Background: an optimization exercise with open tools, aiming at small area and a short achievable clock period. Do not read the settings as production practice.
Where RTL was checked, it was by simulation tests only, not by an equivalence proof against the original.
Not every run is shown, and edits may drop behaviour that the tests do not exercise.
Only the layout flow was run in run 3; the RTL was not checked for function there.
Power is estimated from default activity; no workload was simulated.

==> run_1/met4.png <==
Drawn at 1 px/um. Supply wires on this layer in gray. Cells faint in the background.
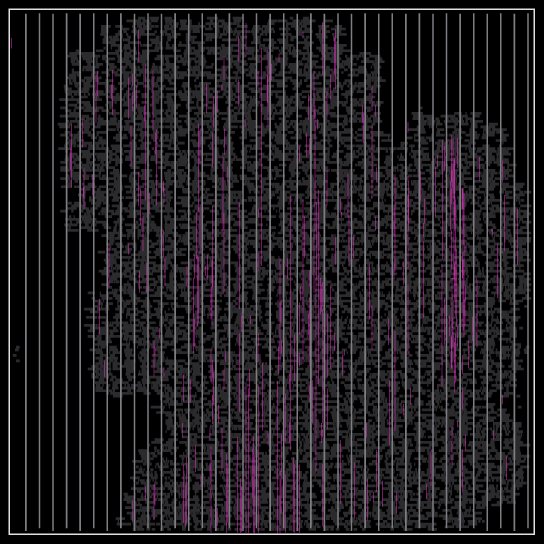
==> run_1/final_worst_path.png <==
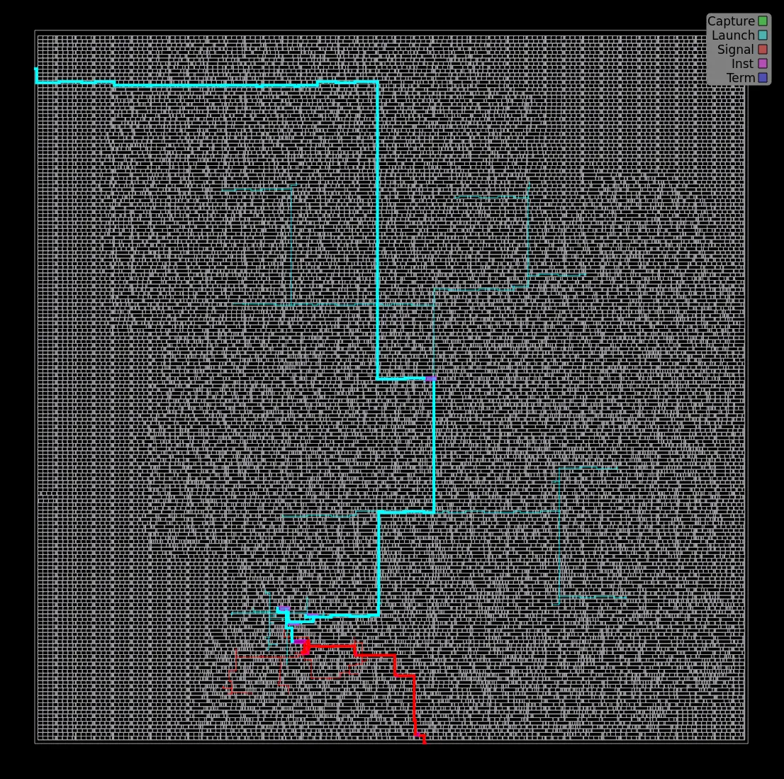
==> run_1/registers.png <==
Drawn at 1.5 px/um.
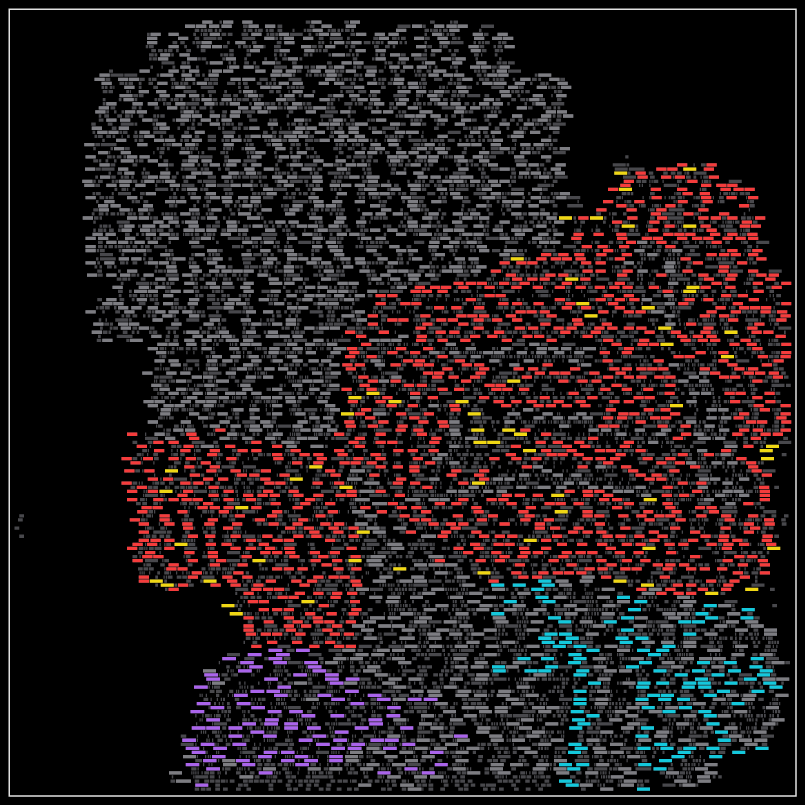
==> run_1/metal_stack.png <==
Drawn at 1 px/um.
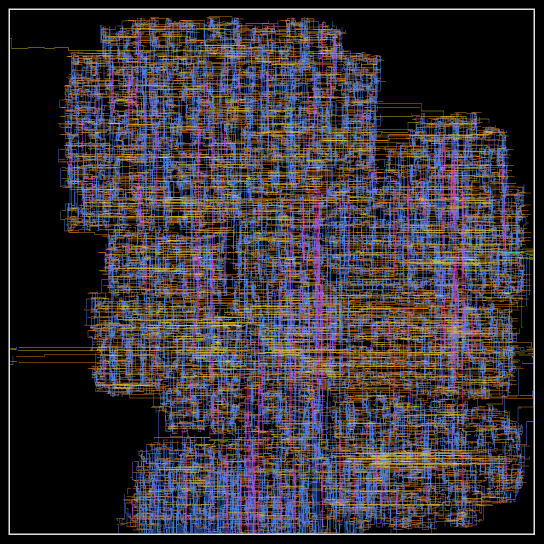
==> flow/design.v <==
module RST_N_SYN(
	clk_sys,
	rst_n,
	en,
	rst_syn_n
);
input clk_sys;
input rst_n;
input en;
output reg rst_syn_n;
reg rst_syn_n_buf;
always @(posedge clk_sys or negedge rst_n) begin
	if(~rst_n) begin
		rst_syn_n_buf <= 1'b0;
		rst_syn_n <= 1'b0;
	end else if(en) begin
		rst_syn_n_buf <= 1'b1;
		rst_syn_n <= rst_syn_n_buf;
	end
end
endmodule
module CLK_12P(
	clk_50M,
	rst_n,
	cnt,
	clk_3p2M,
	en_rise,
	en_fall
);
input  clk_50M;
input  rst_n;
output reg [3:0] cnt;
output clk_3p2M;
output en_rise;  
output en_fall;  
always @(posedge clk_50M or negedge rst_n) begin
	if(!rst_n)
		cnt <= 4'd0;
	else if(cnt == 4'd11)
		cnt <= 4'd0;
	else
		cnt <= cnt + 1'b1;
end
assign clk_3p2M = (cnt > 4'd5);
assign en_rise  = (cnt == 4'd5);
assign en_fall  = (cnt == 4'd11);
endmodule
module elec_register_cache(
	clk,
	en,
	rst_n,
	rotate,
	write_cache_en,
	addr,
	data_in,
	data_out
);
parameter SPI_ADDR_LEN = 10;
parameter SPI_DATA_LEN = 16;
input	clk;
input	en;              
input	rst_n;
input	rotate;          
input	write_cache_en;
input	[SPI_ADDR_LEN-1:0]	addr;
input	[SPI_DATA_LEN-1:0]	data_in;
output	data_out;
reg  [1023:0] cache;
reg  [63:0]   valid;
wire wr  = en & write_cache_en;
wire rot = en & ~write_cache_en & rotate;
wire addr_hi_zero = ~|addr[SPI_ADDR_LEN-1:6];
wire [63:0] we;    
wire [63:0] rv;    
wire [63:0] hold;  
wire [1023:0] nxt;
genvar w, o;
generate
	for (w = 0; w < 64; w = w + 1) begin : word
		assign we[w]   = wr & addr_hi_zero & (addr[5:0] == w);
		assign rv[w]   = rot & valid[w];
		assign hold[w] = ~(we[w] | rot);
		for (o = 0; o < 16; o = o + 1) begin : bit_
			localparam integer I = w*16 + o;
			localparam integer J = (I + 1) % 1024;
			wire src_valid = (o == 15) ? rv[(w + 1) % 64] : rv[w];
			assign nxt[I] = (we[w] & data_in[o]) | (src_valid & cache[J]) | (hold[w] & cache[I]);
		end
	end
endgenerate
always @(posedge clk)
	cache <= nxt;
always @(posedge clk or negedge rst_n) begin
	if(!rst_n)
		valid <= 64'b0;
	else if(rot)
		valid <= {64{1'b1}};
	else
		valid <= valid | we;
end
assign data_out = cache[0] & valid[0];
endmodule
module FSM(
	clk,
	rst_n,
	rx_output,
	rdy_spi,
	spi_busy,
	ack_fetch_spi,
	tx_input,
	code,
	addr,
	data_in,
	data_out,
	data_to_elec,
	clk_to_elec,
	data_to_elec_chem,
	clk_to_elec_chem,
	rst_n_to_probe,
	clk_3p2M,
	en_rise,
	en_fall,
	chem_out
);
parameter LEN_SPI = 32;
parameter SPI_ADDR_LEN = 10;
parameter SPI_DATA_LEN = 16;
parameter SPI_CODE_LEN = 6;
localparam [2:0] IDLE             = 3'd0;
localparam [2:0] WRITE_ELEC       = 3'd1;
localparam [2:0] READ_ELEC        = 3'd2;
localparam [2:0] FINISH_READ_ELEC = 3'd3;
localparam [2:0] RESET_ELEC       = 3'd4;
input clk;
input rst_n;
input [LEN_SPI-1:0] rx_output;
input rdy_spi;
input spi_busy;
output reg [LEN_SPI-1:0] tx_input;
output ack_fetch_spi;
output data_to_elec;
output clk_to_elec;
output data_to_elec_chem;
output clk_to_elec_chem;
output rst_n_to_probe;
output [SPI_CODE_LEN-1:0] code;
output [SPI_ADDR_LEN-1:0] addr;
output [SPI_DATA_LEN-1:0] data_in;
input  [SPI_DATA_LEN-1:0] data_out;
input clk_3p2M;
input en_rise;
input en_fall;
input [7:0] chem_out;
reg  [7:0] chem_out_cnt_1d;
reg  [7:0] chem_out_cnt_2d;
wire [7:0] chem_out_cnt_pos = chem_out_cnt_2d & ~chem_out_cnt_1d;
reg  [15:0] chem_out_cnt[7:0];
reg  [15:0] chem_out_cnt_buf[7:0];    
wire [15:0] chem_out_cnt_buf_n[7:0];  
integer i;
always @(posedge clk or negedge rst_n) begin
	if(~rst_n) begin
		for (i = 0; i < 8; i = i + 1)
			chem_out_cnt[i] <= 16'b0;
	end else begin
		for (i = 0; i < 8; i = i + 1) begin
			if (chem_out[i])
				chem_out_cnt[i] <= chem_out_cnt[i] + 1'b1;
			else if (chem_out_cnt_pos[i])
				chem_out_cnt[i] <= 16'b0;
		end
	end
end
always @(posedge clk or negedge rst_n) begin
	if(~rst_n) begin
		chem_out_cnt_1d <= 8'b0;
		chem_out_cnt_2d <= 8'b0;
	end else begin
		chem_out_cnt_1d <= chem_out;
		chem_out_cnt_2d <= chem_out_cnt_1d;
	end
end
genvar g;
generate
	for (g = 0; g < 8; g = g + 1) begin : chem_buf
		assign chem_out_cnt_buf_n[g] = chem_out_cnt_pos[g] ? chem_out_cnt[g] : chem_out_cnt_buf[g];
	end
endgenerate
always @(posedge clk or negedge rst_n) begin
	if(~rst_n) begin
		for (i = 0; i < 8; i = i + 1)
			chem_out_cnt_buf[i] <= 16'b0;
	end else begin
		for (i = 0; i < 8; i = i + 1)
			chem_out_cnt_buf[i] <= chem_out_cnt_buf_n[i];
	end
end
wire take = rdy_spi & ~spi_busy;
assign ack_fetch_spi = rst_n & take;
reg  [LEN_SPI-1:0] rx_output_buf;    
wire [LEN_SPI-1:0] rx_output_buf_n = take ? rx_output : rx_output_buf;
always @(posedge clk or negedge rst_n) begin
	if(!rst_n)
		rx_output_buf <= {(LEN_SPI){1'b0}};
	else
		rx_output_buf <= rx_output_buf_n;
end
reg [LEN_SPI-1:0] spi_bus;
always @(posedge clk or negedge rst_n) begin
	if(~rst_n)
		spi_bus <= {(LEN_SPI){1'b0}};
	else if(en_rise)
		spi_bus <= rx_output_buf_n;
end
assign code    = spi_bus[LEN_SPI-1:LEN_SPI-SPI_CODE_LEN];
assign addr    = spi_bus[SPI_ADDR_LEN+SPI_DATA_LEN-1:SPI_DATA_LEN];
assign data_in = spi_bus[SPI_DATA_LEN-1:0];
wire code_blk = (code==1 || code==2 || code==3 || code==15 || code==17 || code==19);
reg data_out_en_1d;
reg data_out_en_2d;
reg data_out_en_3d;
always @(posedge clk or negedge rst_n) begin
	if(!rst_n) begin
		data_out_en_1d <= 1'b0;
		data_out_en_2d <= 1'b0;
		data_out_en_3d <= 1'b0;
	end else if(en_fall) begin
		data_out_en_1d <= code_blk;
		data_out_en_2d <= data_out_en_1d;
		data_out_en_3d <= data_out_en_2d;
	end
end
wire data_out_en = data_out_en_3d & data_out_en_1d;
reg [2:0]              current_state;
reg [9:0]              counter_1024;
reg [5:0]              elec_addr;
reg [SPI_DATA_LEN-1:0] read_elec_data;
reg [2:0]              current_state_chem;
reg [9:0]              counter_1024_chem;
reg [5:0]              elec_addr_chem;
reg [SPI_DATA_LEN-1:0] read_elec_data_chem;
wire reg_cache_0;
wire reg_cache_0_chem;
always @(posedge clk or negedge rst_n) begin
	if(!rst_n)
		tx_input <= {(LEN_SPI){1'b0}};
	else if(data_out_en)
		tx_input <= {rx_output_buf_n[LEN_SPI-1:SPI_DATA_LEN], data_out};
	else if(current_state == FINISH_READ_ELEC)
		tx_input <= {16'b0, read_elec_data};
	else if(current_state_chem == FINISH_READ_ELEC)
		tx_input <= {16'b0, read_elec_data_chem};
	else if(code == 25)
		tx_input <= {16'b0, chem_out_cnt_buf_n[addr[2:0]]};
end
wire last     = (counter_1024 == 10'd1023);
wire last_chem = (counter_1024_chem == 10'd1023);
wire busy      = (current_state == WRITE_ELEC) || (current_state == READ_ELEC);
wire busy_chem = (current_state_chem == WRITE_ELEC) || (current_state_chem == READ_ELEC);
always @(posedge clk or negedge rst_n) begin
	if(!rst_n) begin
		current_state <= IDLE;
		counter_1024  <= 10'd0;
		elec_addr     <= 6'd0;
	end else if(en_rise) begin
		case(current_state)
			IDLE:
				if(code == 10)      current_state <= WRITE_ELEC;
				else if(code == 11) current_state <= READ_ELEC;
				else if(code == 12) current_state <= RESET_ELEC;
			WRITE_ELEC:
				if(last) current_state <= IDLE;
			READ_ELEC:
				if(last) current_state <= FINISH_READ_ELEC;
			default:
				current_state <= IDLE;
		endcase
		counter_1024 <= busy ? counter_1024 + 1'b1 : 10'd0;
		if(current_state == IDLE) begin
			if(code == 11)
				elec_addr <= addr[5:0];
			else if(code != 10 && code != 12)
				elec_addr <= 6'd0;
		end
	end
end
always @(posedge clk or negedge rst_n) begin
	if(!rst_n)
		read_elec_data <= 16'd0;
	else if(en_rise && current_state == READ_ELEC && counter_1024[9:4] == elec_addr)
		read_elec_data <= {reg_cache_0, read_elec_data[15:1]};
end
assign clk_to_elec  = ~clk_3p2M & (current_state == WRITE_ELEC);
assign data_to_elec = reg_cache_0;
always @(posedge clk or negedge rst_n) begin
	if(!rst_n) begin
		current_state_chem <= IDLE;
		counter_1024_chem  <= 10'd0;
		elec_addr_chem     <= 6'd0;
	end else if(en_rise) begin
		case(current_state_chem)
			IDLE:
				if(code == 20)      current_state_chem <= WRITE_ELEC;
				else if(code == 21) current_state_chem <= READ_ELEC;
				else if(code == 22) current_state_chem <= RESET_ELEC;
			WRITE_ELEC:
				if(last_chem) current_state_chem <= IDLE;
			READ_ELEC:
				if(last_chem) current_state_chem <= FINISH_READ_ELEC;
			default:
				current_state_chem <= IDLE;
		endcase
		counter_1024_chem <= busy_chem ? counter_1024_chem + 1'b1 : 10'd0;
		if(current_state_chem == IDLE) begin
			if(code == 21)
				elec_addr_chem <= addr[5:0];
			else if(code != 20 && code != 22)
				elec_addr_chem <= 6'd0;
		end
	end
end
always @(posedge clk or negedge rst_n) begin
	if(!rst_n)
		read_elec_data_chem <= 16'd0;
	else if(en_rise && current_state_chem == READ_ELEC && counter_1024_chem[9:4] == elec_addr_chem)
		read_elec_data_chem <= {reg_cache_0_chem, read_elec_data_chem[15:1]};
end
assign clk_to_elec_chem  = ~clk_3p2M & (current_state_chem == WRITE_ELEC);
assign data_to_elec_chem = reg_cache_0_chem;
assign rst_n_to_probe = rst_n & (code != 12) & (code != 22);
elec_register_cache elec_register_cache_i1(
	.clk            (clk),
	.en             (en_rise),
	.rst_n          (rst_n),
	.rotate         (busy),
	.write_cache_en (code == 23),
	.addr           (addr),
	.data_in        (data_in),
	.data_out       (reg_cache_0)
);
elec_register_cache elec_register_cache_i2(
	.clk            (clk),
	.en             (en_rise),
	.rst_n          (rst_n),
	.rotate         (busy_chem),
	.write_cache_en (code == 24),
	.addr           (addr),
	.data_in        (data_in),
	.data_out       (reg_cache_0_chem)
);
endmodule
module P2S(
	p_data,
	clk_50M,
	en_fall,
	rst_n,
	phase,
	s_data,
	data_valid
);
parameter BITS_ADC = 12;
input [BITS_ADC:0] p_data;  
input              clk_50M;
input              en_fall;
input              rst_n;
input  [11:0]      phase;    
output             s_data;
output reg         data_valid;
reg [BITS_ADC:0] p_data_syn;
always @(posedge clk_50M or negedge rst_n) begin
	if(!rst_n)
		p_data_syn <= {1'b0, {(BITS_ADC){1'b1}}};
	else if(en_fall)
		p_data_syn <= p_data;
end
reg z;
always @(posedge clk_50M or negedge rst_n) begin
	if(!rst_n)
		z <= 1'b0;
	else if(en_fall && !p_data_syn[BITS_ADC])
		z <= p_data_syn[BITS_ADC-1];
end
always @(posedge clk_50M or negedge rst_n) begin
	if(!rst_n)
		data_valid <= 1'b1;
	else
		data_valid <= p_data_syn[BITS_ADC];
end
wire [BITS_ADC-2:0] sel = phase[BITS_ADC-1:1] & {(BITS_ADC-1){~p_data_syn[BITS_ADC]}};
assign s_data = |(sel & p_data_syn[BITS_ADC-2:0]) | (z & ~|sel);
endmodule
module npx_main_fsm (
	clk_50M,        
	rst_n,          
	chem_out,       
	p_data,         
	s_data,         
	data_valid,     
	clk_3p2M,       
	rst_n_block,    
	code,           
	addr,           
	data_in,        
	data_out,       
	data_to_elec,
	clk_to_elec,
	data_to_elec_chem,
	clk_to_elec_chem,
	rst_n_to_probe,
	rx_output,      
	rdy_spi,        
	spi_busy,       
	ack_fetch_spi,  
	tx_input        
);
parameter LEN_SPI = 32;
parameter SPI_ADDR_LEN = 10;
parameter SPI_DATA_LEN = 16;
parameter SPI_CODE_LEN = 6;
parameter ROW_NUM = 8;
parameter BITS_ADC = 12;
input rst_n, clk_50M;
input [7:0] chem_out;
input  [ROW_NUM*(BITS_ADC+1)-1:0] p_data;
output [ROW_NUM-1:0] s_data;
output [ROW_NUM-1:0] data_valid;
output clk_3p2M;
output rst_n_block;
output [SPI_CODE_LEN-1:0] code;
output [SPI_ADDR_LEN-1:0] addr;
output [SPI_DATA_LEN-1:0] data_in;
input  [SPI_DATA_LEN-1:0] data_out;
output data_to_elec;
output clk_to_elec;
output data_to_elec_chem;
output clk_to_elec_chem;
output rst_n_to_probe;
input  [LEN_SPI-1:0] rx_output;
input  rdy_spi;
input  spi_busy;
output ack_fetch_spi;
output [LEN_SPI-1:0] tx_input;
wire rst_syn_n;
wire en_rise;
wire en_fall;
wire [3:0] cnt_12;
RST_N_SYN rst_n_syn(
	.clk_sys(clk_50M),
	.rst_n(rst_n),
	.en(1'b1),
	.rst_syn_n(rst_syn_n)
);
RST_N_SYN rst_n_syn2block(
	.clk_sys(clk_50M),
	.rst_n(rst_syn_n),
	.en(en_rise),
	.rst_syn_n(rst_n_block)
);
CLK_12P clk_12p(
	.clk_50M(clk_50M),
	.rst_n(rst_syn_n),
	.cnt(cnt_12),
	.clk_3p2M(clk_3p2M),
	.en_rise(en_rise),
	.en_fall(en_fall)
);
wire [11:0] phase;
genvar p;
generate
	for (p = 0; p < 12; p = p + 1) begin : phase_dec
		assign phase[p] = (cnt_12 == p);
	end
endgenerate
FSM fsm(
	.clk(clk_50M),
	.rst_n(rst_syn_n),
	.rx_output(rx_output),
	.rdy_spi(rdy_spi),
	.spi_busy(spi_busy),
	.ack_fetch_spi(ack_fetch_spi),
	.tx_input(tx_input),
	.code(code),
	.addr(addr),
	.data_in(data_in),
	.data_out(data_out),
	.data_to_elec(data_to_elec),
	.clk_to_elec(clk_to_elec),
	.data_to_elec_chem(data_to_elec_chem),
	.clk_to_elec_chem(clk_to_elec_chem),
	.rst_n_to_probe(rst_n_to_probe),
	.clk_3p2M(clk_3p2M),
	.en_rise(en_rise),
	.en_fall(en_fall),
	.chem_out(chem_out)
);
genvar x;
generate
	for (x = 0; x < ROW_NUM; x=x+1) begin : P2S_i
		P2S p2s(
			.p_data(p_data[x*(BITS_ADC+1)+:(BITS_ADC+1)]),
			.clk_50M(clk_50M),
			.en_fall(en_fall),
			.rst_n(rst_syn_n),
			.phase(phase),
			.s_data(s_data[x]),
			.data_valid(data_valid[x])
		);
	end
endgenerate
endmodule
==> flow/run.sh <==
#!/bin/bash
# synth_recipe.tcl (not shown) runs the flow's synth.tcl, then flattens the netlist and writes it again
# the make line also repeats each setting of config.mk as NAME=value (left out here)
make -C /OpenROAD-flow-scripts/flow DESIGN_CONFIG=/design/flow/config.mk WORK_HOME=/design/flow/orfs CLKGATE_MAP_FILE= SYNTH_SCRIPT=/design/flow/synth_recipe.tcl finish
==> flow/config.mk <==
export PLATFORM = sky130hd
export DESIGN_NAME = npx_main_fsm
export DESIGN_NICKNAME = npx_main_fsm
export VERILOG_FILES = /design/flow/design.v
export SDC_FILE = /design/flow/constraint.sdc
export NUM_CORES = 4
export LEC_CHECK = 0
export CAP_MARGIN = 20
export CORE_MARGIN = 2
export CORE_UTILIZATION = 40
export SLEW_MARGIN = 20
==> flow/constraint.sdc <==
create_clock -name core_clock -period 7.0 [get_ports {clk_50M}]
set_input_delay 1.4000 -clock core_clock [delete_from_list [all_inputs] [get_ports {clk_50M}]]
set_output_delay 1.4000 -clock core_clock [all_outputs]
set_load 0.01 [all_outputs]
==> results.txt, run 1 <==
RSZ-0062 raised after global routing=no; IO Pins=252; worst endpoint required time=5600 ps; sequential logic power=16500 uW; number of distinct library cells after synthesis=77; post-detailed-route count of antenna-violating nets=0; Worst Max-Slew Pin Slew=1190 ps; global-route wire length before repair=492000 um; number of flip-flops and latches in the synthesized netlist=2745; final worst-path setup slack=1600 ps; Worst setup endpoint=s_data[7]; sum of internal, switching and leakage power=34700 uW; grt ovf=0; origin of the worst setup path=clk_12p.cnt[3]$_DFF_PN0_; vertical die dimension=524 um; P per Cell Area=284 mW/mm2; RePlAce Congestion=0.884; initial antenna violation count=22; path length in cells of the critical path=7; portion of synthesized cell area occupied by the leading cell type=0.380; Avg Inst Size Synth=10.5 um2; Final period util=0.771; worst r2r src=clk_12p.cnt[1]$_DFF_PN0_; leading power group=sequential cells; Placed Cells=13300; Worst Clk Skew=84.4 ps; worst min-delay path startpoint=rst_n_syn.rst_syn_n_buf$_DFF_PN0_; worst setup path class=reg -> out; Synth Cell Area=0.108 mm2; post-route DRC violation count=0; part of the power in combinational logic=0.059; number of levels in the clock H-tree=5; Placed Area=0.112 mm2; vias per cell=6.08; Internal Dissipation=26300 uW; Clk network pwr share=0.466; Layout Area Growth over Synthesis=13.0%; # resized after CTS=0; number of enable-type register cells in the synthesized netlist=0; number of clock buffers inserted by TritonCTS=303; arrival time of the worst setup path=4000 ps; Clk power=16200 uW; wire length on met3=22500 um; highest clock rate=0.185 GHz; Initial Utilization=0.403; asr flop ratio synth=0.254; worst-case register-to-register setup slack=2390 ps; die boundary width=524 um; number of rows created at floorplan=190; CTS max path bufs=4; warning count from the yosys run=7; maximum number of pins on one net before global-route repair=193; number of standard cells in the final layout excluding fillers=13800; Synth Net Count=10500; worst r2r dst=fsm.elec_register_cache_i1.cache[300]$_DFF_P_; clock tree root driver cell=sky130_fd_sc_hd__clkbuf_16; Worst Setup End Kind=output port; area of the core=0.268 mm2; fin crit period=5400 ps; DR iter-0 viols=8270; number of buffers inserted by hold repair at cts=0; worst path cell trace=buf_4 -> nor2b_1 -> a222oi_1 -> o22ai_1 -> nor2_1 -> o21ai_0 -> clkdlybuf4s50_1; sequential share of the synthesized area=0.542; Worst-Skew Late Latency=960 ps; final std cell area, no fill=0.122 mm2; GRT Max-Usage Layer=met2; peak supply drop=278 uV; Max Slew Vio Count=0; nature of the critical path startpoint=register; drt pass-1 iters=6; worst slew margin relative to its limit=0.199; post-CTS setup buffer count=0; outcome=timing/DRC/antenna clean; final hold violation count=0; CTS clk-pin slew, worst paths=60 ps; global routing usage on met3=0.0437; GR Util met1=0.310; wire length on met1=142000 um; maximum net fanout on the critical path=15; total of fill cells in the finished design=24400; CP peak stage delay=680 ps; Final setup viols=0; Max-cap violations=0; leading register cell type out of synthesis=sky130_fd_sc_hd__dfxtp_1; floorplan die area=0.274 mm2; category of cells accounting for the largest share of critical-path delay=buffers and inverters; comb pwr=2060 uW; worst reg-to-reg path cell count=9; net switching component of the power=8390 uW; sequential power share=0.475
Back to the opening pictures, met4.png:
- nets with wire on the layer: 167
- wire length on this layer: 11600 um
total via count in the routed design: 84000
routed wire length: 322000 um

Back to the opening pictures, final_worst_path.png:
post-route setup TNS: 0 ps
Finished Core Util: 0.455

Back to the opening pictures, registers.png:
- red: fsm.elec_register_cache_i2.cache (placed flops 1024)
- yellow: fsm.elec_register_cache_i2.valid (placed flops 64)
- cyan: fsm.chem_out_cnt_buf (placed flops 128; where south-east)
- purple: P2S_i.p2s.p_data_syn (placed flops 104)
- not colored: 1425

Back to the opening pictures, metal_stack.png:
- cyan: met5 (wire length 16.6 um)
- yellow: met3 (wire length 22.5 mm)
- orange: met1 (wire length 142 mm)
- blue: met2 (wire length 146 mm)
- magenta: met4 (wire length 11600 um)
final routed wire length divided by cell count: 23.3 um
GRT Resource Usage Total: 0.226

## run 1: kinds of logic after synthesis
kind of cell    synth area share
compound gates             0.221
xor+xnor                 0.00162
fa+ha+maj                0.00162
buf+inv                   0.0421
flops                      0.542
mux                       0.0261
other cells            0.0000347
simple gates               0.165
## run 1: synthesized netlist by cell type, types with 23 or more instances
cell type and n:
sky130_fd_sc_hd__a21o_1 51, sky130_fd_sc_hd__a21oi_1 71, sky130_fd_sc_hd__a21oi_4 41, sky130_fd_sc_hd__a221o_1 1924, sky130_fd_sc_hd__a22oi_1 58, sky130_fd_sc_hd__a31oi_1 23
sky130_fd_sc_hd__and2_1 85, sky130_fd_sc_hd__and3_1 798, sky130_fd_sc_hd__buf_1 34, sky130_fd_sc_hd__buf_2 198, sky130_fd_sc_hd__buf_4 27, sky130_fd_sc_hd__buf_6 47
sky130_fd_sc_hd__clkbuf_1 634, sky130_fd_sc_hd__dfrtp_1 593, sky130_fd_sc_hd__dfstp_2 104, sky130_fd_sc_hd__dfxtp_1 2048, sky130_fd_sc_hd__inv_1 51, sky130_fd_sc_hd__mux2_2 186
sky130_fd_sc_hd__mux2i_1 72, sky130_fd_sc_hd__nand2_1 887, sky130_fd_sc_hd__nand2b_1 82, sky130_fd_sc_hd__nand3_1 199, sky130_fd_sc_hd__nand4_1 46, sky130_fd_sc_hd__nor2_1 1304
sky130_fd_sc_hd__nor2_2 23, sky130_fd_sc_hd__nor3_4 33, sky130_fd_sc_hd__o211ai_1 90, sky130_fd_sc_hd__o21ai_0 215, sky130_fd_sc_hd__or3_1 88
## run 1: worst reg2reg max path, cell delays in order, from the launching register on
cell and delay (ps):
sky130_fd_sc_hd__dfrtp_1 420, sky130_fd_sc_hd__inv_1 110, sky130_fd_sc_hd__ha_1 840, sky130_fd_sc_hd__and3b_2 360
sky130_fd_sc_hd__buf_4 480, sky130_fd_sc_hd__nand4_2 190, sky130_fd_sc_hd__buf_4 340, sky130_fd_sc_hd__nor3_2 860
sky130_fd_sc_hd__nor2_1 500, sky130_fd_sc_hd__a221o_1 420
## run 1: layout by cell type, fill, tap and decap left out, types with 61 or more instances in the layout
cell	instances
sky130_fd_sc_hd__a221o_1	1924
sky130_fd_sc_hd__a21oi_1	71
sky130_fd_sc_hd__mux2i_1	72
sky130_fd_sc_hd__clkbuf_1	83
sky130_fd_sc_hd__nand3_1	197
sky130_fd_sc_hd__clkbuf_16	311
sky130_fd_sc_hd__nand2b_1	79
sky130_fd_sc_hd__mux2_2	186
sky130_fd_sc_hd__buf_4	107
sky130_fd_sc_hd__dfxtp_1	2048
sky130_fd_sc_hd__and3_1	797
sky130_fd_sc_hd__o211ai_1	90
sky130_fd_sc_hd__clkdlybuf4s50_1	251
sky130_fd_sc_hd__dfstp_2	104
sky130_fd_sc_hd__o21ai_0	215
sky130_fd_sc_hd__nor2_1	1300
sky130_fd_sc_hd__clkbuf_8	61
sky130_fd_sc_hd__or3_1	87
sky130_fd_sc_hd__nand2_1	885
sky130_fd_sc_hd__dfrtp_1	573
sky130_fd_sc_hd__and2_1	85
## run 1: sequential cells by signal, summed over array words and instances (netlist names), 4 cells and up
name                              cells
fsm.elec_register_cache_i1.cache   1024
fsm.elec_register_cache_i2.cache   1024
fsm.chem_out_cnt                    128
fsm.chem_out_cnt_buf                128
P2S_i.p2s.p_data_syn                104
fsm.elec_register_cache_i1.valid     64
fsm.elec_register_cache_i2.valid     64
fsm.rx_output_buf                    32
fsm.spi_bus                          32
fsm.tx_input                         32
fsm.read_elec_data                   16
fsm.read_elec_data_chem              16
fsm.counter_1024                     10
fsm.counter_1024_chem                10
P2S_i.p2s.data_valid                  8
P2S_i.p2s.z                           8
fsm.chem_out_cnt_1d                   8
fsm.chem_out_cnt_2d                   8
fsm.elec_addr                         6
fsm.elec_addr_chem                    6
clk_12p.cnt                           4
## run 1: area by class of cell
| class | instances | area, um2 | share of cell area |
|---|---|---|---|
| clock buffers | 455 | 8930 | 0.0732 |
| well taps | 3552 | 4440 | 0.0364 |
| diodes | 20 | 50.0 | 0.000410 |
| flip-flops and latches | 2745 | 58600 | 0.481 |
| inverters | 53 | 199 | 0.00163 |
| multi-input cells | 6539 | 45000 | 0.369 |
| clock inverters | 84 | 1070 | 0.00878 |
| repair buffers | 374 | 3630 | 0.0297 |
==> run_1/density.png <==
The die is cut into 26 by 26 equal tiles; dark blue is low, red is high, 0 to 100% covered.
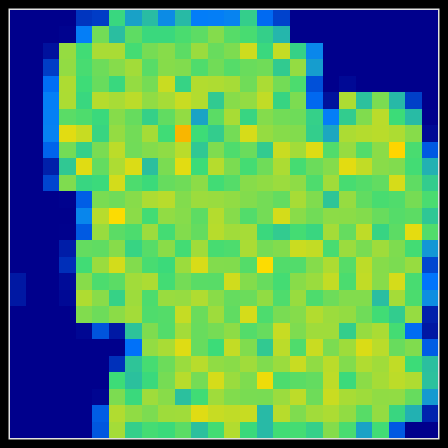

## Run 2: files that changed since run 1, shown whole
==> flow/design.v <==
module RST_N_SYN(
	clk_sys,
	rst_n,
	en,
	rst_syn_n,
	rst_syn_n_buf
);
input clk_sys;
input rst_n;
input en;
output reg rst_syn_n;
output reg rst_syn_n_buf;  
always @(posedge clk_sys or negedge rst_n) begin
	if(~rst_n) begin
		rst_syn_n_buf <= 1'b0;
		rst_syn_n <= 1'b0;
	end else if(en) begin
		rst_syn_n_buf <= 1'b1;
		rst_syn_n <= rst_syn_n_buf;
	end
end
endmodule
module CLK_12P(
	clk_50M,
	rst_n,
	cnt,
	clk_3p2M,
	en_rise,
	en_fall
);
input  clk_50M;
input  rst_n;
output reg [3:0] cnt;
output reg clk_3p2M;
output en_rise;  
output en_fall;  
always @(posedge clk_50M or negedge rst_n) begin
	if(!rst_n)
		cnt <= 4'd0;
	else if(cnt == 4'd11)
		cnt <= 4'd0;
	else
		cnt <= cnt + 1'b1;
end
always @(posedge clk_50M or negedge rst_n) begin
	if(!rst_n)
		clk_3p2M <= 1'b0;
	else
		clk_3p2M <= (cnt >= 4'd5) && (cnt != 4'd11);
end
assign en_rise  = (cnt == 4'd5);
assign en_fall  = (cnt == 4'd11);
endmodule
module elec_register_cache(
	clk,
	en,
	rst_n,
	rotate,
	write_cache_en,
	addr,
	data_in,
	data_out
);
parameter SPI_ADDR_LEN = 10;
parameter SPI_DATA_LEN = 16;
input	clk;
input	en;              
input	rst_n;
input	rotate;          
input	write_cache_en;
input	[SPI_ADDR_LEN-1:0]	addr;
input	[SPI_DATA_LEN-1:0]	data_in;
output	data_out;
reg           valid;
wire [1023:0] cache;
wire wr  = en & write_cache_en;
wire rot = en & ~write_cache_en & rotate;
wire addr_hi_zero = ~|addr[SPI_ADDR_LEN-1:6];
wire no_hold = rot | (wr & ~valid);
wire [63:0] we;    
wire [63:0] hold;  
genvar w;
generate
	for (w = 0; w < 64; w = w + 1) begin : word
		assign we[w]   = wr & addr_hi_zero & (addr[5:0] == w);
		assign hold[w] = ~(we[w] | no_hold);
	end
endgenerate
cache_array u_array (
	.clk  (clk),
	.we   (we),
	.rv   (rot & valid),
	.hold (hold),
	.d    (data_in),
	.q    (cache)
);
always @(posedge clk or negedge rst_n) begin
	if(!rst_n)
		valid <= 1'b0;
	else if(wr | rot)
		valid <= 1'b1;
end
assign data_out = cache[0] & valid;
endmodule
module cache_array(
	clk,
	we,
	rv,
	hold,
	d,
	q
);
input           clk;
input  [63:0]   we;
input           rv;
input  [63:0]   hold;
input  [15:0]   d;
output reg [1023:0] q;
wire [1023:0] src = {q[0], q[1023:1]};
wire [1023:0] nxt;
genvar w, o;
generate
	for (w = 0; w < 64; w = w + 1) begin : word
		for (o = 0; o < 16; o = o + 1) begin : bit_
			localparam integer I = w*16 + o;
			assign nxt[I] = (we[w] & d[o]) | (rv & src[I]) | (hold[w] & q[I]);
		end
	end
endgenerate
always @(posedge clk)
	q <= nxt;
endmodule
module FSM(
	clk,
	rst_n,
	rst_n_pad,
	rst_n_pre,
	cnt_12,
	rx_output,
	rdy_spi,
	spi_busy,
	ack_fetch_spi,
	tx_input,
	code,
	addr,
	data_in,
	data_out,
	data_to_elec,
	clk_to_elec,
	data_to_elec_chem,
	clk_to_elec_chem,
	rst_n_to_probe,
	clk_3p2M,
	en_rise,
	en_fall,
	chem_out
);
parameter LEN_SPI = 32;
parameter SPI_ADDR_LEN = 10;
parameter SPI_DATA_LEN = 16;
parameter SPI_CODE_LEN = 6;
localparam [2:0] IDLE             = 3'd0;
localparam [2:0] WRITE_ELEC       = 3'd1;
localparam [2:0] READ_ELEC        = 3'd2;
localparam [2:0] FINISH_READ_ELEC = 3'd3;
localparam [2:0] RESET_ELEC       = 3'd4;
input clk;
input rst_n;
input rst_n_pad;   
input rst_n_pre;   
input [3:0] cnt_12;
input [LEN_SPI-1:0] rx_output;
input rdy_spi;
input spi_busy;
output reg [LEN_SPI-1:0] tx_input;
output ack_fetch_spi;
output data_to_elec;
output reg clk_to_elec;
output data_to_elec_chem;
output reg clk_to_elec_chem;
output reg rst_n_to_probe;
output [SPI_CODE_LEN-1:0] code;
output [SPI_ADDR_LEN-1:0] addr;
output [SPI_DATA_LEN-1:0] data_in;
input  [SPI_DATA_LEN-1:0] data_out;
input clk_3p2M;
input en_rise;
input en_fall;
input [7:0] chem_out;
reg  [7:0] chem_out_cnt_1d;
reg  [7:0] chem_out_cnt_2d;
wire [7:0] chem_out_cnt_pos = chem_out_cnt_2d & ~chem_out_cnt_1d;
reg  [15:0] chem_out_cnt[7:0];
reg  [15:0] chem_out_cnt_buf[7:0];    
wire [15:0] chem_out_cnt_buf_n[7:0];  
integer i;
always @(posedge clk) begin
	if(~rst_n) begin
		for (i = 0; i < 8; i = i + 1)
			chem_out_cnt[i] <= 16'b0;
	end else begin
		for (i = 0; i < 8; i = i + 1) begin
			if (chem_out[i])
				chem_out_cnt[i] <= chem_out_cnt[i] + 1'b1;
			else if (chem_out_cnt_pos[i])
				chem_out_cnt[i] <= 16'b0;
		end
	end
end
always @(posedge clk) begin
	if(~rst_n) begin
		chem_out_cnt_1d <= 8'b0;
		chem_out_cnt_2d <= 8'b0;
	end else begin
		chem_out_cnt_1d <= chem_out;
		chem_out_cnt_2d <= chem_out_cnt_1d;
	end
end
genvar g;
generate
	for (g = 0; g < 8; g = g + 1) begin : chem_buf
		assign chem_out_cnt_buf_n[g] = chem_out_cnt_pos[g] ? chem_out_cnt[g] : chem_out_cnt_buf[g];
	end
endgenerate
always @(posedge clk) begin
	if(~rst_n) begin
		for (i = 0; i < 8; i = i + 1)
			chem_out_cnt_buf[i] <= 16'b0;
	end else begin
		for (i = 0; i < 8; i = i + 1)
			chem_out_cnt_buf[i] <= chem_out_cnt_buf_n[i];
	end
end
wire take = rdy_spi & ~spi_busy;
assign ack_fetch_spi = rst_n & take;
reg  [LEN_SPI-1:0] rx_output_buf;    
wire [LEN_SPI-1:0] rx_output_buf_n = take ? rx_output : rx_output_buf;
always @(posedge clk) begin
	if(!rst_n)
		rx_output_buf <= {(LEN_SPI){1'b0}};
	else
		rx_output_buf <= rx_output_buf_n;
end
reg [LEN_SPI-1:0] spi_bus;
always @(posedge clk or negedge rst_n) begin
	if(~rst_n)
		spi_bus <= {(LEN_SPI){1'b0}};
	else if(en_rise)
		spi_bus <= rx_output_buf_n;
end
assign code    = spi_bus[LEN_SPI-1:LEN_SPI-SPI_CODE_LEN];
assign addr    = spi_bus[SPI_ADDR_LEN+SPI_DATA_LEN-1:SPI_DATA_LEN];
assign data_in = spi_bus[SPI_DATA_LEN-1:0];
wire code_blk = (code==1 || code==2 || code==3 || code==15 || code==17 || code==19);
reg data_out_en_1d;
reg data_out_en_2d;
reg data_out_en_3d;
always @(posedge clk) begin
	if(!rst_n) begin
		data_out_en_1d <= 1'b0;
		data_out_en_2d <= 1'b0;
		data_out_en_3d <= 1'b0;
	end else if(en_fall) begin
		data_out_en_1d <= code_blk;
		data_out_en_2d <= data_out_en_1d;
		data_out_en_3d <= data_out_en_2d;
	end
end
wire data_out_en = data_out_en_3d & data_out_en_1d;
reg [2:0]              current_state;
reg [9:0]              counter_1024;
reg [5:0]              elec_addr;
reg [SPI_DATA_LEN-1:0] read_elec_data;
reg [2:0]              current_state_chem;
reg [9:0]              counter_1024_chem;
reg [5:0]              elec_addr_chem;
reg [SPI_DATA_LEN-1:0] read_elec_data_chem;
wire reg_cache_0;
wire reg_cache_0_chem;
always @(posedge clk or negedge rst_n) begin
	if(!rst_n)
		tx_input <= {(LEN_SPI){1'b0}};
	else if(data_out_en)
		tx_input <= {rx_output_buf_n[LEN_SPI-1:SPI_DATA_LEN], data_out};
	else if(current_state == FINISH_READ_ELEC)
		tx_input <= {16'b0, read_elec_data};
	else if(current_state_chem == FINISH_READ_ELEC)
		tx_input <= {16'b0, read_elec_data_chem};
	else if(code == 25)
		tx_input <= {16'b0, chem_out_cnt_buf_n[addr[2:0]]};
end
wire last     = (counter_1024 == 10'd1023);
wire last_chem = (counter_1024_chem == 10'd1023);
wire busy      = (current_state == WRITE_ELEC) || (current_state == READ_ELEC);
wire busy_chem = (current_state_chem == WRITE_ELEC) || (current_state_chem == READ_ELEC);
always @(posedge clk or negedge rst_n) begin
	if(!rst_n)
		current_state <= IDLE;
	else
		current_state <= state_next;
end
always @(posedge clk) begin
	if(!rst_n) begin
		counter_1024  <= 10'd0;
		elec_addr     <= 6'd0;
	end else if(en_rise) begin
		counter_1024 <= busy ? counter_1024 + 1'b1 : 10'd0;
		if(current_state == IDLE) begin
			if(code == 11)
				elec_addr <= addr[5:0];
			else if(code != 10 && code != 12)
				elec_addr <= 6'd0;
		end
	end
end
always @(posedge clk) begin
	if(!rst_n)
		read_elec_data <= 16'd0;
	else if(en_rise && current_state == READ_ELEC && counter_1024[9:4] == elec_addr)
		read_elec_data <= {reg_cache_0, read_elec_data[15:1]};
end
assign data_to_elec = reg_cache_0;
always @(posedge clk or negedge rst_n) begin
	if(!rst_n)
		current_state_chem <= IDLE;
	else
		current_state_chem <= state_next_chem;
end
always @(posedge clk) begin
	if(!rst_n) begin
		counter_1024_chem  <= 10'd0;
		elec_addr_chem     <= 6'd0;
	end else if(en_rise) begin
		counter_1024_chem <= busy_chem ? counter_1024_chem + 1'b1 : 10'd0;
		if(current_state_chem == IDLE) begin
			if(code == 21)
				elec_addr_chem <= addr[5:0];
			else if(code != 20 && code != 22)
				elec_addr_chem <= 6'd0;
		end
	end
end
always @(posedge clk) begin
	if(!rst_n)
		read_elec_data_chem <= 16'd0;
	else if(en_rise && current_state_chem == READ_ELEC && counter_1024_chem[9:4] == elec_addr_chem)
		read_elec_data_chem <= {reg_cache_0_chem, read_elec_data_chem[15:1]};
end
assign data_to_elec_chem = reg_cache_0_chem;
wire clk_3p2M_next = (cnt_12 >= 4'd5) && (cnt_12 != 4'd11);
wire [5:0] code_next = en_rise ? rx_output_buf_n[LEN_SPI-1:LEN_SPI-SPI_CODE_LEN] : code;
reg [2:0] state_next;
always @(*) begin
	state_next = current_state;
	if(en_rise)
		case(current_state)
			IDLE:
				if(code == 10)      state_next = WRITE_ELEC;
				else if(code == 11) state_next = READ_ELEC;
				else if(code == 12) state_next = RESET_ELEC;
			WRITE_ELEC:
				if(last) state_next = IDLE;
			READ_ELEC:
				if(last) state_next = FINISH_READ_ELEC;
			default:
				state_next = IDLE;
		endcase
end
reg [2:0] state_next_chem;
always @(*) begin
	state_next_chem = current_state_chem;
	if(en_rise)
		case(current_state_chem)
			IDLE:
				if(code == 20)      state_next_chem = WRITE_ELEC;
				else if(code == 21) state_next_chem = READ_ELEC;
				else if(code == 22) state_next_chem = RESET_ELEC;
			WRITE_ELEC:
				if(last_chem) state_next_chem = IDLE;
			READ_ELEC:
				if(last_chem) state_next_chem = FINISH_READ_ELEC;
			default:
				state_next_chem = IDLE;
		endcase
end
always @(posedge clk or negedge rst_n) begin
	if(!rst_n) begin
		clk_to_elec      <= 1'b0;
		clk_to_elec_chem <= 1'b0;
	end else begin
		clk_to_elec      <= ~clk_3p2M_next & (state_next == WRITE_ELEC);
		clk_to_elec_chem <= ~clk_3p2M_next & (state_next_chem == WRITE_ELEC);
	end
end
wire [5:0] code_after = rst_n ? code_next : 6'd0;
always @(posedge clk or negedge rst_n_pad) begin
	if(!rst_n_pad)
		rst_n_to_probe <= 1'b0;
	else
		rst_n_to_probe <= rst_n_pre & (code_after != 6'd12) & (code_after != 6'd22);
end
elec_register_cache elec_register_cache_i1(
	.clk            (clk),
	.en             (en_rise),
	.rst_n          (rst_n),
	.rotate         (busy),
	.write_cache_en (code == 23),
	.addr           (addr),
	.data_in        (data_in),
	.data_out       (reg_cache_0)
);
elec_register_cache elec_register_cache_i2(
	.clk            (clk),
	.en             (en_rise),
	.rst_n          (rst_n),
	.rotate         (busy_chem),
	.write_cache_en (code == 24),
	.addr           (addr),
	.data_in        (data_in),
	.data_out       (reg_cache_0_chem)
);
endmodule
module P2S(
	p_data,
	clk_50M,
	en_fall,
	rst_n,
	cnt,
	s_data,
	data_valid
);
parameter BITS_ADC = 12;
input [BITS_ADC:0] p_data;  
input              clk_50M;
input              en_fall;
input              rst_n;
input  [3:0]       cnt;      
output reg         s_data;
output reg         data_valid;
reg [BITS_ADC:0] p_data_syn;
always @(posedge clk_50M) begin
	if(!rst_n)
		p_data_syn <= {1'b0, {(BITS_ADC){1'b1}}};
	else if(en_fall)
		p_data_syn <= p_data;
end
always @(posedge clk_50M or negedge rst_n) begin
	if(!rst_n) begin
		s_data     <= 1'b0;
		data_valid <= 1'b1;
	end else begin
		if(!p_data_syn[BITS_ADC])
			s_data <= p_data_syn[cnt];
		data_valid <= p_data_syn[BITS_ADC];
	end
end
endmodule
module npx_main_fsm (
	clk_50M,        
	rst_n,          
	chem_out,       
	p_data,         
	s_data,         
	data_valid,     
	clk_3p2M,       
	rst_n_block,    
	code,           
	addr,           
	data_in,        
	data_out,       
	data_to_elec,
	clk_to_elec,
	data_to_elec_chem,
	clk_to_elec_chem,
	rst_n_to_probe,
	rx_output,      
	rdy_spi,        
	spi_busy,       
	ack_fetch_spi,  
	tx_input        
);
parameter LEN_SPI = 32;
parameter SPI_ADDR_LEN = 10;
parameter SPI_DATA_LEN = 16;
parameter SPI_CODE_LEN = 6;
parameter ROW_NUM = 8;
parameter BITS_ADC = 12;
input rst_n, clk_50M;
input [7:0] chem_out;
input  [ROW_NUM*(BITS_ADC+1)-1:0] p_data;
output [ROW_NUM-1:0] s_data;
output [ROW_NUM-1:0] data_valid;
output clk_3p2M;
output rst_n_block;
output [SPI_CODE_LEN-1:0] code;
output [SPI_ADDR_LEN-1:0] addr;
output [SPI_DATA_LEN-1:0] data_in;
input  [SPI_DATA_LEN-1:0] data_out;
output data_to_elec;
output clk_to_elec;
output data_to_elec_chem;
output clk_to_elec_chem;
output rst_n_to_probe;
input  [LEN_SPI-1:0] rx_output;
input  rdy_spi;
input  spi_busy;
output ack_fetch_spi;
output [LEN_SPI-1:0] tx_input;
wire rst_syn_n;
wire rst_syn_n_buf;
wire en_rise;
wire en_fall;
wire [3:0] cnt_12;
RST_N_SYN rst_n_syn(
	.clk_sys(clk_50M),
	.rst_n(rst_n),
	.en(1'b1),
	.rst_syn_n(rst_syn_n),
	.rst_syn_n_buf(rst_syn_n_buf)
);
RST_N_SYN rst_n_syn2block(
	.clk_sys(clk_50M),
	.rst_n(rst_syn_n),
	.en(en_rise),
	.rst_syn_n(rst_n_block),
	.rst_syn_n_buf()
);
CLK_12P clk_12p(
	.clk_50M(clk_50M),
	.rst_n(rst_syn_n),
	.cnt(cnt_12),
	.clk_3p2M(clk_3p2M),
	.en_rise(en_rise),
	.en_fall(en_fall)
);
FSM fsm(
	.clk(clk_50M),
	.rst_n(rst_syn_n),
	.rst_n_pad(rst_n),
	.rst_n_pre(rst_syn_n_buf),
	.cnt_12(cnt_12),
	.rx_output(rx_output),
	.rdy_spi(rdy_spi),
	.spi_busy(spi_busy),
	.ack_fetch_spi(ack_fetch_spi),
	.tx_input(tx_input),
	.code(code),
	.addr(addr),
	.data_in(data_in),
	.data_out(data_out),
	.data_to_elec(data_to_elec),
	.clk_to_elec(clk_to_elec),
	.data_to_elec_chem(data_to_elec_chem),
	.clk_to_elec_chem(clk_to_elec_chem),
	.rst_n_to_probe(rst_n_to_probe),
	.clk_3p2M(clk_3p2M),
	.en_rise(en_rise),
	.en_fall(en_fall),
	.chem_out(chem_out)
);
genvar x;
generate
	for (x = 0; x < ROW_NUM; x=x+1) begin : P2S_i
		P2S p2s(
			.p_data(p_data[x*(BITS_ADC+1)+:(BITS_ADC+1)]),
			.clk_50M(clk_50M),
			.en_fall(en_fall),
			.rst_n(rst_syn_n),
			.cnt(cnt_12),
			.s_data(s_data[x]),
			.data_valid(data_valid[x])
		);
	end
endgenerate
endmodule
==> flow/config.mk <==
export PLATFORM = sky130hd
export DESIGN_NAME = npx_main_fsm
export DESIGN_NICKNAME = npx_main_fsm
export VERILOG_FILES = /design/flow/design.v
export SDC_FILE = /design/flow/constraint.sdc
export NUM_CORES = 4
export LEC_CHECK = 0
export CAP_MARGIN = 20
export CELL_PAD_IN_SITES_DETAIL_PLACEMENT = 1
export CELL_PAD_IN_SITES_GLOBAL_PLACEMENT = 1
export CORE_MARGIN = 2
export CORE_UTILIZATION = 40
export PLACE_DENSITY = 0.5
export SETUP_SLACK_MARGIN = 3.8
export SLEW_MARGIN = 20
export SYNTH_HIERARCHICAL = 1
export SYNTH_MINIMUM_KEEP_SIZE = 6000
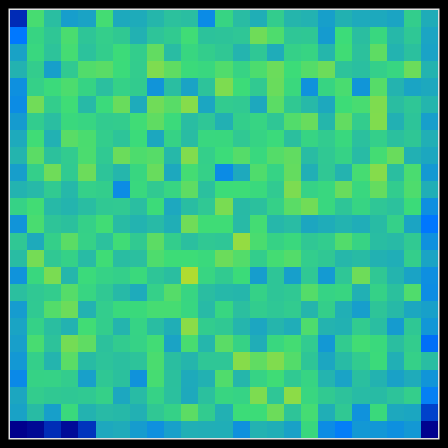
(run_2/density.png)
The die is cut into 25 by 25 equal tiles; dark blue is low, red is high, 0 to 100% covered.
- fullest tile: 65%
- mean over tiles: 44%
- nearly empty tiles: 0.50%

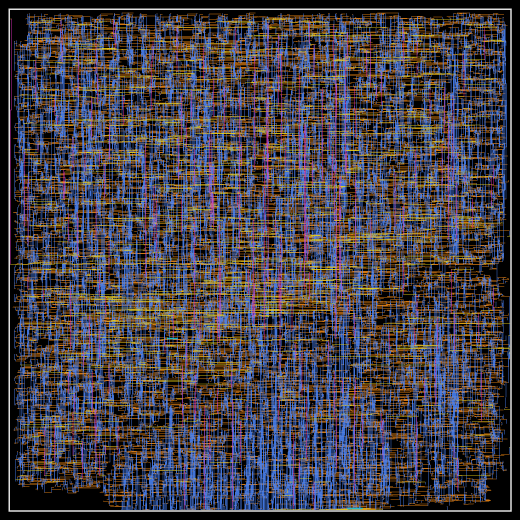
(run_2/metal_stack.png)
Drawn at 1 px/um.
- cyan: met5 (wire length 23.0 um)
- orange: met1 (wire length 152 mm)
- yellow: met3 (wire length 20.2 mm)
- magenta: met4 (wire length 8610 um)
- blue: met2 (wire length 174 mm)

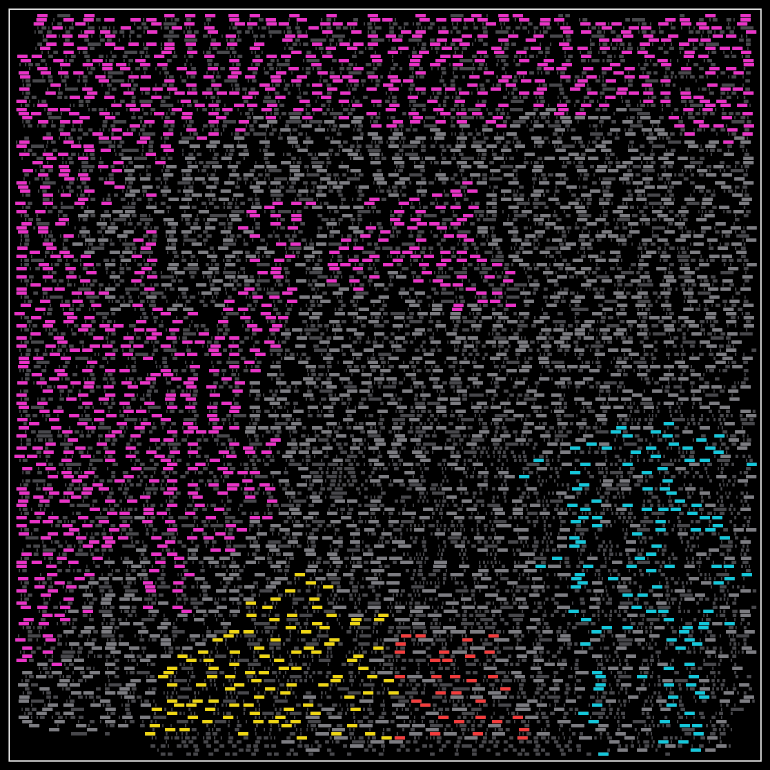
(run_2/registers.png)
Drawn at 1.5 px/um.
- magenta: fsm.elec_register_cache_i2.u_array.q (placed flops 1024; where spread over the die)
- cyan: fsm.chem_out_cnt_buf (placed flops 128)
- yellow: P2S_i.p2s.p_data_syn (placed flops 104)
- red: fsm.rx_output_buf (placed flops 32; where south)
proportion of cell area occupied by registers: 0.463
sequential logic power: 15200 uW
Finished Core Util: 0.468

==> run 2 against run 1 <==
Effect of this change: total power shrank 6.9%; first-iteration DRC count rose by 71%; wire length is 10% higher; clock skew down 34 ps; final area shrank 5.9%; global-route usage increased by 4.4 points; worst hold slack worse by 18 ps.
==> results.txt, run 2 <==
vias per cell=6.21 (+2.1%); number of buffers inserted by hold repair at cts=0 (unchanged); worst reg-to-reg path cell count=8 (-1); IO Pins=252 (unchanged); commonest cells after routing, fill and taps aside=sky130_fd_sc_hd__dfxtp_1, sky130_fd_sc_hd__inv_1, sky130_fd_sc_hd__a222oi_1; arrival time of the worst setup path=1930 ps (-2070 ps); sequential share of the synthesized area=0.538 (-0.00407); final std cell area, no fill=0.115 mm2 (-5.9%); biggest registers after layout=fsm.elec_register_cache_i1.u_array.q x1024, fsm.elec_register_cache_i2.u_array.q x1024; Layout Area Growth over Synthesis=16.5%; Max Slew Vio Count=0 (unchanged); number of rows created at floorplan=182 (-4.2%); RSZ-0062 raised after global routing=yes; number of clock buffers inserted by TritonCTS=308 (+1.7%); number of distinct library cells after synthesis=66 (-14%); Clk network pwr share=0.484 (+0.018); floorplan die area=0.250 mm2 (-8.7%); most instantiated cells after synthesis=sky130_fd_sc_hd__dfxtp_1, sky130_fd_sc_hd__inv_1, sky130_fd_sc_hd__a222oi_1; P per Cell Area=282 mW/mm2 (-1.0%); CTS max path bufs=4 (unchanged); worst setup path class=in -> out; adder and majority cell fraction of the synthesized area=0.00165 (+0.0000293); final routed wire length divided by cell count=26.9 um (+16%); Placed Area=0.102 mm2 (-8.6%); largest area contributor in the synthesized netlist=sky130_fd_sc_hd__dfxtp_1; worst endpoint required time=5600 ps (about the same); Final setup viols=0 (unchanged); total of fill cells in the finished design=26500 (+8.4%); GRT Resource Usage Total=0.270 (+0.0443); clock tree root driver cell=sky130_fd_sc_hd__clkbuf_16; maximum net fanout on the critical path=2 (-13); most common library cell in the layout ignoring fill and taps=sky130_fd_sc_hd__dfxtp_1; worst-case register-to-register setup slack=3840 ps (+1450 ps); number of flip-flops and latches in the synthesized netlist=2623 (-4.4%); worst slew margin relative to its limit=0.249 (+0.0501); CTS clk-pin slew, worst paths=60 ps (about the same); Worst Max-Slew Pin Slew=1120 ps (-74.5 ps); post-route DRC violation count=0 (unchanged); worst r2r dst=fsm.elec_register_cache_i2.u_array.q[369]$_DFF_P_; die boundary width=500 um (-4.5%); combinational family with the most area after synthesis=compound AO/OA/AOI/OAI gates; global-route wire length before repair=522000 um (+6.1%); outcome=timing/DRC/antenna clean; nature of the critical path startpoint=input port; total via count in the routed design=82000 (-2.5%); warning count from the yosys run=14 (+7); net switching component of the power=7510 uW (-10%); post-route setup TNS=0 ps (unchanged); Internal Dissipation=24800 uW (-5.7%); highest clock rate=0.300 GHz (+62%); Worst Setup End Kind=output port; maximum number of pins on one net before global-route repair=215 (+11%); area of the core=0.245 mm2 (-8.5%); DR iter-0 viols=14200 (+71%); RePlAce Congestion=0.778 (-12%); Compound-Gate Fraction of Synth Area=0.239 (+0.0181); drt pass-1 iters=14 (+8); leading register cell type out of synthesis=sky130_fd_sc_hd__dfxtp_1; multiplexer share of the synthesized area=0.0299 (+0.00383); number of enable-type register cells in the synthesized netlist=0 (unchanged); peak supply drop=207 uV (-25%); area fraction in and, or, nand and nor cells after synthesis=0.0620 (-0.103); final hold violation count=0 (unchanged); post-detailed-route count of antenna-violating nets=0 (unchanged); Worst-Skew Late Latency=930 ps (-30 ps); fin crit period=3330 ps (-2070 ps)
-- run 2: changes by cell type after synthesis, moves of 152 or more --
cell / before / now
sky130_fd_sc_hd__a221o_1: 1924 / 15
sky130_fd_sc_hd__dfxtp_1: 2048 / 2523
sky130_fd_sc_hd__and3_1: 798 / 32
sky130_fd_sc_hd__dfrtp_1: 593 / 92
sky130_fd_sc_hd__mux2_2: 186 / 34
sky130_fd_sc_hd__inv_1: 51 / 2083
sky130_fd_sc_hd__a21oi_1: 71 / 243
sky130_fd_sc_hd__nand2_1: 887 / 412
sky130_fd_sc_hd__nor2_1: 1304 / 468
sky130_fd_sc_hd__a222oi_1: 10 / 2048
-- run 2: cells by family (layout without fill, tap and decap cells) --
logic type / count (synthesis) / after routing
compound gates: 2567 / 2567
xor+xnor: 36 / 36
fa+ha+maj: 13 / 13
buf+inv: 3031 / 3125
flops: 2623 / 2623
mux: 260 / 260
other cells: 1 / 5
simple gates: 1354 / 1354
-- run 2: modules after synthesis (local to each module, per instance) --
module        times used  cells  flops+latches
npx_main_fsm           1   3033            575
cache_array            2   3426           1024
-- run 2: worst max-delay path, stage by stage --
cell and delay (ps):
sky130_fd_sc_hd__buf_6 90, sky130_fd_sc_hd__nand2b_4 140, sky130_fd_sc_hd__buf_12 130, sky130_fd_sc_hd__nor2_4 70, sky130_fd_sc_hd__buf_6 100
-- run 2: area by class of cell --
cell class | instances | area [um2] | area share
Timing Repair inverter | 1 | 11.3 | 0.0000981
Tap cell | 3220 | 4030 | 0.0351
Clock inverter | 65 | 743 | 0.00648
Antenna cell | 4 | 10.0 | 0.0000872
Sequential cell | 2623 | 53100 | 0.463
Multi-Input combinational cell | 4231 | 34600 | 0.302
Inverter | 2085 | 7850 | 0.0684
Timing Repair Buffer | 512 | 5390 | 0.0470
Clock buffer | 462 | 9000 | 0.0785
-- run 2: metal layers --
metal | share of wire | vias to the layer above | wire length (um) | global-route usage
met5 | 0.000065 | - | 23 | 0
met4 | 0.024 | 4 | 8610 | 0.0737
met3 | 0.057 | 483 | 20200 | 0.0288
met2 | 0.49 | 2563 | 174000 | 0.467
met1 | 0.43 | 42200 | 152000 | 0.358
li1 | - | 36700 | - | -
-- run 2: what timing repair did --
item / 4_1_cts / 5_1_grt
gates resized for setup: 498 / 36
setup endpoints to repair: 2140 / 1602
gates cloned: 6 / 5
buffers inserted: 85 / 12
pin swaps: 28 / 11
-- run 2: how the worst max path moves through the flow --
stage,depth (start not counted),slack (ps),from,to
finish,5,3670,spi_busy,ack_fetch_spi
CTS,5,3640,spi_busy,ack_fetch_spi
global route,5,3660,spi_busy,ack_fetch_spi
global placement,7,2600,fsm.spi_bus[23]$_DFFE_PN0N_,fsm.elec_register_cache_i1.u_array.q[10]$_DFF_P_
floorplan,5,3520,spi_busy,ack_fetch_spi
detailed placement,11,2440,clk_12p.cnt[1]$_DFF_PN0_,fsm.elec_register_cache_i2.u_array.q[820]$_DFF_P_
-- run 2: power groups by stage --
stage / registers (uW) / clock network (uW) / logic, uW
3_5_place_dp: 15600 / 0 / 1290
3_3_place_gp: 15600 / 0 / 1290
5_1_grt: 15200 / 16600 / 1550
6_report: 15200 / 15600 / 1500
2_1_floorplan: 15500 / 0 / 511
4_1_cts: 15200 / 16100 / 1510
-- run 2: metrics by stage --
stage	cells	power (uW)	worst slack (ps)	utilization
2_1_floorplan	9885	16000	3520	-
3_3_place_gp	12600	16900	2600	0.416
3_5_place_dp	12600	16900	2440	0.416
4_1_cts	13200	32700	3640	0.465
5_1_grt	13200	33400	3660	0.468
6_report	13200	32300	3670	0.468
==> run_2/met4.png <==
Drawn at 1 px/um. Supply wires on this layer in gray. Cells faint in the background.
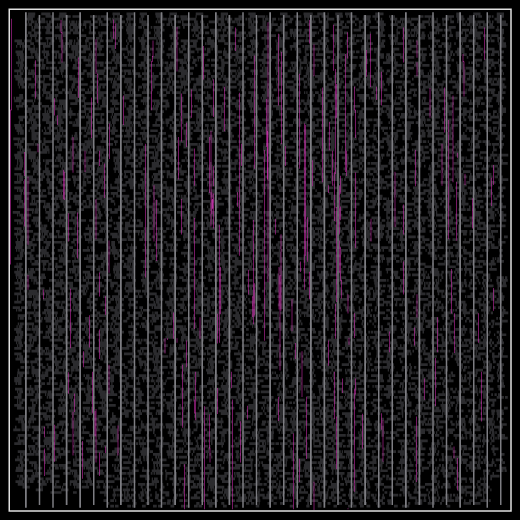

==> run 3: a larger rewrite; changed files in full <==
==> flow/design.v <==
module RST_N_SYN(
    clk_sys,     
    rst_n,       
	en,          
	rst_syn_n
);
input clk_sys;          
input rst_n;            
input en;               
output reg rst_syn_n;  
reg rst_syn_n_buf;
always @(posedge clk_sys or negedge rst_n) begin
	if(~rst_n) begin
		rst_syn_n_buf <= 1'b0;
		rst_syn_n <= 1'b0;
	end else if(en) begin
		rst_syn_n_buf <= 1'b1;
		rst_syn_n <= rst_syn_n_buf;		
	end
end
endmodule
module CLK_12P(
	clk_50M,
	rst_n,
	clk_3p2M,
	en_rise,
	en_fall
);
input  clk_50M;
input  rst_n;
output clk_3p2M;
output en_rise;  
output en_fall;  
reg [3:0] cnt_12;
always @(posedge clk_50M or negedge rst_n) begin
	if(!rst_n) begin
		cnt_12 <= 0;
	end else if(cnt_12==11) begin
		cnt_12 <= 0;
	end else begin
		cnt_12 <= cnt_12 + 1'b1;
	end
end
assign clk_3p2M = cnt_12>5 ? 1 : 0;
assign en_rise  = (cnt_12==5);
assign en_fall  = (cnt_12==11);
endmodule
module elec_register_cache(
	clk,
	en,
	rst_n,
	state,
	write_cache_en,
	addr,
	data_in,
	data_out
);
parameter SPI_ADDR_LEN = 10;
parameter SPI_DATA_LEN = 16;
input	clk;
input	en;  
input	rst_n;
input	[3:0] state;
input	write_cache_en;
input	[SPI_ADDR_LEN-1:0]	addr;
input	[SPI_DATA_LEN-1:0]	data_in;
output	data_out;
reg 	[1023:0] 	reg_cache;
always @(posedge clk or negedge rst_n) begin
	if(!rst_n)
		reg_cache <= 0;
	else if(!en)
		reg_cache <= reg_cache;
	else if(write_cache_en) begin
		case(addr)
			0: reg_cache[15:0] <= data_in;
			1: reg_cache[31:16] <= data_in;
			2: reg_cache[47:32] <= data_in;
			3: reg_cache[63:48] <= data_in;
			4: reg_cache[79:64] <= data_in;
			5: reg_cache[95:80] <= data_in;
			6: reg_cache[111:96] <= data_in;
			7: reg_cache[127:112] <= data_in;
			8: reg_cache[143:128] <= data_in;
			9: reg_cache[159:144] <= data_in;
			10: reg_cache[175:160] <= data_in;
			11: reg_cache[191:176] <= data_in;
			12: reg_cache[207:192] <= data_in;
			13: reg_cache[223:208] <= data_in;
			14: reg_cache[239:224] <= data_in;
			15: reg_cache[255:240] <= data_in;
			16: reg_cache[271:256] <= data_in;
			17: reg_cache[287:272] <= data_in;
			18: reg_cache[303:288] <= data_in;
			19: reg_cache[319:304] <= data_in;
			20: reg_cache[335:320] <= data_in;
			21: reg_cache[351:336] <= data_in;
			22: reg_cache[367:352] <= data_in;
			23: reg_cache[383:368] <= data_in;
			24: reg_cache[399:384] <= data_in;
			25: reg_cache[415:400] <= data_in;
			26: reg_cache[431:416] <= data_in;
			27: reg_cache[447:432] <= data_in;
			28: reg_cache[463:448] <= data_in;
			29: reg_cache[479:464] <= data_in;
			30: reg_cache[495:480] <= data_in;
			31: reg_cache[511:496] <= data_in;
			32: reg_cache[527:512] <= data_in;
			33: reg_cache[543:528] <= data_in;
			34: reg_cache[559:544] <= data_in;
			35: reg_cache[575:560] <= data_in;
			36: reg_cache[591:576] <= data_in;
			37: reg_cache[607:592] <= data_in;
			38: reg_cache[623:608] <= data_in;
			39: reg_cache[639:624] <= data_in;
			40: reg_cache[655:640] <= data_in;
			41: reg_cache[671:656] <= data_in;
			42: reg_cache[687:672] <= data_in;
			43: reg_cache[703:688] <= data_in;
			44: reg_cache[719:704] <= data_in;
			45: reg_cache[735:720] <= data_in;
			46: reg_cache[751:736] <= data_in;
			47: reg_cache[767:752] <= data_in;
			48: reg_cache[783:768] <= data_in;
			49: reg_cache[799:784] <= data_in;
			50: reg_cache[815:800] <= data_in;
			51: reg_cache[831:816] <= data_in;
			52: reg_cache[847:832] <= data_in;
			53: reg_cache[863:848] <= data_in;
			54: reg_cache[879:864] <= data_in;
			55: reg_cache[895:880] <= data_in;
			56: reg_cache[911:896] <= data_in;
			57: reg_cache[927:912] <= data_in;
			58: reg_cache[943:928] <= data_in;
			59: reg_cache[959:944] <= data_in;
			60: reg_cache[975:960] <= data_in;
			61: reg_cache[991:976] <= data_in;
			62: reg_cache[1007:992] <= data_in;
			63: reg_cache[1023:1008] <= data_in;			
		endcase
	end
	else if(state==4'b0010 || state==4'b0100)
		reg_cache <= {reg_cache[0],reg_cache[1023:1]};
end
assign data_out = reg_cache[0];
endmodule
module FSM(
    clk,         
    rst_n,       
	rx_output,      
	rdy_spi,        
	spi_busy,       
	push_tx,        
	ack_fetch_spi,  
	tx_input,   
	code,      
	addr,      
	data_in,   
	data_out,  
	data_to_elec,  
	clk_to_elec,   
	data_to_elec_chem,   
	clk_to_elec_chem,    
	rst_n_to_probe,  
	clk_3p2M,  
	en_rise,   
	en_fall,   
	chem_out  
);
parameter LEN_SPI = 32 ;  
parameter SPI_ADDR_LEN = 10;
parameter SPI_DATA_LEN = 16;
parameter SPI_CODE_LEN = 6;
parameter ELE_NUM       = 1024;  
parameter ELE_CHEM_NUM  = 1024;  
parameter ELE_GROUP_WID = 16;    
localparam IDLE             = 5'b00001;
localparam WRITE_ELEC       = 5'b00010;
localparam READ_ELEC        = 5'b00100;
localparam FINISH_READ_ELEC	= 5'b01000;
localparam RESET_ELEC       = 5'b10000;
input clk;
input rst_n;
input [LEN_SPI-1:0] rx_output;
input rdy_spi;
input spi_busy;
output reg [LEN_SPI-1:0] tx_input;
output push_tx;
output reg ack_fetch_spi;
output data_to_elec;        
output clk_to_elec;         
output data_to_elec_chem;   
output clk_to_elec_chem;    
output rst_n_to_probe;      
wire   rst_n_to_elec;       
wire   rst_n_to_elec_chem;  
assign rst_n_to_probe = rst_n_to_elec & rst_n_to_elec_chem;
output [SPI_CODE_LEN-1:0] code;
output [SPI_ADDR_LEN-1:0] addr;
output [SPI_DATA_LEN-1:0] data_in;
input  [SPI_DATA_LEN-1:0] data_out;
wire data_out_en;  
input clk_3p2M;
input en_rise;
input en_fall;
input [7:0] chem_out;  
reg  [7:0] chem_out_cnt_1d;
reg  [7:0] chem_out_cnt_2d;
wire [7:0] chem_out_cnt_pos;
reg [15:0] chem_out_cnt[7:0];
reg [15:0] chem_out_cnt_buf[7:0];
integer i; 
always @(posedge clk or negedge rst_n) begin
	if(~rst_n) begin
		for (i = 0; i<8; i=i+1) begin
			chem_out_cnt[i] <= 16'b0;
		end
	end else begin
		for (i = 0; i<8; i=i+1) begin
			if (chem_out[i] == 1'b1) begin
				chem_out_cnt[i] <= chem_out_cnt[i] + 1'b1;
			end else if(chem_out_cnt_pos[i])begin 
				chem_out_cnt[i] <= 16'b0;
			end else begin 
				chem_out_cnt[i] <= chem_out_cnt[i];
			end
		end
	end
end
always @(posedge clk or negedge rst_n) begin
	if(~rst_n) begin
		for (i = 0; i<8; i=i+1) begin
			chem_out_cnt_1d[i] <= 1'b0;
			chem_out_cnt_2d[i] <= 1'b0;
		end
	end else begin
		for (i = 0; i<8; i=i+1) begin
			chem_out_cnt_1d[i] <= chem_out[i];
			chem_out_cnt_2d[i] <= chem_out_cnt_1d[i];
		end
	end
end
assign chem_out_cnt_pos = chem_out_cnt_2d & ~chem_out_cnt_1d;
always @(negedge clk or negedge rst_n) begin
	if(~rst_n) begin
		for (i = 0; i<8; i=i+1) begin
			chem_out_cnt_buf[i] <= 16'b0;
		end
	end else begin
		for (i = 0; i<8; i=i+1) begin
			if (chem_out_cnt_pos[i] == 1'b1) begin
				chem_out_cnt_buf[i] <= chem_out_cnt[i];
			end else begin 
				chem_out_cnt_buf[i] <= chem_out_cnt_buf[i];
			end
		end
	end
end
reg [LEN_SPI-1:0] rx_output_buf;
always @(negedge clk or negedge rst_n) begin
	if(!rst_n) begin
		rx_output_buf <= {(LEN_SPI){1'b0}};
		ack_fetch_spi <= 1'b0;
	end else if(rdy_spi==1'b1 && spi_busy==1'b0) begin
		rx_output_buf <= rx_output;
		ack_fetch_spi <= 1'b1;
	end else begin
		ack_fetch_spi <= 1'b0;
	end
end
reg [4:0]              current_state;
reg [4:0]              next_state;
reg [9:0]              counter_1024;
reg [SPI_DATA_LEN-1:0] read_elec_data;  
reg [4:0]              current_state_chem;
reg [4:0]              next_state_chem;
reg [9:0]              counter_1024_chem;
reg [SPI_DATA_LEN-1:0] read_elec_data_chem;  
always @(posedge clk or negedge rst_n) begin
	if(!rst_n) begin		
		tx_input <= {(LEN_SPI){1'b0}};
	end else if(data_out_en) begin  
		tx_input <= {rx_output_buf[LEN_SPI-1:SPI_DATA_LEN],data_out};
	end else if(current_state == FINISH_READ_ELEC) begin  
		tx_input <= read_elec_data;
	end else if(current_state_chem == FINISH_READ_ELEC) begin  
		tx_input <= read_elec_data_chem;
	end else if(code == 25) begin  
		case (addr[2:0])
			3'd0: tx_input <= chem_out_cnt_buf[0];
			3'd1: tx_input <= chem_out_cnt_buf[1];
			3'd2: tx_input <= chem_out_cnt_buf[2];
			3'd3: tx_input <= chem_out_cnt_buf[3];
			3'd4: tx_input <= chem_out_cnt_buf[4];
			3'd5: tx_input <= chem_out_cnt_buf[5];
			3'd6: tx_input <= chem_out_cnt_buf[6];
			3'd7: tx_input <= chem_out_cnt_buf[7];
			default:  ;
		endcase
	end
end
reg [LEN_SPI-1:0] spi_bus;  
always @(posedge clk or negedge rst_n) begin
	if(~rst_n) begin
		spi_bus <= {(LEN_SPI){1'b0}};
	end else if(en_rise) begin
		spi_bus <= rx_output_buf;
	end
end
assign code    = spi_bus[LEN_SPI-1:LEN_SPI-SPI_CODE_LEN];
assign addr    = spi_bus[SPI_ADDR_LEN+SPI_DATA_LEN-1:SPI_DATA_LEN];
assign data_in = spi_bus[SPI_DATA_LEN-1:0];
reg data_out_en_1d;
reg data_out_en_2d;
reg data_out_en_3d;
always @(posedge clk or negedge rst_n) begin
	if(!rst_n) begin
		data_out_en_1d <= 1'b0;
		data_out_en_2d <= 1'b0;
		data_out_en_3d <= 1'b0;
	end else if(!en_fall) begin
		data_out_en_1d <= data_out_en_1d;
		data_out_en_2d <= data_out_en_2d;
		data_out_en_3d <= data_out_en_3d;
	end else if(code==1 || code==2 || code==3 || code==15 || code==17 || code==19) begin
		data_out_en_1d <= 1'b1;
		data_out_en_2d <= data_out_en_1d;
		data_out_en_3d <= data_out_en_2d;
	end else begin
		data_out_en_1d <= 1'b0;
		data_out_en_2d <= data_out_en_1d;
		data_out_en_3d <= data_out_en_2d;
	end
end
assign data_out_en = data_out_en_3d & data_out_en_1d;
assign push_tx = 1'b1;
wire 	reg_cache_0;
always @(posedge clk or negedge rst_n) begin
	if(!rst_n)
		current_state <= IDLE;
	else if(en_rise)
		current_state <= next_state;
end
always @(*)
	case(current_state)
		IDLE:	
			if(code == 10)				next_state <= WRITE_ELEC;
			else if(code == 11)			next_state <= READ_ELEC;
			else if(code ==12)			next_state <= RESET_ELEC;
			else						next_state <= IDLE;
		WRITE_ELEC:
			if(counter_1024 == ELE_NUM-1) next_state <= IDLE;
			else						next_state <= WRITE_ELEC;
		READ_ELEC:
			if(counter_1024 == ELE_NUM-1) next_state <= FINISH_READ_ELEC;
			else						next_state <= READ_ELEC;
		FINISH_READ_ELEC:					next_state <= IDLE;
		RESET_ELEC:						next_state <= IDLE;
		default:						next_state <= IDLE;
	endcase
always @(posedge clk or negedge rst_n) begin
	if(!rst_n)
		counter_1024 <= 0;
	else if(!en_rise)
		counter_1024 <= counter_1024;
	else if(current_state==WRITE_ELEC || current_state == READ_ELEC) begin
		if(counter_1024 == ELE_NUM-1) 		counter_1024 <= 0;
		else						counter_1024 <= counter_1024 + 1;
	end
	else
		counter_1024 <= 0;		
end
assign clk_to_elec = ~clk_3p2M && (current_state == WRITE_ELEC);
assign data_to_elec = reg_cache_0;
assign rst_n_to_elec = rst_n && (~(code == 12));
reg [5:0] elec_addr;
always @(posedge clk or negedge rst_n)
	if(!rst_n)
		elec_addr <= 0;
	else if(!en_rise)
		elec_addr <= elec_addr;
	else if(next_state == READ_ELEC && current_state == IDLE)
		elec_addr <= addr;
	else if(next_state == IDLE && current_state == IDLE)
		elec_addr <= 0;
always @(posedge clk or negedge rst_n) begin
	if(!rst_n)
		read_elec_data <= 0;
	else if(en_rise && current_state == READ_ELEC && (counter_1024>>4)==elec_addr)
		read_elec_data <= {reg_cache_0,read_elec_data[15:1]};		
end
wire 	reg_cache_0_chem;
always @(posedge clk or negedge rst_n) begin
	if(!rst_n)
		current_state_chem <= IDLE;
	else if(en_rise)
		current_state_chem <= next_state_chem;
end
always @(*)
	case(current_state_chem)
		IDLE:	
			if(code == 20)				next_state_chem <= WRITE_ELEC;
			else if(code == 21)			next_state_chem <= READ_ELEC;
			else if(code ==22)			next_state_chem <= RESET_ELEC;
			else						next_state_chem <= IDLE;
		WRITE_ELEC:
			if(counter_1024_chem == ELE_CHEM_NUM-1) next_state_chem <= IDLE;
			else						next_state_chem <= WRITE_ELEC;
		READ_ELEC:
			if(counter_1024_chem == ELE_CHEM_NUM-1) next_state_chem <= FINISH_READ_ELEC;
			else						next_state_chem <= READ_ELEC;
		FINISH_READ_ELEC:					next_state_chem <= IDLE;
		RESET_ELEC:						next_state_chem <= IDLE;
		default:						next_state_chem <= IDLE;
	endcase
always @(posedge clk or negedge rst_n) begin
	if(!rst_n)
		counter_1024_chem <= 0;
	else if(!en_rise)
		counter_1024_chem <= counter_1024_chem;
	else if(current_state_chem==WRITE_ELEC || current_state_chem == READ_ELEC) begin
		if(counter_1024_chem == ELE_CHEM_NUM-1) 		counter_1024_chem <= 0;
		else						counter_1024_chem <= counter_1024_chem + 1;
	end
	else
		counter_1024_chem <= 0;		
end
assign clk_to_elec_chem = ~clk_3p2M && (current_state_chem == WRITE_ELEC);
assign data_to_elec_chem = reg_cache_0_chem;
assign rst_n_to_elec_chem = rst_n && (~(code == 22));
reg [5:0] elec_addr_chem;
always @(posedge clk or negedge rst_n)
	if(!rst_n)
		elec_addr_chem <= 0;
	else if(!en_rise)
		elec_addr_chem <= elec_addr_chem;
	else if(next_state_chem == READ_ELEC && current_state_chem == IDLE)
		elec_addr_chem <= addr;
	else if(next_state_chem == IDLE && current_state_chem == IDLE)
		elec_addr_chem <= 0;
always @(posedge clk or negedge rst_n) begin
	if(!rst_n)
		read_elec_data_chem <= 0;
	else if(en_rise && current_state_chem == READ_ELEC && (counter_1024_chem>>4)==elec_addr_chem)
		read_elec_data_chem <= {reg_cache_0_chem,read_elec_data_chem[15:1]};		
end
wire 	write_cache_en;
assign 	write_cache_en = (code==23) ? 1 : 0;
elec_register_cache elec_register_cache_i1(
	.clk					(clk),
	.en					(en_rise),
	.rst_n				(rst_n),
	.state				(current_state[3:0]),
	.write_cache_en		(write_cache_en),
	.addr				(addr),
	.data_in				(data_in),
	.data_out			(reg_cache_0)
);
wire 	write_cache_en_chem;
assign 	write_cache_en_chem = (code==24) ? 1 : 0;
elec_register_cache elec_register_cache_i2(
	.clk					(clk),
	.en					(en_rise),
	.rst_n				(rst_n),
	.state				(current_state_chem[3:0]),
	.write_cache_en		(write_cache_en_chem),
	.addr				(addr),
	.data_in				(data_in),
	.data_out			(reg_cache_0_chem)
);
endmodule
module P2S(
	p_data,
	clk_50M,
	en_fall,
	rst_n,
	s_data,
	data_valid
);
parameter NUM_COL = 8;    
parameter BITS_ADC = 12;
input [BITS_ADC:0] p_data;  
input			   clk_50M;
input			   en_fall;  
input              rst_n;
output             s_data;
output   	       data_valid;
reg [BITS_ADC:0] p_data_syn;  
always @(posedge clk_50M or negedge rst_n) begin 
	if(!rst_n) begin 
		p_data_syn <= {(BITS_ADC){1'b1}};
	end else if(en_fall) begin 
		p_data_syn <= p_data;
	end
end
reg clk_gate_en_l;
always @(negedge clk_50M or negedge rst_n) begin 
	if(!rst_n) begin 
		clk_gate_en_l <= 1'b1;
	end else begin 
		clk_gate_en_l <= p_data_syn[BITS_ADC];
	end
end
reg clk_gate_en_l_1d;
always @(negedge clk_50M or negedge rst_n) begin 
	if(!rst_n) begin 
		clk_gate_en_l_1d <= 1'b1;
	end else begin 
		clk_gate_en_l_1d <= clk_gate_en_l;
	end
end
reg	[4:0]	cnt_12;  
always @(negedge clk_50M or negedge rst_n) begin 
	if(!rst_n) begin 
		cnt_12 <= 'b0;
	end else if (clk_gate_en_l) begin
		cnt_12 <= cnt_12;
	end else if (p_data_syn[BITS_ADC]==0) begin 
		if (cnt_12 < BITS_ADC-1) begin
			cnt_12 <= cnt_12 + 1;
		end else begin 
			cnt_12 <= 'b0;
		end
	end else begin 
		cnt_12 <= 'b0;
	end
end
reg [BITS_ADC:0] p_buffer;
always @(negedge clk_50M or negedge rst_n) begin 
	if(!rst_n) begin 
		p_buffer <= 'b0;
	end else if (clk_gate_en_l) begin
		p_buffer <= p_buffer;
	end else if ((p_data_syn[BITS_ADC]==0) && (cnt_12 == 'b0)) begin  
		p_buffer <= p_data_syn[BITS_ADC:0];
	end else begin  
		p_buffer <= {1'b0,p_buffer[BITS_ADC:1]};
	end
end
assign s_data = p_buffer[0];
assign data_valid = clk_gate_en_l_1d;
endmodule
module npx_main_fsm (
	clk_50M,        
	rst_n,          
	chem_out,       
	p_data,         
	s_data,         
	data_valid,     
	clk_3p2M,       
	rst_n_block,    
	code,           
	addr,           
	data_in,        
	data_out,       
	data_to_elec,
	clk_to_elec,
	data_to_elec_chem,
	clk_to_elec_chem,
	rst_n_to_probe,
	rx_output,      
	rdy_spi,        
	spi_busy,       
	ack_fetch_spi,  
	tx_input        
);
parameter LEN_SPI = 32;
parameter SPI_ADDR_LEN = 10;
parameter SPI_DATA_LEN = 16;
parameter SPI_CODE_LEN = 6;
parameter ROW_NUM = 8;
parameter BITS_ADC = 12;
input rst_n, clk_50M;
input [7:0] chem_out;
input  [ROW_NUM*(BITS_ADC+1)-1:0] p_data;
output [ROW_NUM-1:0] s_data;
output [ROW_NUM-1:0] data_valid;
output clk_3p2M;
output rst_n_block;
output [SPI_CODE_LEN-1:0] code;
output [SPI_ADDR_LEN-1:0] addr;
output [SPI_DATA_LEN-1:0] data_in;
input  [SPI_DATA_LEN-1:0] data_out;
output data_to_elec;
output clk_to_elec;
output data_to_elec_chem;
output clk_to_elec_chem;
output rst_n_to_probe;
input  [LEN_SPI-1:0] rx_output;
input  rdy_spi;
input  spi_busy;
output ack_fetch_spi;
output [LEN_SPI-1:0] tx_input;
wire rst_syn_n;
wire en_rise;
wire en_fall;
wire push_tx;
RST_N_SYN rst_n_syn(
	.clk_sys(clk_50M),
	.rst_n(rst_n),
	.en(1'b1),
	.rst_syn_n(rst_syn_n)
);
RST_N_SYN rst_n_syn2block(
	.clk_sys(clk_50M),
	.rst_n(rst_syn_n),
	.en(en_rise),
	.rst_syn_n(rst_n_block)
);
CLK_12P clk_12p(
	.clk_50M(clk_50M),
	.rst_n(rst_syn_n),
	.clk_3p2M(clk_3p2M),
	.en_rise(en_rise),
	.en_fall(en_fall)
);
FSM fsm(
	.clk(clk_50M),
	.rst_n(rst_syn_n),
	.rx_output(rx_output),
	.rdy_spi(rdy_spi),
	.spi_busy(spi_busy),
	.push_tx(push_tx),
	.ack_fetch_spi(ack_fetch_spi),
	.tx_input(tx_input),
	.code(code),
	.addr(addr),
	.data_in(data_in),
	.data_out(data_out),
	.data_to_elec(data_to_elec),
	.clk_to_elec(clk_to_elec),
	.data_to_elec_chem(data_to_elec_chem),
	.clk_to_elec_chem(clk_to_elec_chem),
	.rst_n_to_probe(rst_n_to_probe),
	.clk_3p2M(clk_3p2M),
	.en_rise(en_rise),
	.en_fall(en_fall),
	.chem_out(chem_out)
);
genvar x;
generate
	for (x = 0; x < ROW_NUM; x=x+1) begin : P2S_i
		P2S p2s(
			.p_data(p_data[x*(BITS_ADC+1)+:(BITS_ADC+1)]),
			.clk_50M(clk_50M),
			.en_fall(en_fall),
			.rst_n(rst_syn_n),
			.s_data(s_data[x]),
			.data_valid(data_valid[x])
		);
	end
endgenerate
endmodule
==> flow/config.mk <==
export PLATFORM = sky130hd
export DESIGN_NAME = npx_main_fsm
export DESIGN_NICKNAME = npx_main_fsm
export VERILOG_FILES = /design/flow/design.v
export SDC_FILE = /design/flow/constraint.sdc
export NUM_CORES = 4
export LEC_CHECK = 0
export CAP_MARGIN = 20
export CORE_MARGIN = 2
export CORE_UTILIZATION = 40
export SLEW_MARGIN = 20
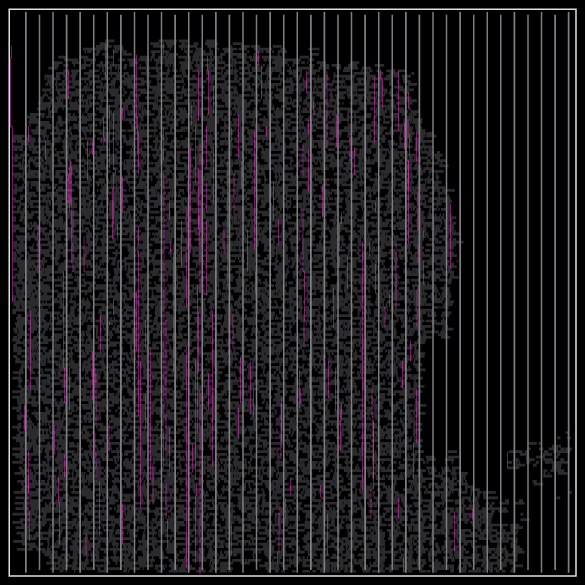
(run_3/met4.png)
Drawn at 1 px/um. Supply wires on this layer in gray. Cells faint in the background.
- share of all routed wire: 2.7%
- wire length on this layer: 8660 um
- longest straight run: 248 um

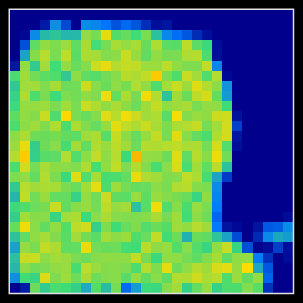
(run_3/density.png)
Drawn at 0.5 px/um. The die is cut into 28 by 28 equal tiles; dark blue is low, red is high, 0 to 100% covered.
- nearly empty tiles: 23%
- tiles over 75% full: 0.50%
- mean over tiles: 42%

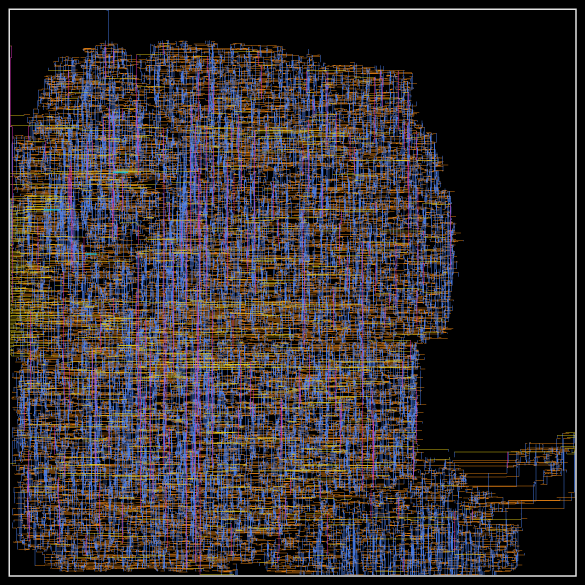
(run_3/metal_stack.png)
Drawn at 1 px/um.
- yellow: met3 (wire length 16600 um)
- blue: met2 (wire length 141 mm)
- magenta: met4 (wire length 8660 um)
- orange: met1 (wire length 151 mm)
- cyan: met5 (wire length 37.7 um)

==> run 3 against run 2 <==
Effect of this change: largest cell class unchanged; register-to-register slack got worse by 2200 ps; synthesized area grew 28%; count of clock-buffer cells in the layout decreased by 10; combinational power grew 55%; critical path depth decreased by 4; still clean; synthesized cell count grew 25%; sequential share of layout area rose by 3.0 points; wire length fell by 11%; worst hold slack better by 23 ps; flip-flop and latch count increased by 143; sequential power rose by 13%.
==> results.txt, run 3 <==
Layout Area Growth over Synthesis=11.6%; worst setup path class=reg -> out; proportion of layout cells with a drive suffix above 1=0.0896; die boundary width=565 um (+13%); post-route DRC violation count=0 (unchanged); CTS tree=yes; pre-CTS setup slack=665 ps (-1770 ps); Avg Inst Size Synth=10.2 um2; leading register cell type out of synthesis=sky130_fd_sc_hd__dfrtp_1; number of distinct library cells after synthesis=80 (+21%); Max-cap violations=0; drt pass-1 iters=6 (-8); leakage=0.0653 uW; final hold violation count=0 (unchanged); portion of synthesized cell area occupied by the leading cell type=0.466; worst endpoint required time=5600 ps (about the same); NumNets Final=12200; critical path buffer and inverter count=1 (-2); RePlAce Congestion=0.782 (+0.45%); Worst Setup End Kind=output port; peak supply drop=182 uV (-12%); clock tree root driver cell=sky130_fd_sc_hd__clkbuf_16; biggest registers after layout=fsm.elec_register_cache_i1.reg_cache x1024, fsm.elec_register_cache_i2.reg_cache x1024; nature of the critical path startpoint=register; area of the core=0.314 mm2 (+28%); final worst-path setup slack=167 ps (-3500 ps); Worst Max-Slew Pin Slew=1190 ps (+74.0 ps); Worst Clk Skew=95.0 ps; warning count from the yosys run=7 (-7); post-CTS setup buffer count=0 (-100%); category of cells accounting for the largest share of critical-path delay=buffers and inverters; class of the tightest hold or removal check=reg -> reg; CP peak stage delay=530 ps (+390 ps); maximum net fanout on the critical path=1 (-1); Synth Net Count=12500; Final setup viols=0 (unchanged); RSZ-0062 raised after global routing=no; final routed wire length divided by cell count=19.4 um (-28%); number of enable-type register cells in the synthesized netlist=0 (unchanged); most common library cell in the layout ignoring fill and taps=sky130_fd_sc_hd__a21oi_1; cell types occupying the most area after synthesis=sky130_fd_sc_hd__dfrtp_1, sky130_fd_sc_hd__mux2i_1, sky130_fd_sc_hd__a21oi_1; via count of the first global-routing pass=85000; CTS max path bufs=4 (unchanged); number of rows created at floorplan=206 (+13%); count of buffers inserted at the top-level ports=251; global-route wire length before repair=504000 um (-3.4%); CTS clk-pin slew, worst paths=60 ps (about the same); total via count in the routed design=88900 (+8.5%); worst-case register-to-register setup slack=1690 ps (-2150 ps); post-detailed-route count of antenna-violating nets=0 (unchanged); commonest cells after routing, fill and taps aside=sky130_fd_sc_hd__a21oi_1, sky130_fd_sc_hd__dfrtp_1, sky130_fd_sc_hd__mux2i_1; IO Pins=252 (unchanged); Worst-Skew Late Latency=910 ps (-20 ps); most instantiated cells after synthesis=sky130_fd_sc_hd__a21oi_1, sky130_fd_sc_hd__dfrtp_1, sky130_fd_sc_hd__mux2i_1; top-count cell post-synth=sky130_fd_sc_hd__a21oi_1; outcome=timing/DRC/antenna clean; # resized after CTS=0 (-100%); half-perimeter wire length after detailed placement=175000 um; arrival time of the worst setup path=5430 ps (+3500 ps); clock net sink count=2766; grt ovf=0; number of levels in the clock H-tree=5; floorplan die area=0.320 mm2 (+28%); initial antenna violation count=9; vias per cell=5.42 (-13%); worst slew margin relative to its limit=0.206 (-0.0436); number of clock buffers inserted by TritonCTS=303 (-1.6%); GRT Resource Usage Total=0.196 (-0.0747); DR iter-0 viols=8967 (-37%); number of flip-flops and latches in the synthesized netlist=2766 (+5.5%); CP max-delay cell=sky130_fd_sc_hd__clkdlybuf4s50_1; P per Cell Area=251 mW/mm2 (-11%); asr flop ratio synth=1.00; worst path cell trace=clkdlybuf4s50_1; sequential share of the synthesized area=0.550 (+0.0119); routed wire length=318000 um; synthesized netlist cell count=12300; number of buffers inserted by hold repair at cts=0 (unchanged); vertical die dimension=565 um; largest area contributor in the synthesized netlist=sky130_fd_sc_hd__dfrtp_1; Initial Utilization=0.401; maximum number of pins on one net before global-route repair=265 (+23%); post-route setup TNS=0 ps (unchanged); Synth Cell Area=0.126 mm2; Max Slew Vio Count=0 (unchanged)
[run 3: cell count changes in the layout (fill, tap and decap cells not counted), sizes merged, moves of 329 or more]
cell and change:
dfrtp +2255, a222oi -2048, mux2i +1233, a21oi +2615, inv -735, a31oi +786
dfxtp -2523, nor2 -329
[run 3: cells by family (layout without fill, tap and decap cells)]
| kind of cell | Yosys count | in the layout | share of synthesized area |
|---|---|---|---|
| muxes | 1621 | 1621 | 0.131 |
| and+or+nand+nor | 1245 | 1245 | 0.0465 |
| buffers and inverters | 2384 | 2286 | 0.0797 |
| DFF | 2766 | 2766 | 0.550 |
| adders and majority gates | 29 | 29 | 0.00288 |
| other | 1 | 5 | 0.0000298 |
| AOI/OAI and AO/OA | 4254 | 4254 | 0.188 |
| xor gates and xnor gates | 25 | 25 | 0.00174 |
[run 3: area by class of cell]
cell class | instances | area [um2]
multi-input combinational | 7175 | 47200
timing repair buffer | 411 | 4100
clock inverter | 100 | 998
fill | 29200 | 174000
clock buffer | 452 | 8780
tap | 4160 | 5200
sequential | 2766 | 69400
antenna | 4 | 10.0
inverter | 1323 | 4970
[run 3: path summary, 6_finish.rpt]
check / endpoint / from / cells after the start
setup / recovery: data_valid[3] / P2S_i[3].p2s.clk_gate_en_l_1d$_DFF_NN1_ / 1
hold / removal: rst_n_syn.rst_syn_n$_DFF_PN0_ / rst_n_syn.rst_syn_n_buf$_DFF_PN0_ / 0
setup reg to reg: P2S_i[0].p2s.p_buffer[6]$_DFFE_NN0N_ / P2S_i[0].p2s.p_data_syn[12]$_DFFE_PN0N_ / 4
hold reg to reg: rst_n_syn.rst_syn_n$_DFF_PN0_ / rst_n_syn.rst_syn_n_buf$_DFF_PN0_ / 0
max in group asynchronous: P2S_i[2].p2s.clk_gate_en_l_1d$_DFF_NN1_ / rst_n_syn.rst_syn_n$_DFF_PN0_ / 1
min in group asynchronous: fsm.elec_register_cache_i1.reg_cache[535]$_DFFE_PN0P_ / rst_n_syn.rst_syn_n$_DFF_PN0_ / 0
[run 3: per-layer routing]
layer | global-route usage | wire length [um] | share of wire | vias up
met4 | 0.0568 | 8660 | 0.027 | 6
met5 | 0 | 37 | 0.00012 | -
li1 | - | - | - | 42100
met2 | 0.295 | 141000 | 0.44 | 1948
met3 | 0.0283 | 16600 | 0.052 | 472
met1 | 0.291 | 151000 | 0.48 | 44400
[run 3: power breakdown]
group | leakage [uW] | switching (uW) | total [uW] | internal, uW
Clock | 0.00485 | 6730 | 15900 | 9190
Combinational | 0.0226 | 1450 | 2330 | 883
Sequential | 0.0378 | 518 | 17100 | 16600
Total | 0.0653 | 8690 | 35300 | 26600
[run 3: stage by stage]
step,cell area (um2),total power [uW],util,hold slack (ps),instances
4_1_cts,140000,35700,0.447,351,16400
3_3_place_gp,131000,19700,0.416,334,15800
3_5_place_dp,131000,19700,0.416,337,15800
6_report,141000,35300,0.448,351,16400
5_1_grt,141000,36700,0.448,379,16400
2_1_floorplan,126000,18700,-,331,12300

==> afterwards: timing with drivers on the ports <==
No port has a modelled driver above. Below, the same layouts with a new extraction and two added sets of constraints.
Step 1 sets driving cells, clkbuf_16 on the clock port and buf_2 on the other inputs (assumed; they add their load-dependent delay and slew).
Step 2 adds t to the input delays and takes it off the output delays; t is the mean of the earliest and latest rising clock arrival at the registers after step 1. Input paths then give back, and output paths get back, about the clock's delay inside the block.
Three values: ideal, step 1, step 2; two values: the first two.
run	t (ns)	setup WS [ns]	worst setup path at the end
run 1	1.026	1.600 / 1.490 / 2.393	register to register
run 2	0.990	3.666 / 3.631 / 3.394	input to register
After both steps every run listed still meets setup and hold. The setup slack of run 2, which loses most, moves by -0.035 ns with the drivers and by -0.272 ns with both steps.
